Source: an optimization exercise on an open RTL-to-GDS flow (aim: small area, a short achievable clock period and few clock cycles). Production flows keep margins and buffers that such runs may drop. In this exercise RTL edits were held to simulation tests only and were not proved equivalent to the original. Some runs may be left out. An edit can pass the tests and still lose a function that they never use.

==> design/flow/design.v <==
module decode_reg_inst(
    input logic [31:7] instruction_code,  
    output logic [4:0] rs1,
    output logic [4:0] rs2,
    output logic [4:0] rd,
    output logic [4:0] alu_control
);
logic [2:0]func3;
logic [6:0] func7;
always@(*) begin
    rs1 = instruction_code[19:15];
    rs2 = instruction_code[24:20];
    rd = instruction_code[11:7];
    func3 = instruction_code[14:12];
    func7 = instruction_code[31:25];
    case(func3)
    3'b0 : if(func7 == 'b0) 
                alu_control = 5'd1 ;
            else
            alu_control = 5'd2 ;     
    3'b001 :alu_control = 5'd6;
    3'b010 : alu_control = 5'd9;
    3'b011 : alu_control = 5'd10 ;
    3'b100 :alu_control = 5'd3 ;
    3'b101 : if(func7 == 'b0)
                alu_control = 5'd7;
             else 
                alu_control = 5'd8 ;
    3'b110 :alu_control = 5'd4;
    3'b111 :alu_control = 5'd5;
    endcase
end
endmodule
module decode_imm_inst(
    input logic [31:7] instruction_code,
    output logic [4:0] rs1,
    output logic [4:0] rd,
    output logic [11:0] imm,
    output logic [4:0] alu_control
);
logic [2:0] func3;
always@(*) begin
    rd = instruction_code[11:7];
    rs1 = instruction_code[19:15];
    func3 = instruction_code[14:12];
    imm = instruction_code[31:20];
        if(func3 == 'b0) begin
            alu_control = 5'd16;
        end
        else if(func3 == 3'b001) begin
            if(imm[11:5] == 'b0) begin
                alu_control = 5'd20;
            end
            else
            alu_control = 5'd0; 
        end
        else if(func3 == 3'b010) begin
            alu_control = 5'd23;
        end
        else if(func3 ==  3'b011) begin
            alu_control = 5'd24;
        end
        else if(func3 == 3'b100) begin
            alu_control = 5'd17;
        end
        else if(func3 == 3'b101) begin
            if(imm[11:5] == 'b0) begin
                alu_control = 5'd21;
            end
            else if(imm[11:5] == 7'b0100000) begin
                alu_control = 5'd22; 
            end
            else begin
                alu_control = 5'd0 ;
            end   
        end
        else if(func3 == 3'b110) begin
            alu_control = 5'd18;
        end 
        else if(func3 == 3'b111) begin
            alu_control = 5'd19 ;
        end
        else begin
            alu_control = 5'd0;
        end
end
endmodule
module decode_load_inst(
    input logic [31:7] instruction_code,
    output logic [4:0] rs1,
    output logic [4:0] rd,
    output logic [11:0] imm,
    output logic [2:0] load_control
);
logic [2:0] func3;
always_comb begin 
    rd       = instruction_code[11:7];
    rs1   = instruction_code[19:15];
    imm  = instruction_code[31:20];
    func3  = instruction_code[14:12];
    case(func3) 
    3'h0 : load_control = 3'd1 ;
    3'h1: load_control = 3'd2 ;
    3'h2 : load_control = 3'd3 ;
    3'h4 : load_control = 3'd4 ;
    3'h5 : load_control = 3'd5 ;
    default : load_control = 3'd0;
    endcase
end
endmodule
module decode_store_inst(
    input logic [31:7] instruction_code,
    output logic [4:0] rs1,
    output logic [4:0] rs2,
    output logic [11:0] imm,
    output logic [2:0] store_control
);
logic [2:0] func3;
always_comb begin
    rs1  = instruction_code[19:15];
    rs2  = instruction_code[24:20];
    imm  = {instruction_code[31:25], instruction_code[11:7]};
    func3 = instruction_code[14:12];
    case(func3)
    3'h0 :  store_control = 3'd1 ;
    3'h1 :  store_control = 3'd2 ;
    3'h2 :  store_control = 3'd3 ;
    default :  store_control = 3'd0 ;
    endcase
end
endmodule
module decode_branch_inst(
    input logic [31:7] instruction_code,
    output logic [4:0] rs1,
    output logic [4:0] rs2,
    output logic [12:0] imm,
    output logic [2:0] branch_control
);
logic [2:0] func3;
always_comb begin
    rs1  = instruction_code[19:15];
    rs2  = instruction_code[24:20];
    imm  = {instruction_code[31],instruction_code[7], instruction_code[30:25],instruction_code[11:8],1'b0};
    func3 = instruction_code[14:12];
    case(func3)
    3'h0 :  branch_control = 3'd1 ;
    3'h1 :  branch_control = 3'd2 ;
    3'h4 :  branch_control = 3'd3 ;
    3'h5 :  branch_control = 3'd4;
    3'h6 :  branch_control = 3'd5;
    3'h7 :  branch_control = 3'd6 ;
    default :  branch_control = 3'd0 ;
    endcase
end         
endmodule
module decode_jump_inst(
    input logic [31:0] instruction_code,
    output logic [4:0] rd,
    output logic [4:0] rs1,
    output logic [20:0] imm,
    output logic [1:0] jump_control
);
logic [6:0] opcode ;
logic [2:0] func3;
always@(*) begin
    rd = instruction_code[11:7];
    func3 = instruction_code[14:12];
    opcode = instruction_code[6:0];
    case(opcode) 
    7'd111 : begin
        imm[20:0] ={instruction_code[31],instruction_code[19:12],instruction_code[20],instruction_code[30:21],1'b0} ;
        jump_control = 2'd1; 
        rs1 = 'b0;
    end
    7'd103 :begin
        if(func3 == 'b0) begin
            imm = {{9{instruction_code[31]}}, instruction_code[31:20]};
           rs1 = instruction_code[19:15];
         jump_control = 2'd2;
        end
        else begin
            jump_control = 2'd0;
            rs1 = 'b0;
            imm = 'b0;
        end
    end
    default : begin
        jump_control = 2'd0;
        rs1 = 'b0;
        imm = 'b0;
    end
    endcase
end
endmodule
module decode_upperimm_inst(
    input logic [31:0] instruction_code,
    output logic [4:0] rd,
    output logic [31:0] imm,
    output logic [4:0] alu_control
);
logic [6:0] opcode ;
always_comb begin 
    rd = instruction_code[11:7];
    imm[31:12] = instruction_code[31:12];
    opcode=instruction_code[6:0];
    for(int i = 11; i>= 0; i = i-1)
    begin
        imm[i] = 1'b0;
    end
    case(opcode)
    7'd55 : alu_control =5'd28;
    7'd23 : alu_control =5'd29;
    default : alu_control = 5'd0;
    endcase
end
endmodule
module idu(
    input logic [31:0] instruction_code,
    output logic [4:0] rs1,
    output logic [4:0] rs2,
    output logic [4:0] rd,
    output logic [31:0] imm,
    output logic [4:0] alu_control,
    output logic [2:0] load_control,
    output logic [2:0] store_control,
    output logic [2:0] branch_control,
    output logic [1:0] jump_control
);
logic [4:0] reg_inst_rs1;
logic [4:0] reg_inst_rs2;
logic [4:0] reg_inst_rd;
logic [4:0] reg_inst_alu_control;
decode_reg_inst inst_decode_reg_instruction(
    .instruction_code   (instruction_code[31:7]),
    .rs1                (reg_inst_rs1),
    .rs2                (reg_inst_rs2),
    .rd                 (reg_inst_rd),
    .alu_control        (reg_inst_alu_control)
);
logic [4:0] imm_inst_rs1;
logic [4:0] imm_inst_rd;
logic [11:0] imm_inst_imm;
logic [4:0] imm_inst_alu_control;
decode_imm_inst inst_decode_imm_instruction(
    .instruction_code   (instruction_code[31:7]),
    .rs1                (imm_inst_rs1),
    .rd                 (imm_inst_rd),
    .imm                (imm_inst_imm),
    .alu_control        (imm_inst_alu_control)
);
logic [4:0] load_inst_rs1;
logic [4:0] load_inst_rd;
logic [11:0] load_inst_imm;
logic [2:0] w_load_control;
decode_load_inst inst_decode_load_instruction(
    .instruction_code   (instruction_code[31:7]),
    .rs1                (load_inst_rs1),
    .rd                 (load_inst_rd),
    .imm                (load_inst_imm),
    .load_control       (w_load_control)
);
logic [4:0] store_inst_rs1;
logic [4:0] store_inst_rs2;
logic [11:0] store_inst_imm;
logic [2:0] w_store_control;
decode_store_inst inst_decode_store_instruction(
    .instruction_code   (instruction_code[31:7]),
    .rs1                (store_inst_rs1),
    .rs2                (store_inst_rs2),
    .imm                (store_inst_imm),
    .store_control      (w_store_control)
);
logic [4:0] branch_inst_rs1;
logic [4:0] branch_inst_rs2;
logic [12:0] branch_inst_imm;
logic [2:0] w_branch_control;
decode_branch_inst inst_decode_branch_instruction(
    .instruction_code   (instruction_code[31:7]),
    .rs1                (branch_inst_rs1),
    .rs2                (branch_inst_rs2),
    .imm                (branch_inst_imm),
    .branch_control     (w_branch_control)
);
logic [4:0] jump_inst_rd;
logic [4:0] jump_inst_rs1;
logic [20:0] jump_inst_imm;
logic [1:0] w_jump_control;
decode_jump_inst inst_decode_jump_instruction(
    .instruction_code   (instruction_code),
    .rd                 (jump_inst_rd),
    .rs1                (jump_inst_rs1),
    .imm                (jump_inst_imm),
    .jump_control       (w_jump_control)
);
logic [4:0] upperimm_inst_rd;
logic [31:0] upperimm_inst_imm;
logic [4:0] upperimm_inst_alu_control;
decode_upperimm_inst inst_decode_upperimm_instruction(
    .instruction_code   (instruction_code),
    .rd                 (upperimm_inst_rd),
    .imm                (upperimm_inst_imm),
    .alu_control        (upperimm_inst_alu_control)
);
always @ (*) begin
    rs1 = 5'h0;
    rs2 = 5'h0;
    rd = 5'h0;
    imm = 32'h0;
    alu_control = 5'd0;
    load_control = 3'd0;
    store_control = 3'd0;
    branch_control = 3'd0;
    jump_control = 2'd0;
    case (instruction_code[6:0])
        7'b011_0011: begin
            rs1 = reg_inst_rs1;
            rs2 = reg_inst_rs2;
            rd = reg_inst_rd;
            alu_control = reg_inst_alu_control;
        end
        7'b001_0011: begin
            rs1 = imm_inst_rs1;
            rd = imm_inst_rd;
            imm = {{20{imm_inst_imm[11]}}, imm_inst_imm};
            alu_control = imm_inst_alu_control;
        end
        7'b000_0011: begin
            rs1 = load_inst_rs1;
            rd = load_inst_rd;
            imm = {{20{load_inst_imm[11]}}, load_inst_imm};
            load_control = w_load_control;
        end
        7'b010_0011: begin
            rs1 = store_inst_rs1;
            rs2 = store_inst_rs2;
            imm = {{20{store_inst_imm[11]}}, store_inst_imm};
            store_control = w_store_control;
        end
        7'b110_0011: begin
            rs1 = branch_inst_rs1;
            rs2 = branch_inst_rs2;
            imm = {{19{branch_inst_imm[12]}}, branch_inst_imm};
            branch_control = w_branch_control;
        end
        7'b110_1111: begin
            rd = jump_inst_rd;
            imm = {{11{jump_inst_imm[20]}}, jump_inst_imm};
            jump_control = w_jump_control;
        end
        7'b110_0111: begin
            rd = jump_inst_rd;
            rs1 = jump_inst_rs1;
            imm = {{11{jump_inst_imm[20]}}, jump_inst_imm};
            jump_control = w_jump_control;
        end
        7'b011_0111: begin
            rd = upperimm_inst_rd;
            imm = upperimm_inst_imm;
            alu_control = upperimm_inst_alu_control;
        end
        7'b001_0111: begin
            rd = upperimm_inst_rd;
            imm = upperimm_inst_imm;
            alu_control = upperimm_inst_alu_control;
        end
    endcase
end
endmodule
module regfile(
    input logic i_clk,
    input logic i_rst,
    input logic [4:0] rs1,
    input logic [4:0] rs2,
    input logic [4:0] rd,
    input logic rd_write_control,
    input logic [31:0] rd_write_val,
    output logic [31:0] rs1_val,
    output logic [31:0] rs2_val
);
logic [31:0]reg_memory[31:0];
always@(*) begin
        rs1_val = reg_memory[rs1][31:0];
        rs2_val = reg_memory[rs2][31:0];
end
always@(posedge i_clk or negedge i_rst) begin
    if(~i_rst) begin
        for(int i = 0 ; i <32 ; i=i+1) begin
            reg_memory[i] <= 0;
        end
    end
    else begin
        if((rd_write_control) & (rd > 0)) begin
            reg_memory[rd][31:0] <= rd_write_val;
        end
    end
end
endmodule
module alu(
    input logic [31:0] pc,
    input logic [31:0] imm,
    input logic [31:0] rs1_val,
    input logic [31:0] rs2_val,
    input logic [4:0] alu_control,
    output logic rd_write_control,
    output logic [31:0] rd_write_val
);
always @(*) begin
    rd_write_control = 1'b1;
    case (alu_control)
        5'd1   : rd_write_val = rs1_val + rs2_val;
        5'd2   : rd_write_val = rs1_val - rs2_val;
        5'd3   : rd_write_val = rs1_val ^ rs2_val;
        5'd4    : rd_write_val = rs1_val | rs2_val;
        5'd5   : rd_write_val = rs1_val & rs2_val;
        5'd6   : rd_write_val = rs1_val << rs2_val[4:0];
        5'd7   : rd_write_val = rs1_val >> rs2_val[4:0];
        5'd8   : rd_write_val = $signed(rs1_val) >>> rs2_val[4:0];
        5'd9   : rd_write_val = {31'b0, $signed(rs1_val) < $signed(rs2_val)};
        5'd10  : rd_write_val = {31'b0, rs1_val < rs2_val};
        5'd16  : rd_write_val = rs1_val + imm;
        5'd17  : rd_write_val = rs1_val ^ imm;
        5'd18   : rd_write_val = rs1_val | imm;
        5'd19  : rd_write_val = rs1_val & imm;
        5'd20  : rd_write_val = rs1_val << imm[4:0];
        5'd21  : rd_write_val = rs1_val >> imm[4:0];
        5'd22  : rd_write_val = $signed(rs1_val) >>> imm[4:0];
        5'd23  : rd_write_val = {31'b0, $signed(rs1_val) < $signed(imm)};
        5'd24 : rd_write_val = {31'b0, rs1_val < imm};
        5'd28   : rd_write_val = imm;
        5'd29 : rd_write_val = pc + imm;
        default: begin
            rd_write_control = 1'b0;
            rd_write_val = 32'b0;
        end
    endcase
end
endmodule
module load(
    input logic i_clk,
    input logic i_rst,
    input logic [31:0] rs1_val,
    input logic [31:0] imm,
    input logic [31:0] mem_data,
    input logic [4:0] rd_in,
    input logic [2:0] load_control,
    output logic stall_pc,
    output logic ignore_curr_inst,
    output logic rd_write_control,
    output logic [4:0] rd_out,
    output logic [31:0] rd_write_val,
    output logic mem_rw_mode,
    output logic [31:0] mem_addr
);
    parameter RESET_STATE = 0;
    parameter READ_MEM=1;
    logic state;
    logic next_state;
    logic [2:0] load_control_s;
    logic [4:0] rd_s;
    logic [31:0]mem_addr_s;
    assign mem_rw_mode =1'b1;
    always@(posedge i_clk or negedge i_rst) begin
        if(~i_rst) begin
            state <= 'b0;
            load_control_s<= 'b0;
            rd_s <= 'b0;
            mem_addr_s<='b0;
        end
        else begin
            load_control_s<= load_control;
            rd_s <= rd_in;
            state <= next_state; 
            mem_addr_s<= mem_addr;
        end
    end
    always@(*) begin
            stall_pc='b0;
            ignore_curr_inst='b0;
            rd_write_control='b0;
            rd_write_val='b0;
            rd_out='b0;
            mem_addr='b0;
            next_state = RESET_STATE;
            case(state) 
            RESET_STATE: begin
                ignore_curr_inst='b0;
                rd_write_control='b0;
                rd_write_val='b0;
                rd_out='b0;
                if(|load_control) begin
                    mem_addr= imm+ rs1_val;
                    stall_pc='b1; 
                    next_state = READ_MEM;
                    end
                else begin
                next_state = RESET_STATE;
                stall_pc='b0;
                mem_addr='b0;
                ignore_curr_inst='b0;
                rd_write_control='b0;
                rd_write_val='b0;
                end
            end
            READ_MEM: begin
                case(load_control_s)
                3'd0: begin 
                    rd_write_control='b0;
                    rd_write_val='b0; end
                3'd1: begin
                    rd_write_control=1'b1;
                    if(mem_addr_s[1:0]==2'b00)
                    rd_write_val= {{24{mem_data[7]}},mem_data[7:0]};
                    else if(mem_addr_s[1:0]==2'b01)
                    rd_write_val= {{24{mem_data[15]}},mem_data[15:8]};
                    else if(mem_addr_s[1:0]==2'b10)
                    rd_write_val= {{24{mem_data[23]}},mem_data[23:16]};
                    else
                    rd_write_val= {{24{mem_data[31]}},mem_data[31:24]};
                     end
                3'd2:begin
                    rd_write_control='b1;
                    if(mem_addr_s[1]==0)
                    rd_write_val= {{16{mem_data[15]}},mem_data[15:0]};
                    else 
                    rd_write_val= {{16{mem_data[31]}},mem_data[31:16]};
                    end
                3'd3:begin
                    rd_write_val = mem_data;
                    rd_write_control=1'b1;
                    end
                3'd4:begin
                    rd_write_control=1'b1;
                    if(mem_addr_s[1:0]==2'b00)
                    rd_write_val= {24'b0,mem_data[7:0]};
                    else if(mem_addr_s[1:0]==2'b01)
                    rd_write_val= {24'b0,mem_data[15:8]};
                    else if(mem_addr_s[1:0]==2'b10)
                    rd_write_val= {24'b0,mem_data[23:16]};
                    else
                    rd_write_val= {24'b0,mem_data[31:24]};
                     end
                3'd5:begin
                    rd_write_control=1'b1;
                    if(mem_addr_s[1]==0)
                    rd_write_val= {16'b0,mem_data[15:0]};
                    else 
                    rd_write_val= {16'b0,mem_data[31:16]};
                     end
                endcase
                stall_pc=1'b0;
                ignore_curr_inst='b1;
                rd_out= rd_s;
                next_state = RESET_STATE;
                mem_addr='b0;
            end
            endcase
    end
endmodule
module store(
    input logic i_clk,
    input logic i_rst,
    input logic [31:0] rs1_val,
    input logic [31:0] rs2_val,
    input logic [31:0] imm,
    input logic [2:0] store_control,
    output logic stall_pc,
    output logic ignore_curr_inst,
    output logic mem_rw_mode,
    output logic [31:0] mem_addr,
    output logic [31:0] mem_write_data,
    output logic [3:0] mem_byte_en
);
always@(*) begin
    if(store_control != 3'd0) begin
        stall_pc = 'b1;
        mem_rw_mode = 'b0;
        mem_addr = rs1_val + imm;
        mem_write_data = rs2_val;
        mem_byte_en = 4'b0;
        if(store_control == 3'd3)begin
            mem_byte_en = 4'b1111;
        end
        else if(store_control == 3'd2)begin
           mem_write_data = {2{rs2_val[15:0]}};
           if(mem_addr[1] == 1'b0) begin
            mem_byte_en = 4'b0011;
           end
           else if(mem_addr[1] == 1'b1) begin
            mem_byte_en = 4'b1100;
           end
        end
        else if(store_control == 3'd1)begin
            mem_write_data = {4{rs2_val[7:0]}};
            if(mem_addr[1:0] == 2'b0) begin
                mem_byte_en = 4'b0001;
            end
            else if(mem_addr[1:0] == 2'b01) begin
                mem_byte_en = 4'b0010;
            end
            else if(mem_addr[1:0] == 2'b10) begin
                mem_byte_en = 4'b0100;
            end
            else if(mem_addr[1:0] == 2'b11) begin
                mem_byte_en = 4'b1000;
            end
        end
    end
    else begin
        stall_pc = 'b0;
        mem_rw_mode = 'b1;
        mem_addr = 'b0;
        mem_write_data = 'b0;
        mem_byte_en = 'b0;
    end
end
always@(posedge i_clk or negedge i_rst) begin
        if(~i_rst) begin
        ignore_curr_inst <= 'b0;
    end
    else begin
    ignore_curr_inst <= stall_pc;
    end
end
endmodule
module branch(
    input logic i_clk,
    input logic i_rst,
    input logic [31:0] pc,
    input logic [31:0] imm,
    input logic [31:0] rs1_val,
    input logic [31:0] rs2_val,
    input logic [2:0] branch_control,
    output logic pc_update_control,
    output logic [31:0] pc_update_val,
    output logic ignore_curr_inst
);
always_comb begin 
    if(branch_control != 3'd0) begin
        if(branch_control == 3'd1) begin
            if(rs1_val == rs2_val) begin
                pc_update_control = 1'b1;
                pc_update_val = pc + imm;
            end
            else begin
                pc_update_val = 'b0;
                pc_update_control = 'b0;
            end
        end
        else if(branch_control == 3'd2) begin
             if(rs1_val != rs2_val ) begin
                pc_update_control = 1'b1;
                pc_update_val = pc + imm;
            end
            else begin
                pc_update_val = 'b0;
                pc_update_control = 'b0;
            end
        end
        else if(branch_control == 3'd3) begin
            if($signed(rs1_val) < $signed(rs2_val)) begin
                pc_update_control = 1'b1;
                pc_update_val = pc + imm;
            end
            else begin
                pc_update_val = 'b0;
                pc_update_control = 'b0;
            end
        end
        else if(branch_control == 3'd4) begin 
            if($signed(rs1_val) >= $signed(rs2_val) ) begin
                pc_update_control = 1'b1;
                pc_update_val = pc + imm;
            end
            else begin
                pc_update_val = 'b0;
                pc_update_control = 'b0;
            end
        end
            else if(branch_control == 3'd5) begin
            if({1'b0,rs1_val} < {1'b0,rs2_val} ) begin
                pc_update_control = 1'b1;
                pc_update_val = pc + imm;
            end
            else begin
                pc_update_val = 'b0; 
                pc_update_control = 'b0;
            end
            end
            else if(branch_control == 3'd6) begin
            if({1'b0,rs1_val} >= {1'b0,rs2_val} ) begin
                pc_update_control = 1'b1;
                pc_update_val = pc + imm;
            end
            else begin
                pc_update_val = 'b0;
                pc_update_control = 'b0;
            end
            end
            else begin
                 pc_update_control = 'b0;
                 pc_update_val = 'b0;
            end
    end
    else begin
        pc_update_val = 'b0;
        pc_update_control = 'b0;
    end
end
always@(posedge i_clk or negedge i_rst) begin
    if(~i_rst) begin
        ignore_curr_inst <= 'b0;
    end
    else begin
        ignore_curr_inst <= pc_update_control;
    end
end
endmodule
module jump(
    input logic i_clk,
    input logic i_rst,
    input logic [31:0] pc,
    input logic [31:0] imm,
    input logic [31:0] rs1_val,
    input logic [1:0] jump_control,
    output logic rd_write_control,
    output logic [31:0] rd_write_val,
    output logic pc_update_control,
    output logic [31:0] pc_update_val,
    output logic ignore_curr_inst
);
always@(*) begin 
    if(jump_control != 2'd0) begin
        pc_update_control = 'b1;
        rd_write_control = 'b1;
        rd_write_val = pc + 4;
        pc_update_val = 'b0;
        if(jump_control == 2'd1) begin
            pc_update_val = pc + imm;
        end
        else if (jump_control == 2'd2) begin
            pc_update_val = rs1_val + imm; 
    end
    end
    else begin
        pc_update_control = 'b0;
        pc_update_val = 'b0;
        rd_write_control = 'b0;
        rd_write_val = 'b0;
    end
end
always@(posedge i_clk or negedge i_rst) begin
    if(~i_rst) begin
        ignore_curr_inst <= 'b0;
    end
    else begin
    ignore_curr_inst <= pc_update_control;
    end
end
endmodule
module ieu(
    input logic i_clk,
    input logic i_rst,
    input logic [31:0] pc,
    input logic [4:0] rs1,
    input logic [4:0] rs2,
    input logic [4:0] rd,
    input logic [31:0] imm,
    input logic [4:0] alu_control,
    input logic [2:0] load_control,
    input logic [2:0] store_control,
    input logic [2:0] branch_control,
    input logic [1:0] jump_control,
    input logic [31:0] mem_read_data,
    output logic pc_update_control,
    output logic [31:0] pc_update_val,
    output logic stall_pc,
    output logic mem_rw_mode,
    output logic [31:0] mem_addr,
    output logic [31:0] mem_write_data,
    output logic [3:0] mem_byte_en,
    output logic ignore_curr_inst 
);
logic rd_write_control;
logic [31:0] rd_write_val;
logic [31:0] rs1_val;
logic [31:0] rs2_val;
logic [4:0] rd_muxed;
regfile inst_regfile(
    .i_clk              (i_clk),
    .i_rst              (i_rst),
    .rs1                (rs1),
    .rs2                (rs2),
    .rd                 (rd_muxed),
    .rd_write_control   (rd_write_control),
    .rd_write_val       (rd_write_val),
    .rs1_val            (rs1_val),
    .rs2_val            (rs2_val)
);
logic alu_rd_write_control;
logic [31:0] alu_rd_write_val;
alu inst_alu(
    .pc                 (pc),
    .imm                (imm),
    .rs1_val            (rs1_val),
    .rs2_val            (rs2_val),
    .alu_control        (alu_control),
    .rd_write_control   (alu_rd_write_control),
    .rd_write_val       (alu_rd_write_val)
);
logic branch_pc_update_control;
logic [31:0] branch_pc_update_val;
logic branch_ignore_curr_inst;
branch inst_branch(
    .i_clk              (i_clk),
    .i_rst              (i_rst),
    .pc                 (pc),
    .imm                (imm),
    .rs1_val            (rs1_val),
    .rs2_val            (rs2_val),
    .branch_control     (branch_control),
    .pc_update_control  (branch_pc_update_control),
    .pc_update_val      (branch_pc_update_val),
    .ignore_curr_inst   (branch_ignore_curr_inst)
);
logic jump_rd_write_control;
logic [31:0] jump_rd_write_val;
logic jump_pc_update_control;
logic [31:0] jump_pc_update_val;
logic jump_ignore_curr_inst;
jump inst_jump(
    .i_clk              (i_clk),
    .i_rst              (i_rst),
    .pc                 (pc),
    .imm                (imm),
    .rs1_val            (rs1_val),
    .jump_control       (jump_control),
    .rd_write_control   (jump_rd_write_control),
    .rd_write_val       (jump_rd_write_val),
    .pc_update_control  (jump_pc_update_control),
    .pc_update_val      (jump_pc_update_val),
    .ignore_curr_inst   (jump_ignore_curr_inst)
);
logic load_stall_pc;
logic load_ignore_curr_inst;
logic load_rd_write_control;
logic [4:0] load_rd_out;
logic [31:0] load_rd_write_val;
logic load_mem_rw_mode;
logic [31:0] load_mem_addr;
load inst_load(
    .i_clk              (i_clk),
    .i_rst              (i_rst),
    .rs1_val            (rs1_val),
    .imm                (imm),
    .mem_data           (mem_read_data),
    .rd_in              (rd),
    .load_control       (load_control),
    .stall_pc           (load_stall_pc),
    .ignore_curr_inst   (load_ignore_curr_inst),
    .rd_write_control   (load_rd_write_control),
    .rd_out             (load_rd_out),
    .rd_write_val       (load_rd_write_val),
    .mem_rw_mode        (load_mem_rw_mode),
    .mem_addr           (load_mem_addr)
);
logic store_stall_pc;
logic store_ignore_curr_inst;
logic store_mem_rw_mode;
logic [31:0] store_mem_addr;
store inst_store(
    .i_clk              (i_clk),
    .i_rst              (i_rst),
    .rs1_val            (rs1_val),
    .rs2_val            (rs2_val),
    .imm                (imm),
    .store_control      (store_control),
    .stall_pc           (store_stall_pc),
    .ignore_curr_inst   (store_ignore_curr_inst),
    .mem_rw_mode        (store_mem_rw_mode),
    .mem_addr           (store_mem_addr),
    .mem_write_data     (mem_write_data),
    .mem_byte_en        (mem_byte_en)
);
always @ (*) begin
    if (load_ignore_curr_inst)
        rd_muxed = load_rd_out;
    else
        rd_muxed = rd;
    rd_write_control = alu_rd_write_control | jump_rd_write_control | load_rd_write_control;
    rd_write_val = alu_rd_write_val | jump_rd_write_val | load_rd_write_val;
    pc_update_control = branch_pc_update_control | jump_pc_update_control;
    pc_update_val = branch_pc_update_val  | jump_pc_update_val;
    stall_pc = load_stall_pc | store_stall_pc;
    ignore_curr_inst = branch_ignore_curr_inst | jump_ignore_curr_inst | load_ignore_curr_inst | store_ignore_curr_inst;
    mem_rw_mode = load_mem_rw_mode & store_mem_rw_mode;
    mem_addr = load_mem_addr | store_mem_addr;
end
endmodule
module ifu(
    input logic i_clk,
    input logic i_rst,  
    input logic stall_pc,
    input logic pc_update_control,
    input logic [31:0] pc_update_val,
    output logic [31:0] pc,
    output logic [31:0] prev_pc
);
always @( posedge i_clk or negedge i_rst) begin 
   if(~i_rst) begin
      pc <= 'b0;
      prev_pc <= 'b0;
   end
   else begin
      prev_pc <= pc;
      if (~stall_pc ) begin 
         if(~pc_update_control) begin
            pc <= pc +4;
         end
         else begin
            pc <= pc_update_val ;
         end
      end
      else begin
         pc <= pc;
      end
   end
end
endmodule
module inst_data_arbiter(
    input logic [31:0] inst_addr,
    input logic stall_pc,
    input logic [31:0] mem_addr,
    input logic mem_rw_mode,
    input logic [31:0] mem_write_data,
    input logic [3:0] mem_byte_en,
    input logic ignore_curr_inst,
    input logic [31:0] from_mem_data,
    output logic [31:0] instruction_code,
    output logic [31:0] mem_read_data,
    output logic [31:0] to_mem_addr,
    output logic to_mem_rw_mode,
    output logic [31:0] to_mem_write_data,
    output logic [3:0] to_mem_byte_en
);
always @(*) begin
    if (stall_pc) begin
        to_mem_addr       = mem_addr;
        to_mem_rw_mode    = mem_rw_mode;
        to_mem_write_data = mem_write_data;
        to_mem_byte_en    = mem_byte_en;
    end
    else begin
        to_mem_addr       = inst_addr;
        to_mem_rw_mode    = 1'b1;
        to_mem_write_data = 32'b0;
        to_mem_byte_en    = 4'b0;
    end
    if (ignore_curr_inst) begin
        instruction_code = 32'b0;
        mem_read_data    = from_mem_data;
    end
    else begin
        instruction_code = from_mem_data;
        mem_read_data    = 32'b0;
    end
end
endmodule
module processor(
    input logic i_clk,
    input logic i_rst,
    output logic [31:0] o_mem_addr,
    output logic o_mem_wen,
    output logic [31:0] o_mem_wdata,
    output logic [3:0] o_mem_byte_en,
    input logic [31:0] i_mem_rdata
);
logic stall_pc;
logic pc_update_control;
logic [31:0] pc_update_val;
logic [31:0] pc;
logic [31:0] prev_pc;
ifu inst_ifu(
    .i_clk              (i_clk),
    .i_rst              (i_rst),
    .stall_pc           (stall_pc),
    .pc_update_control  (pc_update_control),
    .pc_update_val      (pc_update_val),
    .pc                 (pc),
    .prev_pc            (prev_pc)
);
logic mem_rw_mode;
logic [31:0] mem_addr;
logic [31:0] mem_read_data;
logic [31:0] mem_write_data;
logic [31:0] instruction_code;
logic [3:0] mem_byte_en;
logic ignore_curr_inst;
logic [31:0] from_mem_data;
logic [31:0] to_mem_addr;
logic to_mem_rw_mode;
logic [31:0] to_mem_write_data;
logic [3:0] to_mem_byte_en;
inst_data_arbiter inst_intruction_data_arbiter(
    .inst_addr          (pc),
    .stall_pc           (stall_pc),
    .mem_addr           (mem_addr),
    .mem_rw_mode        (mem_rw_mode),
    .mem_write_data     (mem_write_data),
    .mem_byte_en        (mem_byte_en),
    .ignore_curr_inst   (ignore_curr_inst),
    .from_mem_data      (from_mem_data),
    .instruction_code   (instruction_code),
    .mem_read_data      (mem_read_data),
    .to_mem_addr        (to_mem_addr),
    .to_mem_rw_mode     (to_mem_rw_mode),
    .to_mem_write_data  (to_mem_write_data),
    .to_mem_byte_en     (to_mem_byte_en)
);
assign from_mem_data = i_mem_rdata;
assign o_mem_addr    = to_mem_addr;
assign o_mem_wen     = ~to_mem_rw_mode;
assign o_mem_wdata   = to_mem_write_data;
assign o_mem_byte_en = to_mem_byte_en;
logic [4:0] rs1;
logic [4:0] rs2;
logic [4:0] rd;
logic [31:0] imm;
logic [4:0] alu_control;
logic [2:0] load_control;
logic [2:0] store_control;
logic [2:0] branch_control;
logic [1:0] jump_control;
idu inst_idu(
    .instruction_code   (instruction_code),
    .rs1                (rs1),
    .rs2                (rs2),
    .rd                 (rd),
    .imm                (imm),
    .alu_control        (alu_control),
    .load_control       (load_control),
    .store_control      (store_control),
    .branch_control     (branch_control),
    .jump_control       (jump_control)
);
ieu inst_ieu(
    .i_clk              (i_clk),
    .i_rst              (i_rst),
    .pc                 (prev_pc),
    .rs1                (rs1),
    .rs2                (rs2),
    .rd                 (rd),
    .imm                (imm),
    .alu_control        (alu_control),
    .load_control       (load_control),
    .store_control      (store_control),
    .branch_control     (branch_control),
    .jump_control       (jump_control),
    .mem_read_data      (mem_read_data),
    .pc_update_control  (pc_update_control),
    .pc_update_val      (pc_update_val),
    .stall_pc           (stall_pc),
    .mem_rw_mode        (mem_rw_mode),
    .mem_addr           (mem_addr),
    .mem_write_data     (mem_write_data),
    .mem_byte_en        (mem_byte_en),
    .ignore_curr_inst   (ignore_curr_inst)
);
endmodule
==> design/flow/run.sh <==
#!/bin/bash
# synth_recipe.tcl (not shown) runs the flow's synth.tcl, then flattens the netlist and writes it again
# the make line also repeats each setting of config.mk as NAME=value (left out here)
make -C /OpenROAD-flow-scripts/flow DESIGN_CONFIG=/design/flow/config.mk WORK_HOME=/design/flow/orfs CLKGATE_MAP_FILE= SYNTH_SCRIPT=/design/flow/synth_recipe.tcl finish
==> design/flow/config.mk <==
export PLATFORM = sky130hd
export DESIGN_NAME = processor
export DESIGN_NICKNAME = processor
export VERILOG_FILES = /design/flow/design.v
export SDC_FILE = /design/flow/constraint.sdc
export NUM_CORES = 4
export LEC_CHECK = 0
export CAP_MARGIN = 20
export CORE_MARGIN = 2
export CORE_UTILIZATION = 30
export PLACE_DENSITY = 0.4
export SLEW_MARGIN = 20
==> design/flow/constraint.sdc <==
create_clock -name core_clock -period 14.0 [get_ports {i_clk}]
set_input_delay 2.8000 -clock core_clock [delete_from_list [all_inputs] [get_ports {i_clk}]]
set_output_delay 2.8000 -clock core_clock [all_outputs]
set_load 0.01 [all_outputs]
==> flow_metrics.py, run 1 <==
metrics = {
    "status": {
        "status": "timing/DRC/antenna clean",
    },
    "routing": {
        "via_per_inst": 7.04,
        "wl_per_cell_um": 50.2,
        "dr.pass1.iters": 13,
        "drt_iter0_drc": 15723,
        "ant_nets": 0,
        "drcViolationCount": 0,
    },
    "finish": {
        "final_core_util": 0.360,
        "area_delta_synth_final_pct": 19.3,
        "stdcell_count": 13122,
        "drive_above_1_share": 0.144,
        "finalNetCount": 9793,
    },
    "synth": {
        "yosys.area.top_type": "dfrtp_1",
        "syn_inst": 9423,
        "synth_area_leaders": "dfrtp_1, nand2_1, o21ai_0",
        "ys_warn_count": 18,
        "synth_area_um2": 75700,
        "async_flop_share": 1.00,
        "synth.most_common_cell": "nand2_1",
        "synth_ff_type": "dfrtp_1",
        "synth_common_cells": "nand2_1, dfrtp_1, o21ai_0",
        "synth_edf_count": 0,
        "yosysUniqueCellTypes": 118,
        "ys_seq_area_frac": 0.364,
        "avgSynthCellArea_um2": 8.04,
        "ys_ff_latch": 1102,
        "synth_top_area_share": 0.364,
    },
    "setup_path": {
        "cp_common_cell": "a21oi_1",
        "path_buf_inv": 5,
        "arrival_ns": 10.92,
        "end_kind": "output port",
        "startpoint_type": "input pin",
        "critical_path.top_delay_family": "compound AO/OA/AOI/OAI gates",
        "cp_data_required_time_ns": 11.20,
        "cp_slowest_cell": "nor3_1",
        "cp_max_fo": 13,
        "crit_type": "input pin to output port",
        "max_stage_delay_ns": 0.69,
    },
    "die": {
        "start_util": 0.302,
        "dieArea_um2": 256000,
        "core_um2": 251000,
        "io_pins": 103,
        "die_y_um": 506,
        "num_rows": 184,
        "die_w_um": 506,
    },
    "timing": {
        "worst_slack_ns": 0.282,
        "report.final.slew_viol_count": 0,
        "finalClockSkew_ns": 0.0826,
        "timing.final.crit_share": 0.980,
        "min_period_ns": 13.72,
        "final_hold_viol_count": 0,
        "tns_ns": 0,
        "clock.fmax_mhz": 72.9,
        "slew-limit-headroom": 0.121,
        "setup_viol": 0,
        "tightest_slew_ns": 1.29,
        "fin_hold_ws_ns": 0.394,
        "rsz0062_at_grt": "no",
    },
    "placement": {
        "pre_cts_slack_ns": 0.347,
        "dp_cells": 12803,
        "io_buffers": 102,
        "place_hpwl_um": 493000,
        "finalWeightedCongestion": 1.12,
    },
    "grt": {
        "grt_usage": 0.497,
        "antenna_found_initial": 96,
        "grt_pass1_wl_um": 853000,
        "grt_max_degree": 166,
        "grt_pass1_vias": 84243,
        "grt_busiest_layer": "met2",
        "globalRoute.totalOverflow": 0,
    },
    "clocking": {
        "cts_max_level": 4,
        "clk_latency_ns": 0.88,
        "path_clk_slew_ns": 0.07,
        "clock_path_buffers": 3,
        "hold_buffers": 0,
        "post_cts_buffers": 0,
        "cts_resized": 0,
        "cts_tree": "done",
        "cts.sinks": 1102,
        "clockRootBuffer": "clkbuf_16",
        "numCtsBuffers": 133,
    },
    "hold_path": {
        "hp-class": "flip-flop to flip-flop",
    },
    "run": {
        "cap_violations": 0,
    },
}
Testbench counts for the RTL of run 1, summed over its fixed seeds: cycles 86,988.
## run 1: per-layer routing
layer,share of wire,up-vias
li1,-,35572
met1,0.36,45707
met2,0.41,8218
met3,0.12,2787
met4,0.11,44
met5,0.00063,-
## run 1: layout make-up
class | count | area (um2)
Multi-Input combinational cell | 7274 | 45500
Clock inverter | 45 | 818
Timing Repair Buffer | 889 | 7390
Sequential cell | 1102 | 27600
Antenna cell | 80 | 200
Clock buffer | 189 | 3900
Tap cell | 3348 | 4190
Fill cell | 26291 | 161000
Inverter | 195 | 732
## run 1: per-stage QoR
stage | area [um2]
after floorplan | 75700
after global routing | 90200
final | 90300
after CTS | 90000
after detailed placement | 85300
after global placement | 85200
## run 1: worst paths after layout
kind                                                       endpoint  slack (ns)                                 from  depth (start not counted)
min reg2reg                                     inst_ifu.prev_pc[1]        0.39                       inst_ifu.pc[1]                          0
min                                             inst_ifu.prev_pc[1]        0.39                       inst_ifu.pc[1]                          0
min in group asynchronous                           inst_ifu.pc[29]        1.79                                i_rst                          1
max                                                  o_mem_addr[30]        0.28                       i_mem_rdata[6]                         29
max in group asynchronous  inst_ieu.inst_regfile.reg_memory[27][25]        8.93                                i_rst                          4
max reg2reg                inst_ieu.inst_regfile.reg_memory[10][26]        2.61  inst_ieu.inst_jump.ignore_curr_inst                         32
## run 1: registers in the layout, summed over array words and instances, names as in the netlist
name / cells
inst_ieu.inst_store.ignore_curr_inst: 1
inst_ieu.inst_regfile.reg_memory: 1024
inst_ieu.inst_jump.ignore_curr_inst: 1
inst_ifu.prev_pc: 32
inst_ieu.inst_load.mem_addr_s: 2
inst_ieu.inst_branch.ignore_curr_inst: 1
inst_ieu.inst_load.rd_s: 5
inst_ieu.inst_load.load_control_s: 3
inst_ifu.pc: 32
inst_ieu.inst_load.state: 1
## run 1: placed cells by master, fill, tap and decap left out, types with 160 or more instances in the layout
cell type,synthesis,routed
o21ai_0,878,873
nand4_1,196,196
nand3_1,397,386
ha_1,160,160
dfrtp_1,1102,1102
o21ai_1,200,200
a22oi_1,337,337
nor2_1,688,659
buf_4,21,748
nand2_1,1394,1381
and3_1,162,160
inv_1,188,187
a21oi_1,573,571
## run 1: logic make-up (layout without fill, tap and decap cells)
group,count (synthesis),count (layout),share of synthesized area
AND/OR/NAND/NOR,3494,3494,0.216
AO/OA/AOI/OAI,3238,3238,0.285
flip-flops,1102,1102,0.364
buffers and inverters,1047,1318,0.0561
multiplexers,244,244,0.0358
adder cells (fa/ha/maj),167,167,0.0279
XOR/XNOR,131,131,0.0152
other,0,80,0
## run 1: worst register-to-register path: cells and delay by family, from the launching register on
kind                       cells  cell delay [ns]
and+or+nand+nor                8             2.93
buffers and inverters         10             2.54
AOI/OAI and AO/OA             12             4.30
adders and majority gates      2             0.84
DFF                            1             0.58
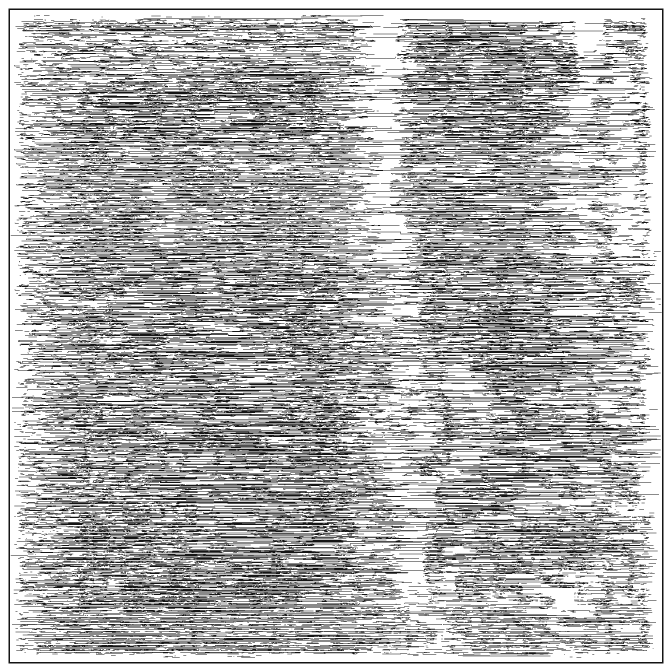
run_1/layer_met1.png
- wire length on this layer: 238 mm
- nets with wire on the layer: 9261
- share of all routed wire: 36%
- longest straight run: 168 um
GRT met1 Usage: 0.582
via count: 92328
wirelength, routed: 659000 um

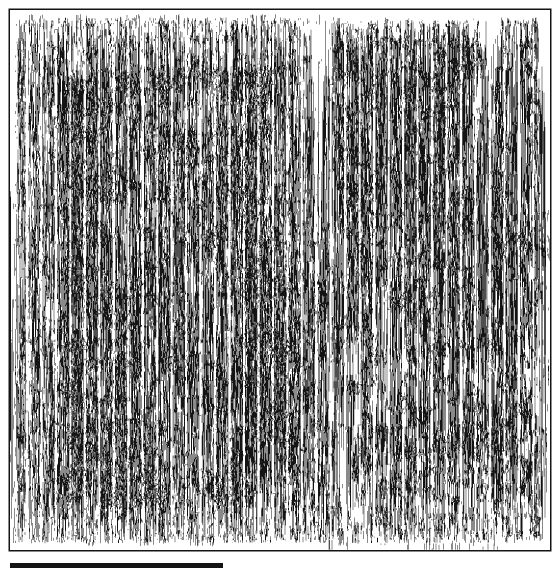
run_1/layer_met2.png
The bar under the picture is 200 um long.
- main direction: vertical
- wire length on this layer: 270 mm
- longest straight run: 368 um
- nets with wire on the layer: 7818
- share of all routed wire: 41%
M2 GR Usage: 0.719

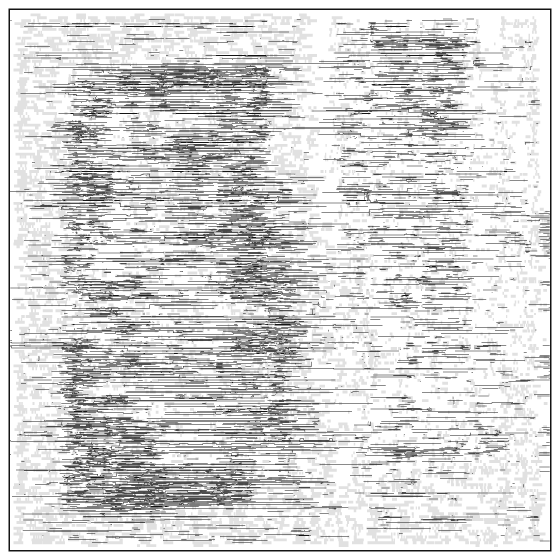
run_1/layer_met3.png
- nets with wire on the layer: 1977
- wire length on this layer: 78.0 mm
- longest straight run: 256 um
M3 GR Usage: 0.178

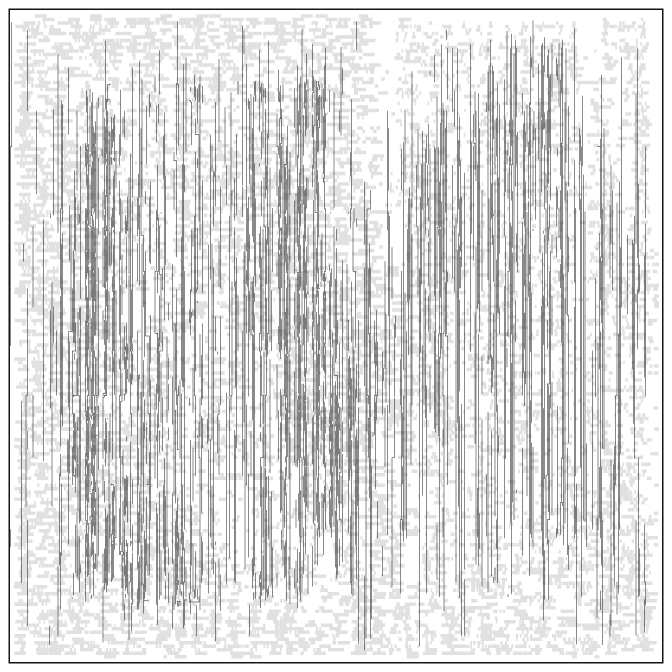
run_1/layer_met4.png
- main direction: vertical
- nets with wire on the layer: 745
- longest straight run: 350 um
- wire length on this layer: 72.7 mm

run_1/clocks.png
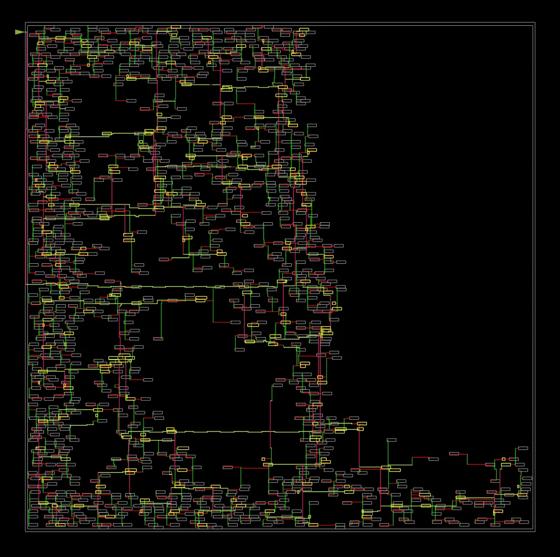

--- run 2 (changed files replaced; the others as in run 1) ---
removed: design/flow/run.sh
==> design/flow/design.v <==
module regfile(
    input  logic        i_clk,
    input  logic        we,
    input  logic [4:0]  wa,
    input  logic [31:0] wd,
    input  logic [4:0]  ra1,
    input  logic [4:0]  ra2,
    output logic [31:0] rd1,
    output logic [31:0] rd2
);
logic [31:1][31:0] rf;
logic [31:0] wsel, sel1, sel2;
always_comb begin
    wsel = '0;
    sel1 = '0;
    sel2 = '0;
    wsel[wa]  = we;
    sel1[ra1] = 1'b1;
    sel2[ra2] = 1'b1;
end
genvar i;
generate
    for (i = 1; i < 32; i++) begin : g_r
        always_ff @(posedge i_clk) begin
            if (wsel[i]) rf[i] <= wd;
        end
    end
endgenerate
always_comb begin
    rd1 = '0;
    rd2 = '0;
    for (int k = 1; k < 32; k++) begin
        rd1 = rd1 | (rf[k] & {32{sel1[k]}});
        rd2 = rd2 | (rf[k] & {32{sel2[k]}});
    end
end
endmodule
module processor(
    input  logic        i_clk,
    input  logic        i_rst,
    output logic [31:0] o_mem_addr,
    output logic        o_mem_wen,
    output logic [31:0] o_mem_wdata,
    output logic [3:0]  o_mem_byte_en,
    input  logic [31:0] i_mem_rdata
);
logic [31:0] addr_q;
logic        wen_q;
logic [31:0] wdata_q;
logic [3:0]  be_q;
logic        s_fetch_q;      
logic        s_ep_q;         
logic [11:0] npc_q;          
logic        ep_q;           
logic        d_v_q;
logic [11:0] d_pc_q;
logic        d_ep_q;
logic        ld1_v, ld2_v;
logic [4:0]  ld1_rd, ld2_rd;
logic [2:0]  ld1_f3, ld2_f3;
logic [1:0]  ld1_lo, ld2_lo;
logic        e_v;
logic        e_ld, e_st, e_br, e_jal, e_jalr;
logic [2:0]  e_f3;
logic        e_sub, e_alt, e_useimm, e_wr;
logic [4:0]  e_rd, e_rs1, e_rs2;
logic [31:0] e_a, e_b, e_imm;
logic [11:0] e_pc4, e_tgt;
logic        e_pred, e_ep;
assign o_mem_addr    = addr_q;
assign o_mem_wen     = wen_q;
assign o_mem_wdata   = wdata_q;
assign o_mem_byte_en = be_q;
logic [31:0] ldval;
logic [15:0] ld_h;
logic [7:0]  ld_b;
always_comb begin
    ld_h = ld2_lo[1] ? i_mem_rdata[31:16] : i_mem_rdata[15:0];
    ld_b = ld2_lo[0] ? ld_h[15:8] : ld_h[7:0];
    if (ld2_f3[1])      ldval = i_mem_rdata;
    else if (ld2_f3[0]) ldval = {{16{~ld2_f3[2] & ld_h[15]}}, ld_h};
    else                ldval = {{24{~ld2_f3[2] & ld_b[7]}}, ld_b};
end
logic wait_e, exec;
assign wait_e = e_v & (ld2_v | (ld1_v & (ld1_rd != 5'd0) &
                                ((e_rs1 == ld1_rd) | (e_rs2 == ld1_rd) |
                                 (e_wr & (e_rd == ld1_rd)))));
assign exec = e_v & ~wait_e;
logic [31:0] opb, opbx, sum;
logic [32:0] sum33;
logic        ltu, lts, eq, taken;
assign opb   = e_useimm ? e_imm : e_b;
assign opbx  = e_sub ? ~opb : opb;
assign sum33 = {1'b0, e_a} + {1'b0, opbx} + {32'd0, e_sub};
assign sum   = sum33[31:0];
assign ltu   = ~sum33[32];
assign lts   = (e_a[31] ^ opb[31]) ? e_a[31] : sum[31];
assign eq    = (e_a == e_b);
assign taken = (e_f3[2] ? (e_f3[1] ? ltu : lts) : eq) ^ e_f3[0];
logic        sh_left, sh_fill;
logic [31:0] sh_src, sh_out, sh_res;
logic [32:0] sh_ext;
always_comb begin
    sh_left = ~e_f3[2];
    for (int k = 0; k < 32; k++) sh_src[k] = sh_left ? e_a[31-k] : e_a[k];
    sh_fill = e_alt & e_a[31] & ~sh_left;
    sh_ext  = $signed({sh_fill, sh_src}) >>> opb[4:0];
    sh_out  = sh_ext[31:0];
    for (int k = 0; k < 32; k++) sh_res[k] = sh_left ? sh_out[31-k] : sh_out[k];
end
logic [31:0] res;
always_comb begin
    case (e_f3)
        3'b000:  res = sum;
        3'b001:  res = sh_res;
        3'b010:  res = {31'd0, lts};
        3'b011:  res = {31'd0, ltu};
        3'b100:  res = e_a ^ opb;
        3'b101:  res = sh_res;
        3'b110:  res = e_a | opb;
        default: res = e_a & opb;
    endcase
    if (e_jal | e_jalr) res = {18'd0, e_pc4, 2'b00};
end
logic [31:0] ir;
assign ir = i_mem_rdata;
logic [4:0] op;
logic d_jal, d_jalr, d_br, d_ld, d_st, d_opi, d_op, d_lui, d_auipc;
assign op      = ir[6:2];
assign d_jal   =  op[4] &  op[1];
assign d_jalr  =  op[4] & ~op[1] &  op[0];
assign d_br    =  op[4] & ~op[0];
assign d_ld    = ~op[4] & ~op[2] & ~op[3];
assign d_st    = ~op[4] & ~op[2] &  op[3];
assign d_opi   = ~op[4] &  op[2] & ~op[3] & ~op[0];
assign d_op    = ~op[4] &  op[2] &  op[3] & ~op[0];
assign d_lui   = ~op[4] &  op[2] &  op[3] &  op[0];
assign d_auipc = ~op[4] &  op[2] & ~op[3] &  op[0];
logic [4:0]  rs1, rs2, rd;
logic [2:0]  f3;
assign rs1 = ir[19:15];
assign rs2 = ir[24:20];
assign rd  = ir[11:7];
assign f3  = ir[14:12];
logic [31:0] imm_i, imm_s, imm_u, imm_b, imm_j, d_imm;
assign imm_i = {{20{ir[31]}}, ir[31:20]};
assign imm_s = {{20{ir[31]}}, ir[31:25], ir[11:7]};
assign imm_u = {ir[31:12], 12'd0};
assign imm_b = {{19{ir[31]}}, ir[31], ir[7], ir[30:25], ir[11:8], 1'b0};
assign imm_j = {{11{ir[31]}}, ir[31], ir[19:12], ir[20], ir[30:21], 1'b0};
assign d_imm = d_st ? imm_s : ((d_lui | d_auipc) ? imm_u : imm_i);
logic [11:0] d_tgt, d_pc4;
assign d_tgt = d_pc_q + (d_jal ? imm_j[13:2] : imm_b[13:2]);
assign d_pc4 = d_pc_q + 12'd1;
logic        rf_we;
logic [4:0]  rf_wa;
logic [31:0] rf_wd, rf_rd1, rf_rd2;
assign rf_we = ld2_v | (exec & e_wr);
assign rf_wa = ld2_v ? ld2_rd : e_rd;
assign rf_wd = ld2_v ? ldval : res;
regfile u_rf(
    .i_clk (i_clk),
    .we    (rf_we),
    .wa    (rf_wa),
    .wd    (rf_wd),
    .ra1   (rs1),
    .ra2   (rs2),
    .rd1   (rf_rd1),
    .rd2   (rf_rd2)
);
logic byp1, byp2;
logic [31:0] v1, v2, a_next;
assign byp1 = exec & e_wr & (e_rd == rs1);
assign byp2 = exec & e_wr & (e_rd == rs2);
assign v1 = byp1 ? res : rf_rd1;
assign v2 = byp2 ? res : rf_rd2;
always_comb begin
    a_next = v1;
    if (d_lui)   a_next = 32'd0;
    if (d_auipc) a_next = {18'd0, d_pc_q, 2'b00};
end
logic        d_old, redir, kill_d, kill_f;
logic [11:0] redir_pc;
assign d_old = d_v_q & (d_ep_q != e_ep);
always_comb begin
    redir    = 1'b0;
    redir_pc = e_tgt;
    kill_d   = 1'b0;
    kill_f   = 1'b0;
    if (exec) begin
        if (e_jalr) begin
            redir = 1'b1; redir_pc = sum[13:2]; kill_d = 1'b1; kill_f = 1'b1;
        end else if (e_br | e_jal) begin
            if (!e_pred) begin
                if (e_jal | taken) begin
                    redir = 1'b1; kill_d = 1'b1; kill_f = 1'b1;
                end
            end else if (e_jal | taken) begin
                kill_d = d_old;
            end else begin
                redir = 1'b1; kill_f = 1'b1; kill_d = ~d_old;
                redir_pc = d_old ? d_pc4 : e_pc4;
            end
        end
    end
end
logic d_adv, late_pred, drop, d_pred, e_mem;
assign d_adv     = d_v_q & ~kill_d & (~e_v | exec);
assign e_mem     = exec & (e_ld | e_st);
assign late_pred = wait_e & (e_br | e_jal) & ~e_pred;
assign drop      = wait_e & d_v_q;
assign d_pred    = d_adv & (d_br | d_jal) & ~e_mem & ~redir;
logic        n_fetch, n_kill, ep_n;
logic [11:0] n_pc;
always_comb begin
    n_fetch = ~e_mem;
    n_pc    = npc_q;
    n_kill  = kill_f;
    ep_n    = ep_q;
    if (e_mem) begin
    end else if (redir) begin
        n_pc = redir_pc;
    end else if (late_pred) begin
        n_pc = e_tgt; ep_n = ~ep_q; n_kill = d_v_q;
    end else if (drop) begin
        n_pc = d_pc_q; n_kill = 1'b1;
    end else if (d_pred) begin
        n_pc = d_tgt; ep_n = ~ep_q;
    end
end
logic [31:0] st_data;
logic [3:0]  st_be;
always_comb begin
    case (e_f3[1:0])
        2'b00:   begin st_data = {4{e_b[7:0]}};  st_be = 4'b0001 << sum[1:0]; end
        2'b01:   begin st_data = {2{e_b[15:0]}}; st_be = sum[1] ? 4'b1100 : 4'b0011; end
        default: begin st_data = e_b;            st_be = 4'b1111; end
    endcase
end
always_ff @(posedge i_clk or negedge i_rst) begin
    if (~i_rst) begin
        addr_q    <= 32'd0;
        wen_q     <= 1'b0;
        s_fetch_q <= 1'b1;
        s_ep_q    <= 1'b0;
        npc_q     <= 12'd1;
        ep_q      <= 1'b0;
        d_v_q     <= 1'b0;
        ld1_v     <= 1'b0;
        ld2_v     <= 1'b0;
        e_v       <= 1'b0;
    end else begin
        addr_q    <= n_fetch ? {18'd0, n_pc, 2'b00} : sum;
        wen_q     <= exec & e_st;
        s_fetch_q <= n_fetch;
        s_ep_q    <= ep_n;
        if (n_fetch) npc_q <= n_pc + 12'd1;
        ep_q      <= ep_n;
        d_v_q     <= s_fetch_q & ~n_kill;
        ld1_v     <= exec & e_ld;
        ld2_v     <= ld1_v;
        if (d_adv)     e_v <= 1'b1;
        else if (exec) e_v <= 1'b0;
    end
end
always_ff @(posedge i_clk) begin
    wdata_q <= st_data;
    be_q    <= st_be;
    d_pc_q  <= addr_q[13:2];
    d_ep_q  <= s_ep_q;
    ld1_rd  <= e_rd;
    ld1_f3  <= e_f3;
    ld1_lo  <= sum[1:0];
    ld2_rd  <= ld1_rd;
    ld2_f3  <= ld1_f3;
    ld2_lo  <= ld1_lo;
    if (d_adv) begin
        e_ld     <= d_ld;
        e_st     <= d_st;
        e_br     <= d_br;
        e_jal    <= d_jal;
        e_jalr   <= d_jalr;
        e_f3     <= (d_lui | d_auipc) ? 3'b000 : f3;
        e_sub    <= (d_op & (f3 == 3'b000) & ir[30]) |
                    ((d_op | d_opi) & (f3[2:1] == 2'b01)) | d_br;
        e_alt    <= ir[30];
        e_useimm <= ~(d_op | d_br);
        e_wr     <= (d_op | d_opi | d_lui | d_auipc | d_jal | d_jalr) & (rd != 5'd0);
        e_rd     <= rd;
        e_rs1    <= (d_lui | d_auipc | d_jal) ? 5'd0 : rs1;
        e_rs2    <= (d_op | d_st | d_br) ? rs2 : 5'd0;
        e_a      <= a_next;
        e_b      <= v2;
        e_imm    <= d_imm;
        e_pc4    <= d_pc4;
        e_tgt    <= d_tgt;
        e_pred   <= d_pred;
        e_ep     <= ep_n;
    end else if (e_v & ~exec) begin
        if (late_pred) begin
            e_pred <= 1'b1;
            e_ep   <= ep_n;
        end
        if (ld2_v & (ld2_rd != 5'd0) & (e_rs1 == ld2_rd)) e_a <= ldval;
        if (ld2_v & (ld2_rd != 5'd0) & (e_rs2 == ld2_rd)) e_b <= ldval;
    end
end
endmodule
==> design/flow/flow/run.sh <==
#!/bin/bash
# Standard layout, with repair_timing asked for extra setup slack so that it
# works on the critical paths below the clock period. Clock, constraints and
# every other step are the standard flow's own.
set -euo pipefail
bash standard.sh SETUP_SLACK_MARGIN=9 TNS_END_PERCENT=100 finish > standard_flow.log 2>&1
==> design/flow/standard.sh <==
#!/bin/bash
# synth_recipe.tcl (not shown) runs the flow's synth.tcl, then flattens the netlist and writes it again
# the make line also repeats each setting of config.mk as NAME=value (left out here)
make -C /OpenROAD-flow-scripts/flow DESIGN_CONFIG=/design/flow/config.mk WORK_HOME=/design/flow/orfs CLKGATE_MAP_FILE= SYNTH_SCRIPT=/design/flow/synth_recipe.tcl "${@:-finish}"
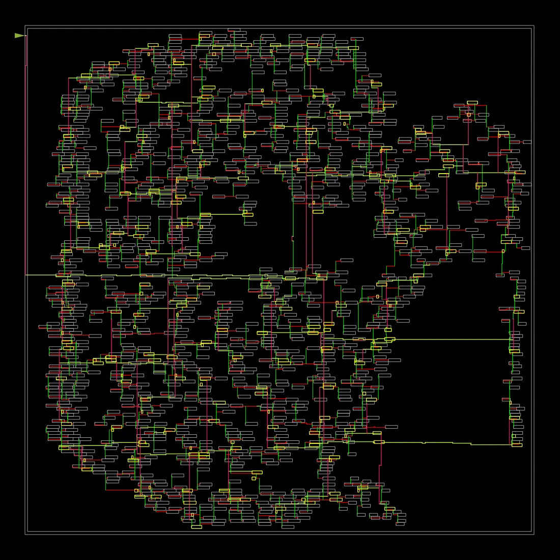
run_2/clocks.png
FFs & Latches: 1261
clk latency of the worst-skew pair: 0.83 ns
CLK BUF: 185
skew final: 0.0416 ns
CTS Sinks: 1261

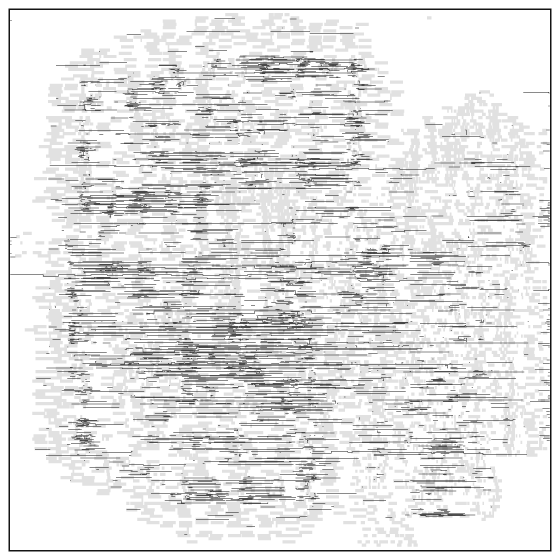
run_2/layer_met3.png
- wire length on this layer: 34.3 mm
- share of all routed wire: 9.9%
- main direction: horizontal
M3 GR Usage: 0.0673
via count: 54031
wirelength, routed: 349000 um

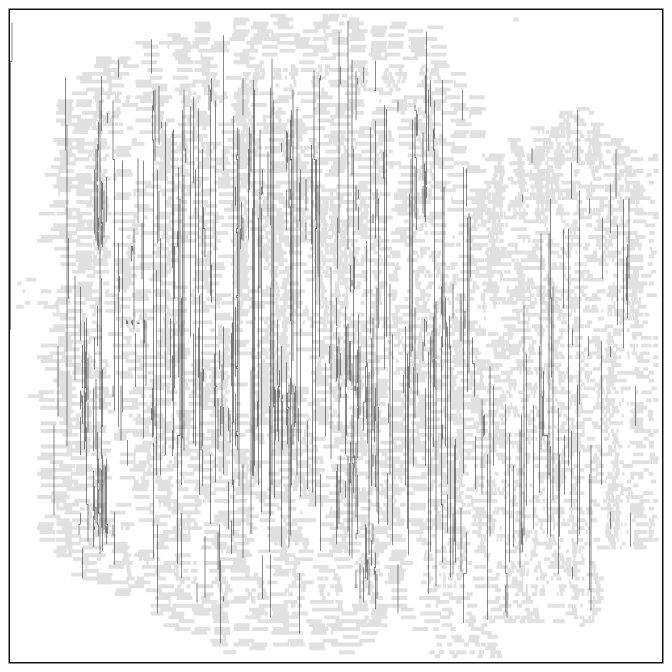
run_2/layer_met4.png
- wire length on this layer: 28.1 mm
- longest straight run: 299 um
- share of all routed wire: 8.1%
- main direction: vertical

==> run 2 against run 1 <==
  * Critical path type is now flip-flop to flip-flop
  * Worst hold slack got worse by 0.066 ns
  * Via count down 41%
  * Register-to-register slack better by 5.5 ns
  * Non-clock buffer count shrank 111
  * Fmax grew 130%
  * Critical path depth decreased by 9
  * Sequential share of layout area is 14 points higher
  * Synthesized area decreased by 19%
  * Highest routed layer is now met4
  * Clock skew is 0.041 ns lower
  * Largest cell class is now registers
  * Utilization rose by 4.7 points
==> flow_metrics.py, run 2 <==
metrics = {
    "routing": {
        "dr.pass1.iters": 9,
        "drcViolationCount": 0,
        "drt_iter0_drc": 9077,
        "wl_per_cell_um": 41.7,
        "ant_nets": 0,
        "via_per_inst": 6.46,
    },
    "finish": {
        "largest_reg_flops": 992,
        "final_common_cell": "edfxtp_1",
        "fillers": 18981,
        "postLayoutCellArea_um2": 83100,
        "max_flop_register": "u_rf.rf",
        "drive_above_1_share": 0.296,
        "layout_common_cells": "edfxtp_1, a22oi_1, buf_4",
        "area_delta_synth_final_pct": 35.1,
        "finalNetCount": 5704,
    },
    "timing": {
        "clock.fmax_mhz": 171,
        "min_period_ns": 5.84,
        "tns_ns": 0,
        "tightest_slew_ns": 1.21,
        "report.final.slew_viol_count": 0,
        "slew-limit-headroom": 0.193,
        "fin_hold_ws_ns": 0.327,
        "timing.final.crit_share": 0.417,
        "rsz0062_at_grt": "yes",
        "final_hold_viol_count": 0,
        "setup_viol": 0,
        "worst_slack_ns": 8.16,
    },
    "placement": {
        "place_hpwl_um": 202000,
        "placed_cell_area_um2": 68200,
        "pre_cts_slack_ns": 5.72,
        "finalWeightedCongestion": 0.927,
        "io_buffers": 102,
    },
    "synth": {
        "ys_warn_count": 2,
        "synth_area_um2": 61500,
        "synth_ff_type": "edfxtp_1",
        "ys_seq_area_frac": 0.600,
        "synth_common_cells": "edfxtp_1, a22oi_1, nor2_1",
        "synth_top_area_share": 0.557,
        "yosys.area.top_type": "edfxtp_1",
        "yosysUniqueCellTypes": 89,
        "synth_area_leaders": "edfxtp_1, a22oi_1, ha_1",
        "async_flop_share": 0.0404,
        "avgSynthCellArea_um2": 12.4,
        "synth_edf_count": 1141,
        "syn_inst": 4955,
        "synth.most_common_cell": "edfxtp_1",
        "ys_ff_latch": 1261,
    },
    "clocking": {
        "clockRootBuffer": "clkbuf_16",
        "path_clk_slew_ns": 0.06,
        "cts_tree": "done",
        "cts_max_level": 4,
        "clock_path_buffers": 3,
        "numCtsBuffers": 147,
        "hold_buffers": 0,
    },
    "grt": {
        "antenna_found_initial": 17,
        "grt_busiest_layer": "met2",
        "grt_util_met1": 0.415,
        "grt_pass1_wl_um": 459000,
        "grt_max_degree": 52,
        "use_met2": 0.489,
        "grt_pass1_vias": 50984,
        "globalRoute.totalOverflow": 0,
        "grt_usage": 0.321,
    },
    "die": {
        "die_w_um": 457,
        "core_um2": 204000,
        "start_util": 0.301,
        "dieArea_um2": 209000,
        "die_y_um": 457,
        "num_rows": 166,
        "io_pins": 103,
    },
    "status": {
        "status": "timing/DRC/antenna clean",
    },
    "hold_path": {
        "hp-class": "flip-flop to flip-flop",
    },
    "setup_path": {
        "cp_max_fo": 5,
        "crit_type": "flip-flop to flip-flop",
        "startpoint_type": "flip-flop",
        "cp_data_required_time_ns": 14.71,
        "end_kind": "flip-flop",
        "arrival_ns": 6.56,
    },
    "run": {
        "cap_violations": 0,
    },
}
Testbench counts for the RTL of run 2, summed over its fixed seeds: cycles 87,695.
-- run 2: changes by cell type after synthesis, sizes merged, moves of 169 or more --
cell,before,now
nand2,1395,225
edfxtp,0,1141
dfrtp,1102,49
o21ai,1080,195
a21oi,574,202
nor2,693,329
clkbuf,629,292
a22oi,338,626
nand3,397,136
buf,223,54
-- run 2: cells by family (layout without fill, tap and decap cells) --
kind of cell | count (synthesis) | count (layout) | share of synthesized area
AO/OA/AOI/OAI | 1669 | 1676 | 0.199
XOR/XNOR | 164 | 164 | 0.0233
adder cells (fa/ha/maj) | 117 | 117 | 0.0240
buffers and inverters | 470 | 1174 | 0.0289
flip-flops | 1261 | 1261 | 0.600
multiplexers | 211 | 216 | 0.0418
other | 0 | 4 | 0
AND/OR/NAND/NOR | 1063 | 1063 | 0.0828
-- run 2: area by class of cell --
class | count | area, um2 | share of cell area
sequential | 1261 | 36900 | 0.444
clock buffer | 185 | 3980 | 0.0479
antenna | 4 | 10.0 | 0.000120
tap | 2688 | 3360 | 0.0405
timing repair inverter | 5 | 116 | 0.00140
timing repair buffer | 778 | 9580 | 0.115
clock inverter | 82 | 968 | 0.0117
inverter | 124 | 524 | 0.00631
multi-input combinational | 3236 | 27700 | 0.333
-- run 2: what timing repair did --
item / CTS / global route
pin swaps: 201 / 112
buffers inserted: 313 / 85
gates resized for setup: 863 / 270
cloned: 66 / 8
setup endpoints to repair: 1243 / 1102
-- run 2: routing by layer --
| metal | share of wire | routed length, um | vias up |
|---|---|---|---|
| li1 | - | - | 21319 |
| met1 | 0.38 | 134000 | 27498 |
| met2 | 0.44 | 152000 | 4199 |
| met3 | 0.098 | 34300 | 1015 |
| met4 | 0.081 | 28100 | 0 |
| met5 | 0 | 0 | - |
-- run 2: final timing paths --
kind	from	to	slack, ns	cells after the start
worst max-delay path	e_b[8]	npc_q[9]	8.16	20
worst min-delay path	ld1_f3[1]	ld2_f3[1]	0.33	0
worst min register to register	ld1_f3[1]	ld2_f3[1]	0.33	0
worst max register to register	e_b[8]	npc_q[9]	8.16	20
max in group asynchronous	i_rst	ld2_v	11.28	2
min in group asynchronous	i_rst	addr_q[24]	2.10	2
-- run 2: metrics by stage --
stage               std cells  utilization
floorplan                4955            -
detailed placement       7619        0.334
finish                   8363        0.407
CTS                      8265        0.397
global route             8361        0.407
global placement         7618        0.334
-- run 2: worst max-delay path, stage by stage (launching register included) --
cell	delay, ns
edfxtp_1	0.83
mux2i_4	0.19
xnor2_1	0.18
ha_1	0.38
a21oi_2	0.17
o211ai_1	0.14
a311oi_2	0.40
a21oi_4	0.13
o21ai_2	0.16
or3b_4	0.44
a211o_4	0.43
mux2i_4	0.22
or4_4	0.58
buf_6	0.18
mux2i_4	0.18
a21oi_2	0.08
buf_4	0.15
nor4_4	0.28
nand4_1	0.16
xor2_1	0.17
mux2_4	0.26
run_2/routing.png
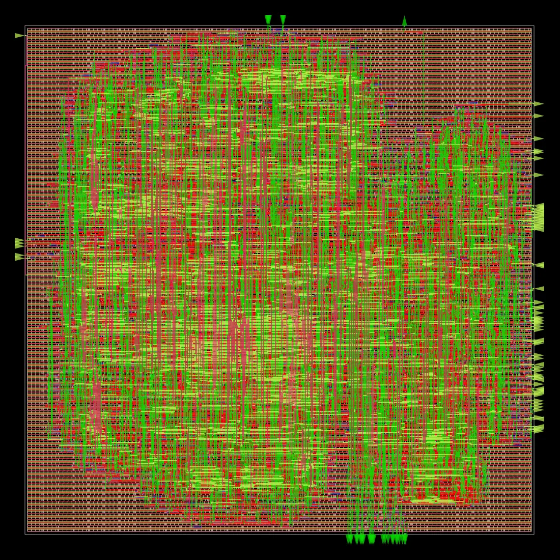

--- run 3 (diff from run 2) ---
==> design/flow/run.sh (new file) <==
#!/bin/bash
# synth_recipe.tcl (not shown) runs the flow's synth.tcl, then flattens the netlist and writes it again
# the make line also repeats each setting of config.mk as NAME=value (left out here)
make -C /OpenROAD-flow-scripts/flow DESIGN_CONFIG=/design/flow/config.mk WORK_HOME=/design/flow/orfs CLKGATE_MAP_FILE= SYNTH_SCRIPT=/design/flow/synth_recipe.tcl finish
removed: design/flow/flow/run.sh
removed: design/flow/standard.sh
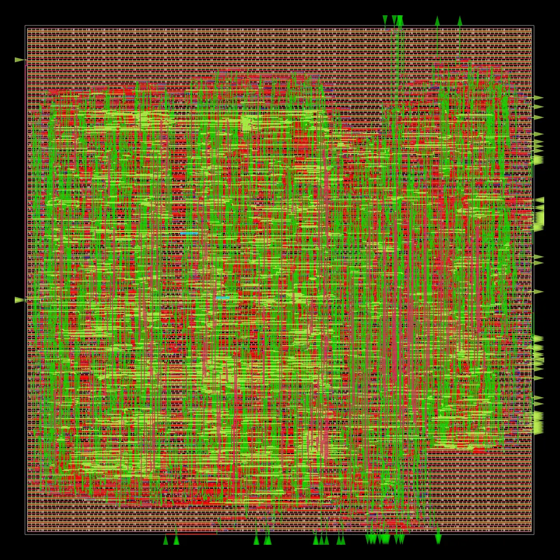
run_3/routing.png
routed length on met3: 30400 um
DR top layer: met5
via count: 50484
WL met1: 124000 um
metal2 WL: 140000 um

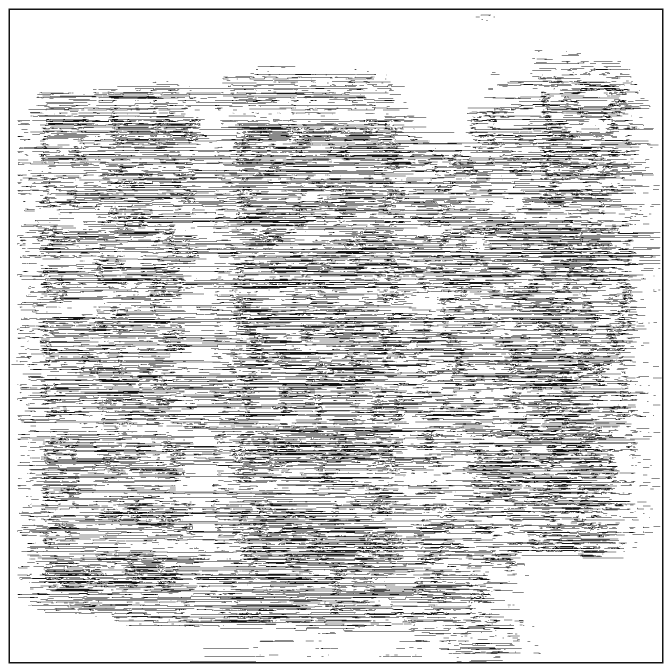
run_3/layer_met1.png
- nets with wire on the layer: 4931
- longest straight run: 182 um
GRT met1 Usage: 0.377
wirelength, routed: 313000 um

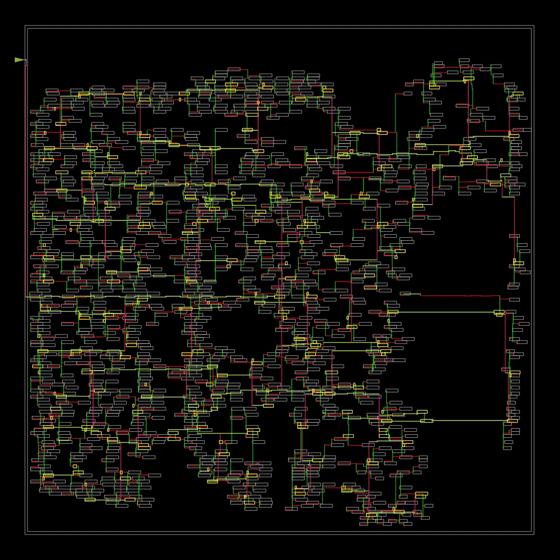
run_3/clocks.png
Inserted Clock Buffers: 147
skew final: 0.0334 ns
clk latency of the worst-skew pair: 0.82 ns

==> run 3 against run 2 <==
  * Still clean
  * Die area unchanged
  * Design area decreased by 13%
  * Synthesized cell count unchanged
  * Non-clock buffer count decreased by 453
==> flow_metrics.py, run 3 <==
metrics = {
    "finish": {
        "area_delta_synth_final_pct": 17.1,
        "regArea_um2": 36900,
        "finalNetCount": 5234,
        "layout_common_cells": "edfxtp_1, a22oi_1, nor2_1",
        "fillers": 19845,
        "multi_input_area_um2": 23800,
        "stdcell_count": 7894,
        "drive_above_1_share": 0.134,
        "postLayoutCellArea_um2": 72100,
        "final_common_cell": "edfxtp_1",
        "largest_reg_flops": 992,
        "final_core_util": 0.353,
        "max_flop_register": "u_rf.rf",
    },
    "clocking": {
        "cts_resized": 0,
        "clockRootBuffer": "clkbuf_16",
        "cts.sinks": 1261,
        "clock_path_buffers": 3,
        "hold_buffers": 0,
        "cts_tree": "done",
        "cts_max_level": 4,
        "post_cts_buffers": 0,
        "path_clk_slew_ns": 0.06,
    },
    "synth": {
        "ys_seq_area_frac": 0.600,
        "synth_top_area_share": 0.557,
        "ys_warn_count": 2,
        "synth_common_cells": "edfxtp_1, a22oi_1, nor2_1",
        "synth_area_um2": 61500,
        "yosysUniqueCellTypes": 89,
        "yosys.area.top_type": "edfxtp_1",
        "async_flop_share": 0.0404,
        "synth.most_common_cell": "edfxtp_1",
        "avgSynthCellArea_um2": 12.4,
        "syn_inst": 4955,
        "synth_ff_type": "edfxtp_1",
        "ys_ff_latch": 1261,
        "synth_edf_count": 1141,
        "synth_area_leaders": "edfxtp_1, a22oi_1, ha_1",
    },
    "timing": {
        "slew-limit-headroom": 0.115,
        "min_period_ns": 8.02,
        "clock.fmax_mhz": 125,
        "final_hold_viol_count": 0,
        "timing.final.crit_share": 0.573,
        "tightest_slew_ns": 1.31,
        "report.final.slew_viol_count": 0,
        "tns_ns": 0,
        "setup_viol": 0,
        "rsz0062_at_grt": "no",
    },
    "setup_path": {
        "arrival_ns": 8.57,
        "r2r_setup_slack_ns": 6.01,
        "cp_data_required_time_ns": 14.54,
        "crit_type": "input pin to flip-flop",
        "cp_max_fo": 21,
        "path_cells": "clkdlybuf4s50_1 -> inv_1 -> ha_1 -> nor2b_1 -> o21ai_0 -> a211oi_1 -> a31oi_2 -> nor2_4 -> buf_4 -> a22oi_1 -> nand4_1 -> nor3_1 -> nand4_1 -> o21ai_0 -> o22ai_1",
        "end_kind": "flip-flop",
        "r2r_start": "e_useimm",
        "cp_slowest_cell": "clkdlybuf4s50_1",
        "rr_worst_depth": 24,
        "max_stage_delay_ns": 0.85,
        "reg2reg_to": "npc_q[8]",
        "startpoint_type": "input pin",
        "startpoint": "i_mem_rdata[16]",
        "endpoint": "e_a[25]",
    },
    "die": {
        "start_util": 0.301,
        "dieArea_um2": 209000,
        "die_w_um": 457,
        "num_rows": 166,
        "die_y_um": 457,
        "io_pins": 103,
        "core_um2": 204000,
    },
    "grt": {
        "grt_max_degree": 68,
        "grt_usage": 0.290,
        "antenna_found_initial": 19,
        "grt_pass1_wl_um": 421000,
        "globalRoute.totalOverflow": 0,
        "grt_pass1_vias": 48493,
    },
    "routing": {
        "via_per_inst": 6.40,
        "drt_iter0_drc": 7419,
        "wl_per_cell_um": 39.6,
        "dr.pass1.iters": 8,
        "drcViolationCount": 0,
        "ant_nets": 0,
    },
    "placement": {
        "place_hpwl_um": 197000,
        "placed_cell_area_um2": 67200,
        "dp_cells": 7622,
        "finalWeightedCongestion": 0.950,
        "io_buffers": 102,
    },
    "run": {
        "cap_violations": 0,
    },
    "hold_path": {
        "hp-class": "flip-flop to flip-flop",
    },
    "status": {
        "status": "timing/DRC/antenna clean",
    },
}
[run 3: cell counts after synthesis]
No cell type changed its count.
[run 3: worst min-delay path by stage]
stage                          from        end  slack [ns]  depth (start not counted)
after floorplan           ld1_f3[0]  ld2_f3[0]        0.31                          0
after global placement    ld1_f3[1]  ld2_f3[1]        0.31                          0
after detailed placement  ld1_f3[2]  ld2_f3[2]        0.31                          0
after CTS                 ld1_f3[1]  ld2_f3[1]        0.34                          0
after global routing      ld1_f3[1]  ld2_f3[1]        0.34                          0
final                     ld1_f3[1]  ld2_f3[1]        0.34                          0
[run 3: cell type report]
type / instances / share of cell area
diodes: 5 / 0.000174
clock buffers: 175 / 0.0534
clock inverters: 92 / 0.0132
inverters: 124 / 0.00656
multi-input cells: 3224 / 0.330
flip-flops and latches: 1261 / 0.512
well taps: 2688 / 0.0467
repair buffers: 325 / 0.0374
[run 3: layer usage]
layer	global-route usage	up-vias	part of all wire
met4	0.143	4	0.057
met1	0.377	25763	0.40
met2	0.455	3605	0.45
met3	0.0677	815	0.097
li1	-	20297	-
met5	0	-	0.000074
[run 3: cell families (layout without fill, tap and decap cells)]
kind of cell / count (synthesis) / after routing / share of synthesized area
buffers and inverters: 470 / 716 / 0.0289
AND/OR/NAND/NOR: 1063 / 1063 / 0.0828
AO/OA/AOI/OAI: 1669 / 1669 / 0.199
other: 0 / 5 / 0
adder cells (fa/ha/maj): 117 / 117 / 0.0240
XOR/XNOR: 164 / 164 / 0.0233
flip-flops: 1261 / 1261 / 0.600
multiplexers: 211 / 211 / 0.0418
[run 3: through the flow]
stage / hold WS, ns / worst slack (ns)
global placement: 0.314 / 5.44
floorplan: 0.310 / 5.70
global route: 0.344 / 5.58
CTS: 0.336 / 6.06
finish: 0.335 / 5.98
detailed placement: 0.312 / 5.45
[run 3: critical path: cells and delay by family]
family          cells  cell delay (ns)
fa+ha+maj           1             0.39
simple gates        5             2.14
buf+inv             3             1.52
compound gates      6             1.62
run_3/layer_met2.png
The bar under the picture is 100 um long.
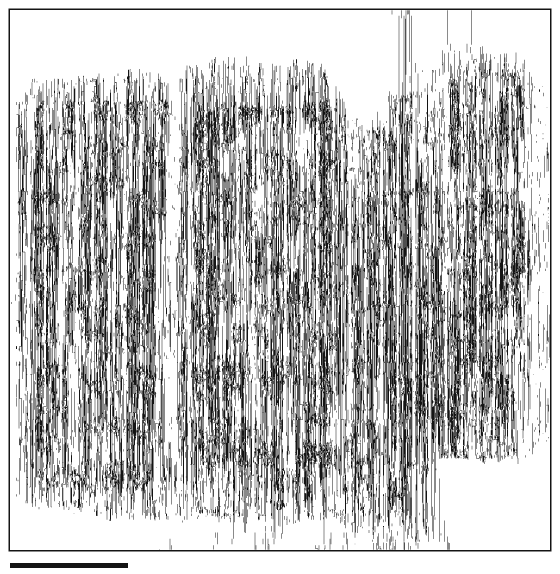

--- run 4 (changed files replaced; the others as in run 3) ---
==> design/flow/design.v <==
module regfile(
    input  logic        i_clk,
    input  logic        we,
    input  logic [4:0]  wa,
    input  logic [31:0] wd,
    input  logic [4:0]  ra1,
    input  logic [4:0]  ra2,
    output logic [31:0] rd1,
    output logic [31:0] rd2
);
logic [31:1][31:0] rf;
logic [31:0] wsel, sel1, sel2;
always_comb begin
    wsel = '0;
    sel1 = '0;
    sel2 = '0;
    wsel[wa]  = we;
    sel1[ra1] = 1'b1;
    sel2[ra2] = 1'b1;
end
genvar i;
generate
    for (i = 1; i < 32; i++) begin : g_r
        always_ff @(posedge i_clk) begin
            if (wsel[i]) rf[i] <= wd;
        end
    end
endgenerate
always_comb begin
    rd1 = '0;
    rd2 = '0;
    for (int k = 1; k < 32; k++) begin
        rd1 = rd1 | (rf[k] & {32{sel1[k]}});
        rd2 = rd2 | (rf[k] & {32{sel2[k]}});
    end
end
endmodule
module processor(
    input  logic        i_clk,
    input  logic        i_rst,
    output logic [31:0] o_mem_addr,
    output logic        o_mem_wen,
    output logic [31:0] o_mem_wdata,
    output logic [3:0]  o_mem_byte_en,
    input  logic [31:0] i_mem_rdata
);
logic [13:0] addr_q;
logic        wen_q;
logic [31:0] wdata_q;
logic [3:0]  be_q;
logic        s_fetch_q;      
logic        s_ep_q;         
logic [11:0] lf_q;           
logic        ep_q;           
logic        d_v_q;
logic [11:0] d_pc_q;
logic        d_ep_q;
logic        ld1_v, ld2_v;
logic [4:0]  ld1_rd, ld2_rd;
logic [2:0]  ld1_f3, ld2_f3;
logic [1:0]  ld1_lo, ld2_lo;
logic        e_v;
logic        e_ld, e_st, e_br, e_jal, e_jalr;
logic [2:0]  e_f3;
logic        e_sub, e_alt, e_wr;
logic        e_sadd, e_ssh, e_sslt, e_sxor, e_sor, e_sand, e_slink;
logic [4:0]  e_rd, e_rs1, e_rs2;
logic [31:0] e_a, e_b, e_sd;
logic [11:0] e_pc4, e_tgt;
logic        e_pred, e_ep;
assign o_mem_addr    = {18'd0, addr_q};
assign o_mem_wen     = wen_q;
assign o_mem_wdata   = wdata_q;
assign o_mem_byte_en = be_q;
logic [31:0] ldval;
logic [15:0] ld_h;
logic [7:0]  ld_b;
always_comb begin
    ld_h = ld2_lo[1] ? i_mem_rdata[31:16] : i_mem_rdata[15:0];
    ld_b = ld2_lo[0] ? ld_h[15:8] : ld_h[7:0];
    if (ld2_f3[1])      ldval = i_mem_rdata;
    else if (ld2_f3[0]) ldval = {{16{~ld2_f3[2] & ld_h[15]}}, ld_h};
    else                ldval = {{24{~ld2_f3[2] & ld_b[7]}}, ld_b};
end
logic wait_e, exec;
assign wait_e = e_v & (ld2_v | (ld1_v & (ld1_rd != 5'd0) &
                                ((e_rs1 == ld1_rd) | (e_rs2 == ld1_rd) |
                                 (e_wr & (e_rd == ld1_rd)))));
assign exec = e_v & ~wait_e;
logic [31:0] sum;
logic        ltu, lt, eq, taken;
assign sum   = e_a + (e_sub ? ~e_b : e_b) + {31'd0, e_sub};
assign ltu   = e_a < e_b;
assign lt    = (e_a[31] ^ e_b[31]) ? e_a[31] : ltu;
assign eq    = (e_a == e_b);
assign taken = (e_f3[2] ? (e_f3[1] ? ltu : lt) : eq) ^ e_f3[0];
logic        sh_left, sh_fill;
logic [31:0] sh_src, sh_out, sh_res;
logic [32:0] sh_ext;
always_comb begin
    sh_left = ~e_f3[2];
    for (int k = 0; k < 32; k++) sh_src[k] = sh_left ? e_a[31-k] : e_a[k];
    sh_fill = e_alt & e_a[31] & ~sh_left;
    sh_ext  = $signed({sh_fill, sh_src}) >>> e_b[4:0];
    sh_out  = sh_ext[31:0];
    for (int k = 0; k < 32; k++) sh_res[k] = sh_left ? sh_out[31-k] : sh_out[k];
end
logic [31:0] res;
assign res = ({32{e_sadd}}  & sum)
           | ({32{e_ssh}}   & sh_res)
           | ({32{e_sslt}}  & {31'd0, e_f3[0] ? ltu : lt})
           | ({32{e_sxor}}  & (e_a ^ e_b))
           | ({32{e_sor}}   & (e_a | e_b))
           | ({32{e_sand}}  & (e_a & e_b))
           | ({32{e_slink}} & {18'd0, e_pc4, 2'b00});
logic [31:0] ir;
assign ir = i_mem_rdata;
logic [4:0] op;
logic d_jal, d_jalr, d_br, d_ld, d_st, d_opi, d_op, d_lui, d_auipc;
assign op      = ir[6:2];
assign d_jal   =  op[4] &  op[1];
assign d_jalr  =  op[4] & ~op[1] &  op[0];
assign d_br    =  op[4] & ~op[0];
assign d_ld    = ~op[4] & ~op[2] & ~op[3];
assign d_st    = ~op[4] & ~op[2] &  op[3];
assign d_opi   = ~op[4] &  op[2] & ~op[3] & ~op[0];
assign d_op    = ~op[4] &  op[2] &  op[3] & ~op[0];
assign d_lui   = ~op[4] &  op[2] &  op[3] &  op[0];
assign d_auipc = ~op[4] &  op[2] & ~op[3] &  op[0];
logic [4:0]  rs1, rs2, rd;
logic [2:0]  f3;
assign rs1 = ir[19:15];
assign rs2 = ir[24:20];
assign rd  = ir[11:7];
assign f3  = ir[14:12];
logic [31:0] imm_i, imm_s, imm_u, imm_b, imm_j, d_imm;
assign imm_i = {{20{ir[31]}}, ir[31:20]};
assign imm_s = {{20{ir[31]}}, ir[31:25], ir[11:7]};
assign imm_u = {ir[31:12], 12'd0};
assign imm_b = {{19{ir[31]}}, ir[31], ir[7], ir[30:25], ir[11:8], 1'b0};
assign imm_j = {{11{ir[31]}}, ir[31], ir[19:12], ir[20], ir[30:21], 1'b0};
assign d_imm = d_st ? imm_s : ((d_lui | d_auipc) ? imm_u : imm_i);
logic [11:0] d_tgt, d_pc4;
assign d_tgt = d_pc_q + (d_jal ? imm_j[13:2] : imm_b[13:2]);
assign d_pc4 = d_pc_q + 12'd1;
logic        rf_we;
logic [4:0]  rf_wa;
logic [31:0] rf_wd, rf_rd1, rf_rd2;
assign rf_we = ld2_v | (exec & e_wr);
assign rf_wa = ld2_v ? ld2_rd : e_rd;
assign rf_wd = ld2_v ? ldval : res;
regfile u_rf(
    .i_clk (i_clk),
    .we    (rf_we),
    .wa    (rf_wa),
    .wd    (rf_wd),
    .ra1   (rs1),
    .ra2   (rs2),
    .rd1   (rf_rd1),
    .rd2   (rf_rd2)
);
logic byp1, byp2, d_bimm;
logic [31:0] v1, v2, a_next, b_next;
assign byp1   = exec & e_wr & (e_rd == rs1);
assign byp2   = exec & e_wr & (e_rd == rs2);
assign v1     = byp1 ? res : rf_rd1;
assign v2     = byp2 ? res : rf_rd2;
assign d_bimm = ~(d_op | d_br);
assign b_next = d_bimm ? d_imm : v2;
always_comb begin
    a_next = v1;
    if (d_lui)   a_next = 32'd0;
    if (d_auipc) a_next = {18'd0, d_pc_q, 2'b00};
end
logic        d_old, redir, kill_d, kill_f;
logic [11:0] redir_pc;
assign d_old = d_v_q & (d_ep_q != e_ep);
always_comb begin
    redir    = 1'b0;
    redir_pc = e_tgt;
    kill_d   = 1'b0;
    kill_f   = 1'b0;
    if (exec) begin
        if (e_jalr) begin
            redir = 1'b1; redir_pc = sum[13:2]; kill_d = 1'b1; kill_f = 1'b1;
        end else if (e_br | e_jal) begin
            if (!e_pred) begin
                if (e_jal | taken) begin
                    redir = 1'b1; kill_d = 1'b1; kill_f = 1'b1;
                end
            end else if (e_jal | taken) begin
                kill_d = d_old;
            end else begin
                redir = 1'b1; kill_f = 1'b1; kill_d = ~d_old;
                redir_pc = d_old ? d_pc4 : e_pc4;
            end
        end
    end
end
logic d_adv, late_pred, drop, d_pred, e_mem;
assign d_adv     = d_v_q & ~kill_d & (~e_v | exec);
assign e_mem     = exec & (e_ld | e_st);
assign late_pred = wait_e & (e_br | e_jal) & ~e_pred;
assign drop      = wait_e & d_v_q;
assign d_pred    = d_adv & (d_br | d_jal) & ~e_mem & ~redir;
logic        n_kill, ep_n;
logic [11:0] n_pc, seq_pc;
assign seq_pc = lf_q + 12'd1;
always_comb begin
    n_pc   = seq_pc;
    n_kill = kill_f;
    ep_n   = ep_q;
    if (redir) begin
        n_pc = redir_pc;
    end else if (late_pred) begin
        n_pc = e_tgt; ep_n = ~ep_q; n_kill = d_v_q;
    end else if (drop) begin
        n_pc = d_pc_q; n_kill = 1'b1;
    end else if (d_pred) begin
        n_pc = d_tgt; ep_n = ~ep_q;
    end
end
logic [31:0] st_data;
logic [3:0]  st_be;
always_comb begin
    case (e_f3[1:0])
        2'b00:   begin st_data = {4{e_sd[7:0]}};  st_be = 4'b0001 << sum[1:0]; end
        2'b01:   begin st_data = {2{e_sd[15:0]}}; st_be = sum[1] ? 4'b1100 : 4'b0011; end
        default: begin st_data = e_sd;            st_be = 4'b1111; end
    endcase
end
always_ff @(posedge i_clk or negedge i_rst) begin
    if (~i_rst) begin
        addr_q    <= 14'd0;
        wen_q     <= 1'b0;
        s_fetch_q <= 1'b1;
        s_ep_q    <= 1'b0;
        lf_q      <= 12'd0;
        ep_q      <= 1'b0;
        d_v_q     <= 1'b0;
        ld1_v     <= 1'b0;
        ld2_v     <= 1'b0;
        e_v       <= 1'b0;
    end else begin
        addr_q    <= e_mem ? sum[13:0] : {n_pc, 2'b00};
        wen_q     <= exec & e_st;
        s_fetch_q <= ~e_mem;
        s_ep_q    <= ep_n;
        if (~e_mem) lf_q <= n_pc;
        ep_q      <= ep_n;
        d_v_q     <= s_fetch_q & ~n_kill;
        ld1_v     <= exec & e_ld;
        ld2_v     <= ld1_v;
        if (~wait_e) e_v <= d_adv;
    end
end
always_ff @(posedge i_clk) begin
    wdata_q <= st_data;
    be_q    <= st_be;
    d_pc_q  <= addr_q[13:2];
    d_ep_q  <= s_ep_q;
    ld1_rd  <= e_rd;
    ld1_f3  <= e_f3;
    ld1_lo  <= sum[1:0];
    ld2_rd  <= ld1_rd;
    ld2_f3  <= ld1_f3;
    ld2_lo  <= ld1_lo;
    if (~wait_e) begin
        e_ld     <= d_ld;
        e_st     <= d_st;
        e_br     <= d_br;
        e_jal    <= d_jal;
        e_jalr   <= d_jalr;
        e_f3     <= f3;
        e_sub    <= d_op & (f3 == 3'b000) & ir[30];
        e_alt    <= ir[30];
        e_sadd   <= ((d_op | d_opi) & (f3 == 3'b000)) | d_lui | d_auipc;
        e_ssh    <= (d_op | d_opi) & (f3[1:0] == 2'b01);
        e_sslt   <= (d_op | d_opi) & (f3[2:1] == 2'b01);
        e_sxor   <= (d_op | d_opi) & (f3 == 3'b100);
        e_sor    <= (d_op | d_opi) & (f3 == 3'b110);
        e_sand   <= (d_op | d_opi) & (f3 == 3'b111);
        e_slink  <= d_jal | d_jalr;
        e_wr     <= (d_op | d_opi | d_lui | d_auipc | d_jal | d_jalr) & (rd != 5'd0);
        e_rd     <= rd;
        e_rs1    <= (d_lui | d_auipc | d_jal) ? 5'd0 : rs1;
        e_rs2    <= (d_op | d_st | d_br) ? rs2 : 5'd0;
        e_a      <= a_next;
        e_b      <= b_next;
        e_sd     <= v2;
        e_pc4    <= d_pc4;
        e_tgt    <= d_tgt;
        e_pred   <= d_pred;
        e_ep     <= ep_n;
    end else begin
        if (late_pred) begin
            e_pred <= 1'b1;
            e_ep   <= ep_n;
        end
        if (ld2_v & (ld2_rd != 5'd0) & (e_rs1 == ld2_rd)) e_a <= ldval;
        if (ld2_v & (ld2_rd != 5'd0) & (e_rs2 == ld2_rd)) begin
            if (e_st) e_sd <= ldval;
            else      e_b  <= ldval;
        end
    end
end
endmodule
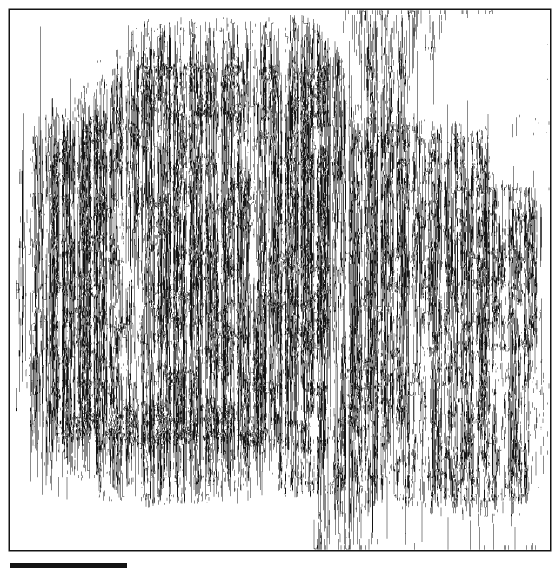
run_4/layer_met2.png
The bar under the picture is 100 um long.
- longest straight run: 220 um
- share of all routed wire: 45%
- nets with wire on the layer: 4422
- wire length on this layer: 154 mm
- main direction: vertical
wirelength, routed: 340000 um
M2 GR Usage: 0.494
via count: 52381

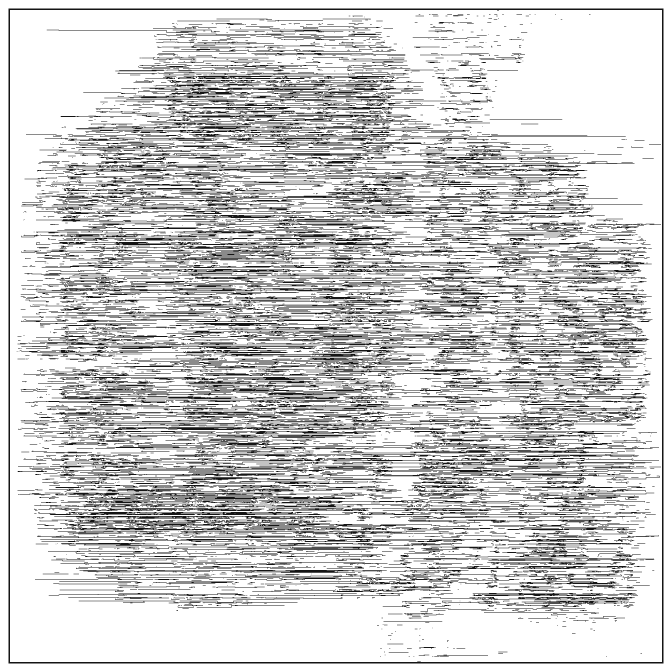
run_4/layer_met1.png
- main direction: horizontal
- longest straight run: 134 um
GRT met1 Usage: 0.387

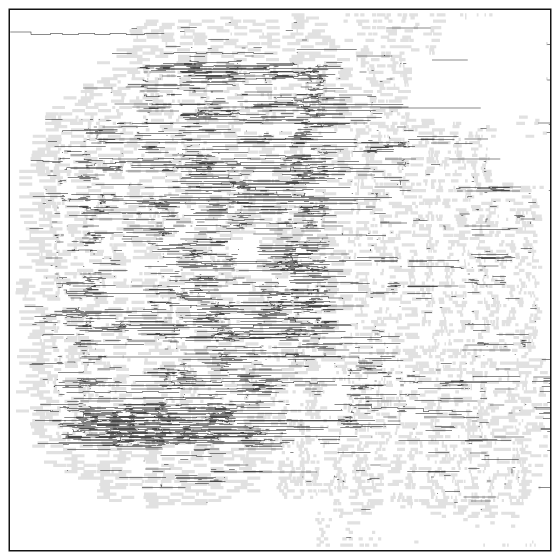
run_4/layer_met3.png
- main direction: horizontal
- nets with wire on the layer: 898
M3 GR Usage: 0.0748

==> run 4 against run 3 <==
  * Synthesized area rose by 1.3%
  * Sequential share of layout area shrank 0.81 points
  * Via count rose by 3.8%
  * Clock-buffer cell count stayed put
  * Global-route usage grew 2.1 points
  * Worst setup slack better by 0.45 ns
  * Synthesized cell count about the same
  * Final cell count about the same
  * First-iteration DRC count increased by 30%
  * Critical endpoint is now e_b[19]
==> flow_metrics.py, run 4 <==
metrics = {
    "grt": {
        "grt_busiest_layer": "met2",
        "grt_usage": 0.311,
        "grt_pass1_wl_um": 449000,
        "grt_max_degree": 69,
        "antenna_found_initial": 19,
        "grt_pass1_vias": 50300,
        "globalRoute.totalOverflow": 0,
    },
    "hold_path": {
        "hold_depth": 0,
        "hp-class": "flip-flop to flip-flop",
        "holdPathEnd": "ld2_f3[1]",
        "hp-start": "ld1_f3[1]",
    },
    "finish": {
        "fillers": 20053,
        "final_common_cell": "edfxtp_1",
        "layout_common_cells": "edfxtp_1, a22oi_1, nand2_1",
        "postLayoutCellArea_um2": 72700,
        "stdcell_count": 7891,
        "drive_above_1_share": 0.142,
        "largest_reg_flops": 992,
        "area_delta_synth_final_pct": 16.7,
        "max_flop_register": "u_rf.rf",
        "finalNetCount": 5232,
    },
    "setup_path": {
        "cp_common_cell": "buf_4",
        "cp_slowest_cell": "clkdlybuf4s50_1",
        "end_kind": "flip-flop",
        "r2r_start": "e_b[0]",
        "cp_data_required_time_ns": 14.58,
        "arrival_ns": 8.15,
        "startpoint_type": "input pin",
        "rr_worst_depth": 13,
        "path_cells": "clkdlybuf4s50_1 -> inv_1 -> ha_1 -> nor2b_1 -> a31oi_1 -> o32ai_4 -> buf_4 -> and2_2 -> buf_4 -> a2111oi_0 -> nand4_1 -> nor3_1 -> a41o_1 -> a21oi_1 -> or2_2",
        "max_stage_delay_ns": 0.88,
        "reg2reg_to": "u_rf.rf[92]",
        "cp_max_fo": 26,
        "crit_type": "input pin to flip-flop",
        "r2r_setup_slack_ns": 8.05,
    },
    "synth": {
        "synth_ff_type": "edfxtp_1",
        "synth_common_cells": "edfxtp_1, a22oi_1, clkbuf_1",
        "yosys.area.top_type": "edfxtp_1",
        "syn_inst": 4956,
        "ys_seq_area_frac": 0.588,
        "avgSynthCellArea_um2": 12.6,
        "synth_area_leaders": "edfxtp_1, a22oi_1, ha_1",
        "yosysUniqueCellTypes": 96,
        "synth_top_area_share": 0.553,
        "synth_area_um2": 62300,
        "synth.most_common_cell": "edfxtp_1",
        "synth_edf_count": 1147,
        "ys_warn_count": 2,
        "ys_ff_latch": 1249,
        "async_flop_share": 0.0264,
    },
    "run": {
        "cap_violations": 0,
    },
    "placement": {
        "dp_cells": 7605,
        "placed_cell_area_um2": 67500,
        "io_buffers": 84,
        "finalWeightedCongestion": 0.925,
        "place_hpwl_um": 211000,
    },
    "routing": {
        "dr.pass1.iters": 10,
        "drt_iter0_drc": 9678,
        "wl_per_cell_um": 43.1,
        "via_per_inst": 6.64,
        "drcViolationCount": 0,
        "ant_nets": 0,
    },
    "clocking": {
        "clockRootBuffer": "clkbuf_16",
        "clk_latency_ns": 0.84,
        "numCtsBuffers": 147,
        "cts_resized": 0,
        "clock_path_buffers": 3,
        "hold_buffers": 0,
        "path_clk_slew_ns": 0.06,
        "post_cts_buffers": 0,
        "cts.sinks": 1249,
        "cts_max_level": 4,
        "cts_tree": "done",
    },
    "timing": {
        "min_period_ns": 7.57,
        "rsz0062_at_grt": "no",
        "setup_viol": 0,
        "slew-limit-headroom": 0.175,
        "report.final.slew_viol_count": 0,
        "finalClockSkew_ns": 0.0728,
        "final_hold_viol_count": 0,
        "timing.final.crit_share": 0.541,
        "clock.fmax_mhz": 132,
        "tightest_slew_ns": 1.22,
        "tns_ns": 0,
    },
    "status": {
        "status": "timing/DRC/antenna clean",
    },
    "die": {
        "io_pins": 103,
        "core_um2": 207000,
        "die_w_um": 460,
        "dieArea_um2": 211000,
        "num_rows": 167,
        "start_util": 0.301,
        "die_y_um": 460,
    },
}
Testbench counts for the RTL of run 4, summed over its fixed seeds: cycles 87,695.
[run 4: worst max-delay path: cells and delay by family]
kind	cells	cell delay, ns
compound gates	5	1.21
fa+ha+maj	1	0.31
buf+inv	4	1.74
simple gates	5	2.04
[run 4: cell type report]
class / instances / area, um2 / area share
diodes: 13 / 32.5 / 0.000448
clock buffers: 175 / 3900 / 0.0536
clock inverters: 98 / 1270 / 0.0175
inverters: 119 / 452 / 0.00621
multi-input cells: 3234 / 24500 / 0.338
flip-flops and latches: 1249 / 36700 / 0.504
well taps: 2704 / 3380 / 0.0465
repair buffers: 299 / 2450 / 0.0337
[run 4: cell families (layout without fill, tap and decap cells)]
family / Yosys count / after routing / share of synthesized area
other: 1 / 31 / 0.0000602
multiplexers: 175 / 175 / 0.0394
buffers and inverters: 490 / 691 / 0.0329
XOR/XNOR: 124 / 124 / 0.0174
AO/OA/AOI/OAI: 1667 / 1667 / 0.202
AND/OR/NAND/NOR: 1102 / 1102 / 0.0898
flip-flops: 1249 / 1249 / 0.588
adder cells (fa/ha/maj): 148 / 148 / 0.0300
[run 4: worst max-delay path by stage]
stage / from / end / slack [ns] / cells past startpoint
2_1_floorplan: i_mem_rdata[15] / u_rf.rf[125] / 7.73 / 8
5_1_grt: i_mem_rdata[21] / e_b[19] / 6.30 / 15
4_1_cts: i_mem_rdata[21] / e_b[1] / 6.49 / 15
3_3_place_gp: i_mem_rdata[21] / e_b[1] / 5.70 / 15
6_report: i_mem_rdata[21] / e_b[19] / 6.43 / 15
3_5_place_dp: i_mem_rdata[21] / e_b[1] / 5.64 / 15
[run 4: per-layer routing]
metal,part of all wire,wire [um]
met5,0.00083,281
met1,0.38,128000
met3,0.10,34400
met4,0.067,22900
met2,0.45,154000
[run 4: stage by stage]
| step | hold WS (ns) | utilization | setup WS [ns] |
|---|---|---|---|
| after CTS | 0.327 | 0.351 | 6.49 |
| final | 0.326 | 0.351 | 6.43 |
| after floorplan | 0.310 | - | 7.73 |
| after detailed placement | 0.315 | 0.326 | 5.64 |
| after global placement | 0.311 | 0.326 | 5.70 |
| after global routing | 0.339 | 0.351 | 6.30 |
run_4/routing.png
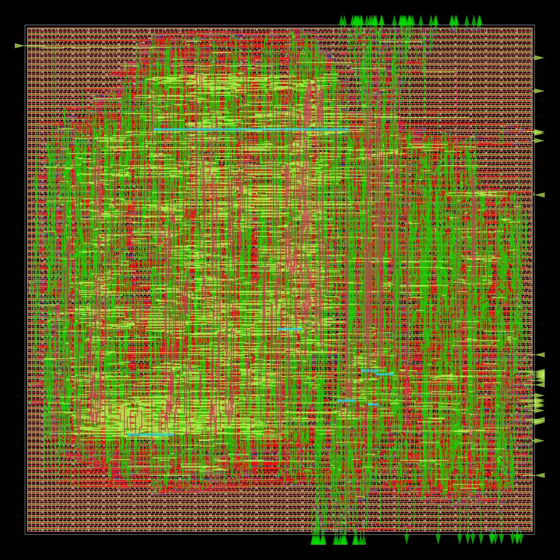

--- run 5 (diff from run 4) ---
--- a/design/flow/design.v
+++ b/design/flow/design.v
@@ -53,7 +53,10 @@
 logic [11:0] lf_q;           
 logic        ep_q;           
+logic        btb_v;
+logic [11:0] btb_pc, btb_tgt;
 logic        d_v_q;
 logic [11:0] d_pc_q;
 logic        d_ep_q;
+logic        d_btb_q;        
 logic        ld1_v, ld2_v;
 logic [4:0]  ld1_rd, ld2_rd;
@@ -66,7 +69,7 @@
 logic        e_sadd, e_ssh, e_sslt, e_sxor, e_sor, e_sand, e_slink;
 logic [4:0]  e_rd, e_rs1, e_rs2;
-logic [31:0] e_a, e_b, e_sd;
-logic [11:0] e_pc4, e_tgt;
-logic        e_pred, e_ep;
+logic [31:0] e_a, e_b;
+logic [11:0] e_pc4, e_tgt;     
+logic        e_pred, e_ep, e_back;
 assign o_mem_addr    = {18'd0, addr_q};
 assign o_mem_wen     = wen_q;
@@ -89,4 +92,6 @@
 assign exec = e_v & ~wait_e;
 logic [31:0] sum;
+logic [13:0] asum;           
+assign asum  = e_a[13:0] + {{2{e_tgt[11]}}, e_tgt};
 logic        ltu, lt, eq, taken;
 assign sum   = e_a + (e_sub ? ~e_b : e_b) + {31'd0, e_sub};
@@ -166,5 +171,5 @@
 assign v1     = byp1 ? res : rf_rd1;
 assign v2     = byp2 ? res : rf_rd2;
-assign d_bimm = ~(d_op | d_br);
+assign d_bimm = ~(d_op | d_br | d_st);
 assign b_next = d_bimm ? d_imm : v2;
 always_comb begin
@@ -183,5 +188,5 @@
     if (exec) begin
         if (e_jalr) begin
-            redir = 1'b1; redir_pc = sum[13:2]; kill_d = 1'b1; kill_f = 1'b1;
+            redir = 1'b1; redir_pc = asum[13:2]; kill_d = 1'b1; kill_f = 1'b1;
         end else if (e_br | e_jal) begin
             if (!e_pred) begin
@@ -203,5 +208,8 @@
 assign late_pred = wait_e & (e_br | e_jal) & ~e_pred;
 assign drop      = wait_e & d_v_q;
-assign d_pred    = d_adv & (d_br | d_jal) & ~e_mem & ~redir;
+assign d_pred    = d_adv & (d_br | d_jal) & ~d_btb_q & ~e_mem & ~redir;
+logic btb_hit, btb_go;
+assign btb_hit = s_fetch_q & btb_v & (addr_q[13:2] == btb_pc);
+assign btb_go  = btb_hit & ~e_mem & ~redir & ~late_pred & ~drop & ~d_pred;
 logic        n_kill, ep_n;
 logic [11:0] n_pc, seq_pc;
@@ -219,4 +227,6 @@
     end else if (d_pred) begin
         n_pc = d_tgt; ep_n = ~ep_q;
+    end else if (btb_go) begin
+        n_pc = btb_tgt; ep_n = ~ep_q;
     end
 end
@@ -225,7 +235,7 @@
 always_comb begin
     case (e_f3[1:0])
-        2'b00:   begin st_data = {4{e_sd[7:0]}};  st_be = 4'b0001 << sum[1:0]; end
-        2'b01:   begin st_data = {2{e_sd[15:0]}}; st_be = sum[1] ? 4'b1100 : 4'b0011; end
-        default: begin st_data = e_sd;            st_be = 4'b1111; end
+        2'b00:   begin st_data = {4{e_b[7:0]}};  st_be = 4'b0001 << asum[1:0]; end
+        2'b01:   begin st_data = {2{e_b[15:0]}}; st_be = asum[1] ? 4'b1100 : 4'b0011; end
+        default: begin st_data = e_b;            st_be = 4'b1111; end
     endcase
 end
@@ -242,6 +252,10 @@
         ld2_v     <= 1'b0;
         e_v       <= 1'b0;
+        btb_v     <= 1'b0;
+        d_btb_q   <= 1'b0;
     end else begin
-        addr_q    <= e_mem ? sum[13:0] : {n_pc, 2'b00};
+        d_btb_q   <= btb_go;
+        if (exec & e_br & e_back & taken) btb_v <= 1'b1;
+        addr_q    <= e_mem ? asum : {n_pc, 2'b00};
         wen_q     <= exec & e_st;
         s_fetch_q <= ~e_mem;
@@ -260,7 +274,11 @@
     d_pc_q  <= addr_q[13:2];
     d_ep_q  <= s_ep_q;
+    if (exec & e_br & e_back & taken) begin
+        btb_pc  <= e_pc4 - 12'd1;
+        btb_tgt <= e_tgt;
+    end
     ld1_rd  <= e_rd;
     ld1_f3  <= e_f3;
-    ld1_lo  <= sum[1:0];
+    ld1_lo  <= asum[1:0];
     ld2_rd  <= ld1_rd;
     ld2_f3  <= ld1_f3;
@@ -288,9 +306,9 @@
         e_a      <= a_next;
         e_b      <= b_next;
-        e_sd     <= v2;
         e_pc4    <= d_pc4;
-        e_tgt    <= d_tgt;
-        e_pred   <= d_pred;
-        e_ep     <= ep_n;
+        e_tgt    <= (d_ld | d_st | d_jalr) ? d_imm[11:0] : d_tgt;
+        e_pred   <= d_pred | d_btb_q;
+        e_ep     <= d_btb_q ? ~d_ep_q : ep_n;
+        e_back   <= ir[31];
     end else begin
         if (late_pred) begin
@@ -299,8 +317,5 @@
         end
         if (ld2_v & (ld2_rd != 5'd0) & (e_rs1 == ld2_rd)) e_a <= ldval;
-        if (ld2_v & (ld2_rd != 5'd0) & (e_rs2 == ld2_rd)) begin
-            if (e_st) e_sd <= ldval;
-            else      e_b  <= ldval;
-        end
+        if (ld2_v & (ld2_rd != 5'd0) & (e_rs2 == ld2_rd)) e_b <= ldval;
     end
 end
==> design/flow/flow/run.sh (new file) <==
#!/bin/bash
# Standard layout (standard.sh, its synthesis and steps unchanged),
# with repair_timing asked for extra setup slack so that it works on the
# critical paths below the clock period, free cell resizing, and port
# buffers of a regular buffer cell. Clock and constraints are the standard flow's own.
set -euo pipefail
bash standard.sh SETUP_SLACK_MARGIN=9 TNS_END_PERCENT=100 MATCH_CELL_FOOTPRINT=0 \
  'BUFFER_PORTS_ARGS=-buffer_cell sky130_fd_sc_hd__buf_4' finish > standard_flow.log 2>&1
==> design/flow/standard.sh (new file) <==
#!/bin/bash
# synth_recipe.tcl (not shown) runs the flow's synth.tcl, then flattens the netlist and writes it again
# the make line also repeats each setting of config.mk as NAME=value (left out here)
make -C /OpenROAD-flow-scripts/flow DESIGN_CONFIG=/design/flow/config.mk WORK_HOME=/design/flow/orfs CLKGATE_MAP_FILE= SYNTH_SCRIPT=/design/flow/synth_recipe.tcl "${@:-finish}"
--- a/design/flow/config.mk
+++ b/design/flow/config.mk
@@ -8,5 +8,5 @@
 export CAP_MARGIN = 20
 export CORE_MARGIN = 2
-export CORE_UTILIZATION = 30
-export PLACE_DENSITY = 0.4
+export CORE_UTILIZATION = 55
+export PLACE_DENSITY = 0.65
 export SLEW_MARGIN = 20
removed: design/flow/run.sh
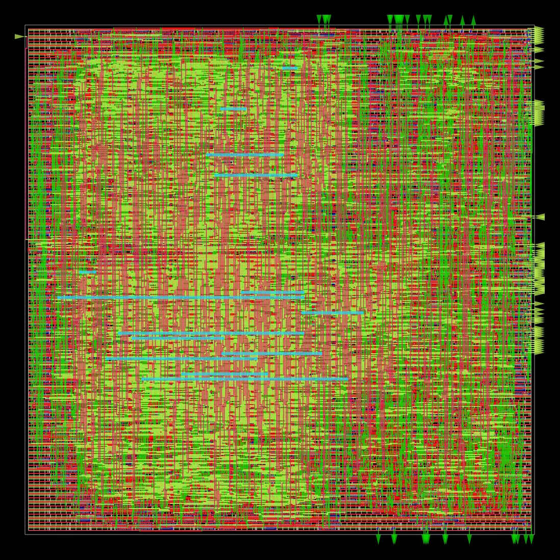
run_5/routing.png
WL met1: 94400 um
routed length on met3: 55000 um
metal2 WL: 120000 um
via count: 57309
DR WL/cell: 42.8 um

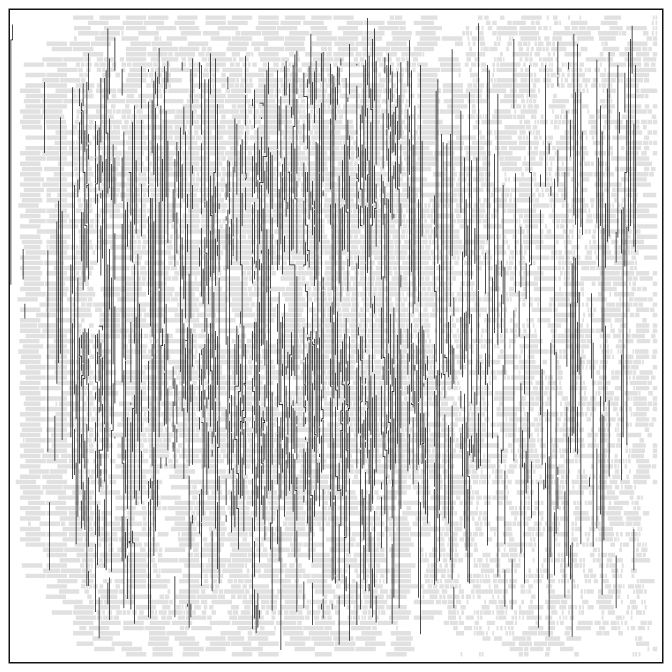
run_5/layer_met4.png
- wire length on this layer: 34.1 mm
- nets with wire on the layer: 615
- main direction: vertical
- longest straight run: 220 um
wirelength, routed: 305000 um

==> run 5 against run 4 <==
  * Now fails the layout checks on max-capacitance violations, max-slew violations
  * Worst hold slack worse by 0.024 ns
  * Utilization up 35 points
  * Worst setup slack improved by 1.6 ns
  * Global-route usage grew 17 points
  * Die area down 45%
  * Critical path depth is 2 higher
  * Sequential share of layout area is 3.9 points lower
  * Critical path type unchanged
==> flow_metrics.py, run 5 <==
metrics = {
    "setup_path": {
        "end_kind": "flip-flop",
        "cp_data_required_time_ns": 14.51,
        "max_stage_delay_ns": 0.69,
        "critical_path.top_delay_family": "simple AND/OR/NAND/NOR gates",
        "crit_type": "input pin to flip-flop",
        "r2r_start": "e_a[1]",
        "reg2reg_to": "u_rf.rf[888]",
        "path_cells": "buf_16 -> clkinv_8 -> ha_4 -> nor2_2 -> mux2_4 -> a32oi_4 -> buf_12 -> nor2_4 -> buf_4 -> buf_6 -> clkbuf_16 -> a22oi_1 -> nand4_1 -> nor4_1 -> nand4_1 -> nand3_1 -> nand3_1",
        "cp_max_fo": 7,
        "cp_slowest_cell": "nand4_1",
        "arrival_ns": 6.48,
        "startpoint_type": "input pin",
        "rr_worst_depth": 13,
        "path_buf_inv": 6,
        "r2r_setup_slack_ns": 8.92,
    },
    "finish": {
        "finalNetCount": 5705,
        "layout_common_cells": "edfxtp_1, a22oi_1, buf_4",
        "drive_above_1_share": 0.264,
        "final_core_util": 0.699,
        "area_delta_synth_final_pct": 26.4,
        "largest_reg_flops": 992,
        "final_common_cell": "edfxtp_1",
        "max_flop_register": "u_rf.rf",
    },
    "routing": {
        "ant_nets": 0,
        "drt_iter0_drc": 13724,
        "drcViolationCount": 0,
        "via_per_inst": 8.05,
        "dr.pass1.iters": 15,
    },
    "timing": {
        "worst_slack_ns": 8.03,
        "clock.fmax_mhz": 167,
        "tns_ns": 0,
        "report.final.slew_viol_count": 9,
        "min_period_ns": 5.97,
        "rsz0062_at_grt": "yes",
        "finalClockSkew_ns": 0.0736,
        "final_hold_viol_count": 0,
        "timing.final.crit_share": 0.427,
        "tightest_slew_ns": 1.56,
        "slew-limit-headroom": -0.0410,
        "setup_viol": 0,
    },
    "synth": {
        "synth.most_common_cell": "edfxtp_1",
        "ys_seq_area_frac": 0.588,
        "synth_area_leaders": "edfxtp_1, a22oi_1, ha_1",
        "synth_top_area_share": 0.552,
        "avgSynthCellArea_um2": 12.2,
        "ys_ff_latch": 1244,
        "yosys.area.top_type": "edfxtp_1",
        "async_flop_share": 0.0281,
        "synth_common_cells": "edfxtp_1, a22oi_1, nand2_1",
        "synth_area_um2": 62100,
        "synth_edf_count": 1140,
        "synth_ff_type": "edfxtp_1",
        "syn_inst": 5070,
        "yosysUniqueCellTypes": 92,
        "ys_warn_count": 2,
    },
    "grt": {
        "antenna_found_initial": 11,
        "grt_pass1_vias": 50915,
        "grt_usage": 0.486,
        "grt_max_degree": 81,
        "grt_pass1_wl_um": 393000,
        "globalRoute.totalOverflow": 0,
    },
    "run": {
        "cap_violations": 2,
    },
    "hold_path": {
        "hp-start": "ld1_lo[0]",
        "hold_depth": 0,
        "holdPathEnd": "ld2_lo[0]",
        "hp-class": "flip-flop to flip-flop",
    },
    "clocking": {
        "path_clk_slew_ns": 0.06,
        "clock_path_buffers": 3,
        "clk_latency_ns": 0.82,
        "numCtsBuffers": 131,
        "cts_tree": "done",
        "hold_buffers": 0,
        "cts_max_level": 4,
        "clockRootBuffer": "clkbuf_16",
        "cts.sinks": 1244,
    },
    "placement": {
        "place_hpwl_um": 162000,
        "pre_cts_slack_ns": 6.71,
        "finalWeightedCongestion": 1.03,
        "io_buffers": 84,
    },
    "die": {
        "core_um2": 112000,
        "start_util": 0.553,
        "dieArea_um2": 116000,
        "num_rows": 123,
        "die_w_um": 340,
        "die_y_um": 340,
        "io_pins": 103,
    },
    "status": {
        "so_faults": "max-capacitance violations, max-slew violations",
        "status": "failed layout checks",
    },
}
Testbench counts for the RTL of run 5, summed over its fixed seeds: cycles 83,611.
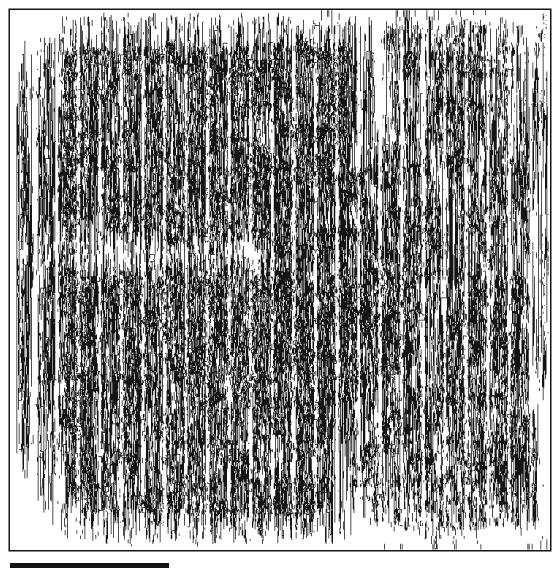
run_5/layer_met2.png
The bar under the picture is 100 um long.
- longest straight run: 218 um
- main direction: vertical
- nets with wire on the layer: 4976
M2 GR Usage: 0.676

-- run 5: cell types whose count changed in the layout (fill, tap and decap cells not counted), moves of 72 or more --
cell             before  now
buf_4               215  372
nor3_1              112   39
buf_6                 0   72
a221oi_1            204   64
a22oi_2               0  105
nor2_4               38  112
buf_12                0  110
a22oi_1             503  619
clkdlybuf4s50_1      83    0
-- run 5: timing repair --
| item | 4_1_cts | 5_1_grt |
|---|---|---|
| gates resized for setup | 537 | 247 |
| setup endpoints to repair | 433 | 489 |
| endpoints found under the hold margin | 0 | 0 |
| setup buffers | 178 | 155 |
| cloned | 36 | 26 |
| pin swaps | 223 | 278 |
-- run 5: cell families (layout without fill, tap and decap cells) --
| group | Yosys count | after routing | synth area share |
|---|---|---|---|
| simple gates | 1144 | 1145 | 0.0885 |
| flops | 1244 | 1244 | 0.588 |
| xor+xnor | 170 | 170 | 0.0240 |
| buf+inv | 477 | 981 | 0.0302 |
| compound gates | 1707 | 1711 | 0.202 |
| other cells | 1 | 28 | 0.0000604 |
| mux | 163 | 172 | 0.0337 |
| fa+ha+maj | 164 | 164 | 0.0334 |
-- run 5: per-layer routing --
metal	part of all wire	track usage	up-vias	wire length [um]
met2	0.39	0.676	6726	120000
met1	0.31	0.589	27085	94400
li1	-	-	21367	-
met3	0.18	0.212	2103	55000
met5	0.0030	0.00163	-	917
met4	0.11	0.386	28	34100
-- run 5: worst register-to-register path: stages (launching register included) --
cell and delay, ns:
edfxtp_1 0.76, inv_1 0.24, fa_1 0.51, nand2b_1 0.18, a21boi_0 0.24, o21ai_0 0.19
a311oi_1 0.48, o21a_1 0.37, a211o_1 0.26, a21oi_1 0.15, mux2i_1 0.14, nand4_1 0.22
nor2_2 0.17, a21oi_4 0.81
-- run 5: cell type report --
class / instances / area [um2]
Tap cell: 1500 / 1880
Inverter: 126 / 536
Antenna cell: 10 / 25.0
Clock buffer: 162 / 3470
Sequential cell: 1244 / 36500
Clock inverter: 69 / 813
Timing Repair Buffer: 624 / 7340
Fill cell: 7539 / 33800
Multi-Input combinational cell: 3380 / 27900
-- run 5: worst max-delay path by stage --
stage	slack [ns]	cells past startpoint	end	start
after floorplan	8.45	15	e_b[31]	i_mem_rdata[20]
after global placement	6.79	13	e_b[17]	i_mem_rdata[20]
after detailed placement	6.71	13	e_b[27]	i_mem_rdata[20]
after CTS	8.74	15	e_b[6]	i_mem_rdata[21]
after global routing	8.03	17	e_b[8]	i_mem_rdata[20]
final	8.03	17	e_b[8]	i_mem_rdata[20]
-- run 5: per-stage QoR --
step / instance area, um2 / hold slack (ns) / cells
after global placement: 66000 / 0.310 / 6476
after detailed placement: 66100 / 0.316 / 6476
after global routing: 78400 / 0.303 / 7108
after floorplan: 63700 / 0.310 / 5087
final: 78400 / 0.302 / 7115
after CTS: 75100 / 0.314 / 6921

==> re-timing with driven ports <==
The flow's constraints put no driver on any port. The routed layouts listed below were extracted and timed again, unchanged, in two steps. Step 1 sets driving cells, clkbuf_16 on the clock port and buf_2 on the other inputs (assumed; they add their load-dependent delay and slew). Step 2 moves the port delays by t, midway between the first and last clock arrival at a register: inputs arrive t later, outputs are due t later. That takes back most of the time a late clock gives input paths. a / b / c = ideal / step 1 / step 2; a / b = the first two.
run | t (ns) | slack for setup (ns) | worst data-port slew with drivers (ns)
run 1 | 0.939 | 0.282 / 0.230 / 0.230 | 0.14
run 2 | 0.902 | 8.158 / 8.158 / 7.324 | 0.14
run 3 | 0.883 | 5.976 / 5.883 / 5.000 | 0.17
run 4 | 0.902 | 6.425 / 6.492 / 5.590 | 0.04
run 5 | 0.855 | 8.028 / 8.006 / 7.151 | 0.15
For run 3, which loses most, drivers alone change the setup slack by -0.093 ns; drivers and shift together by -0.976 ns.
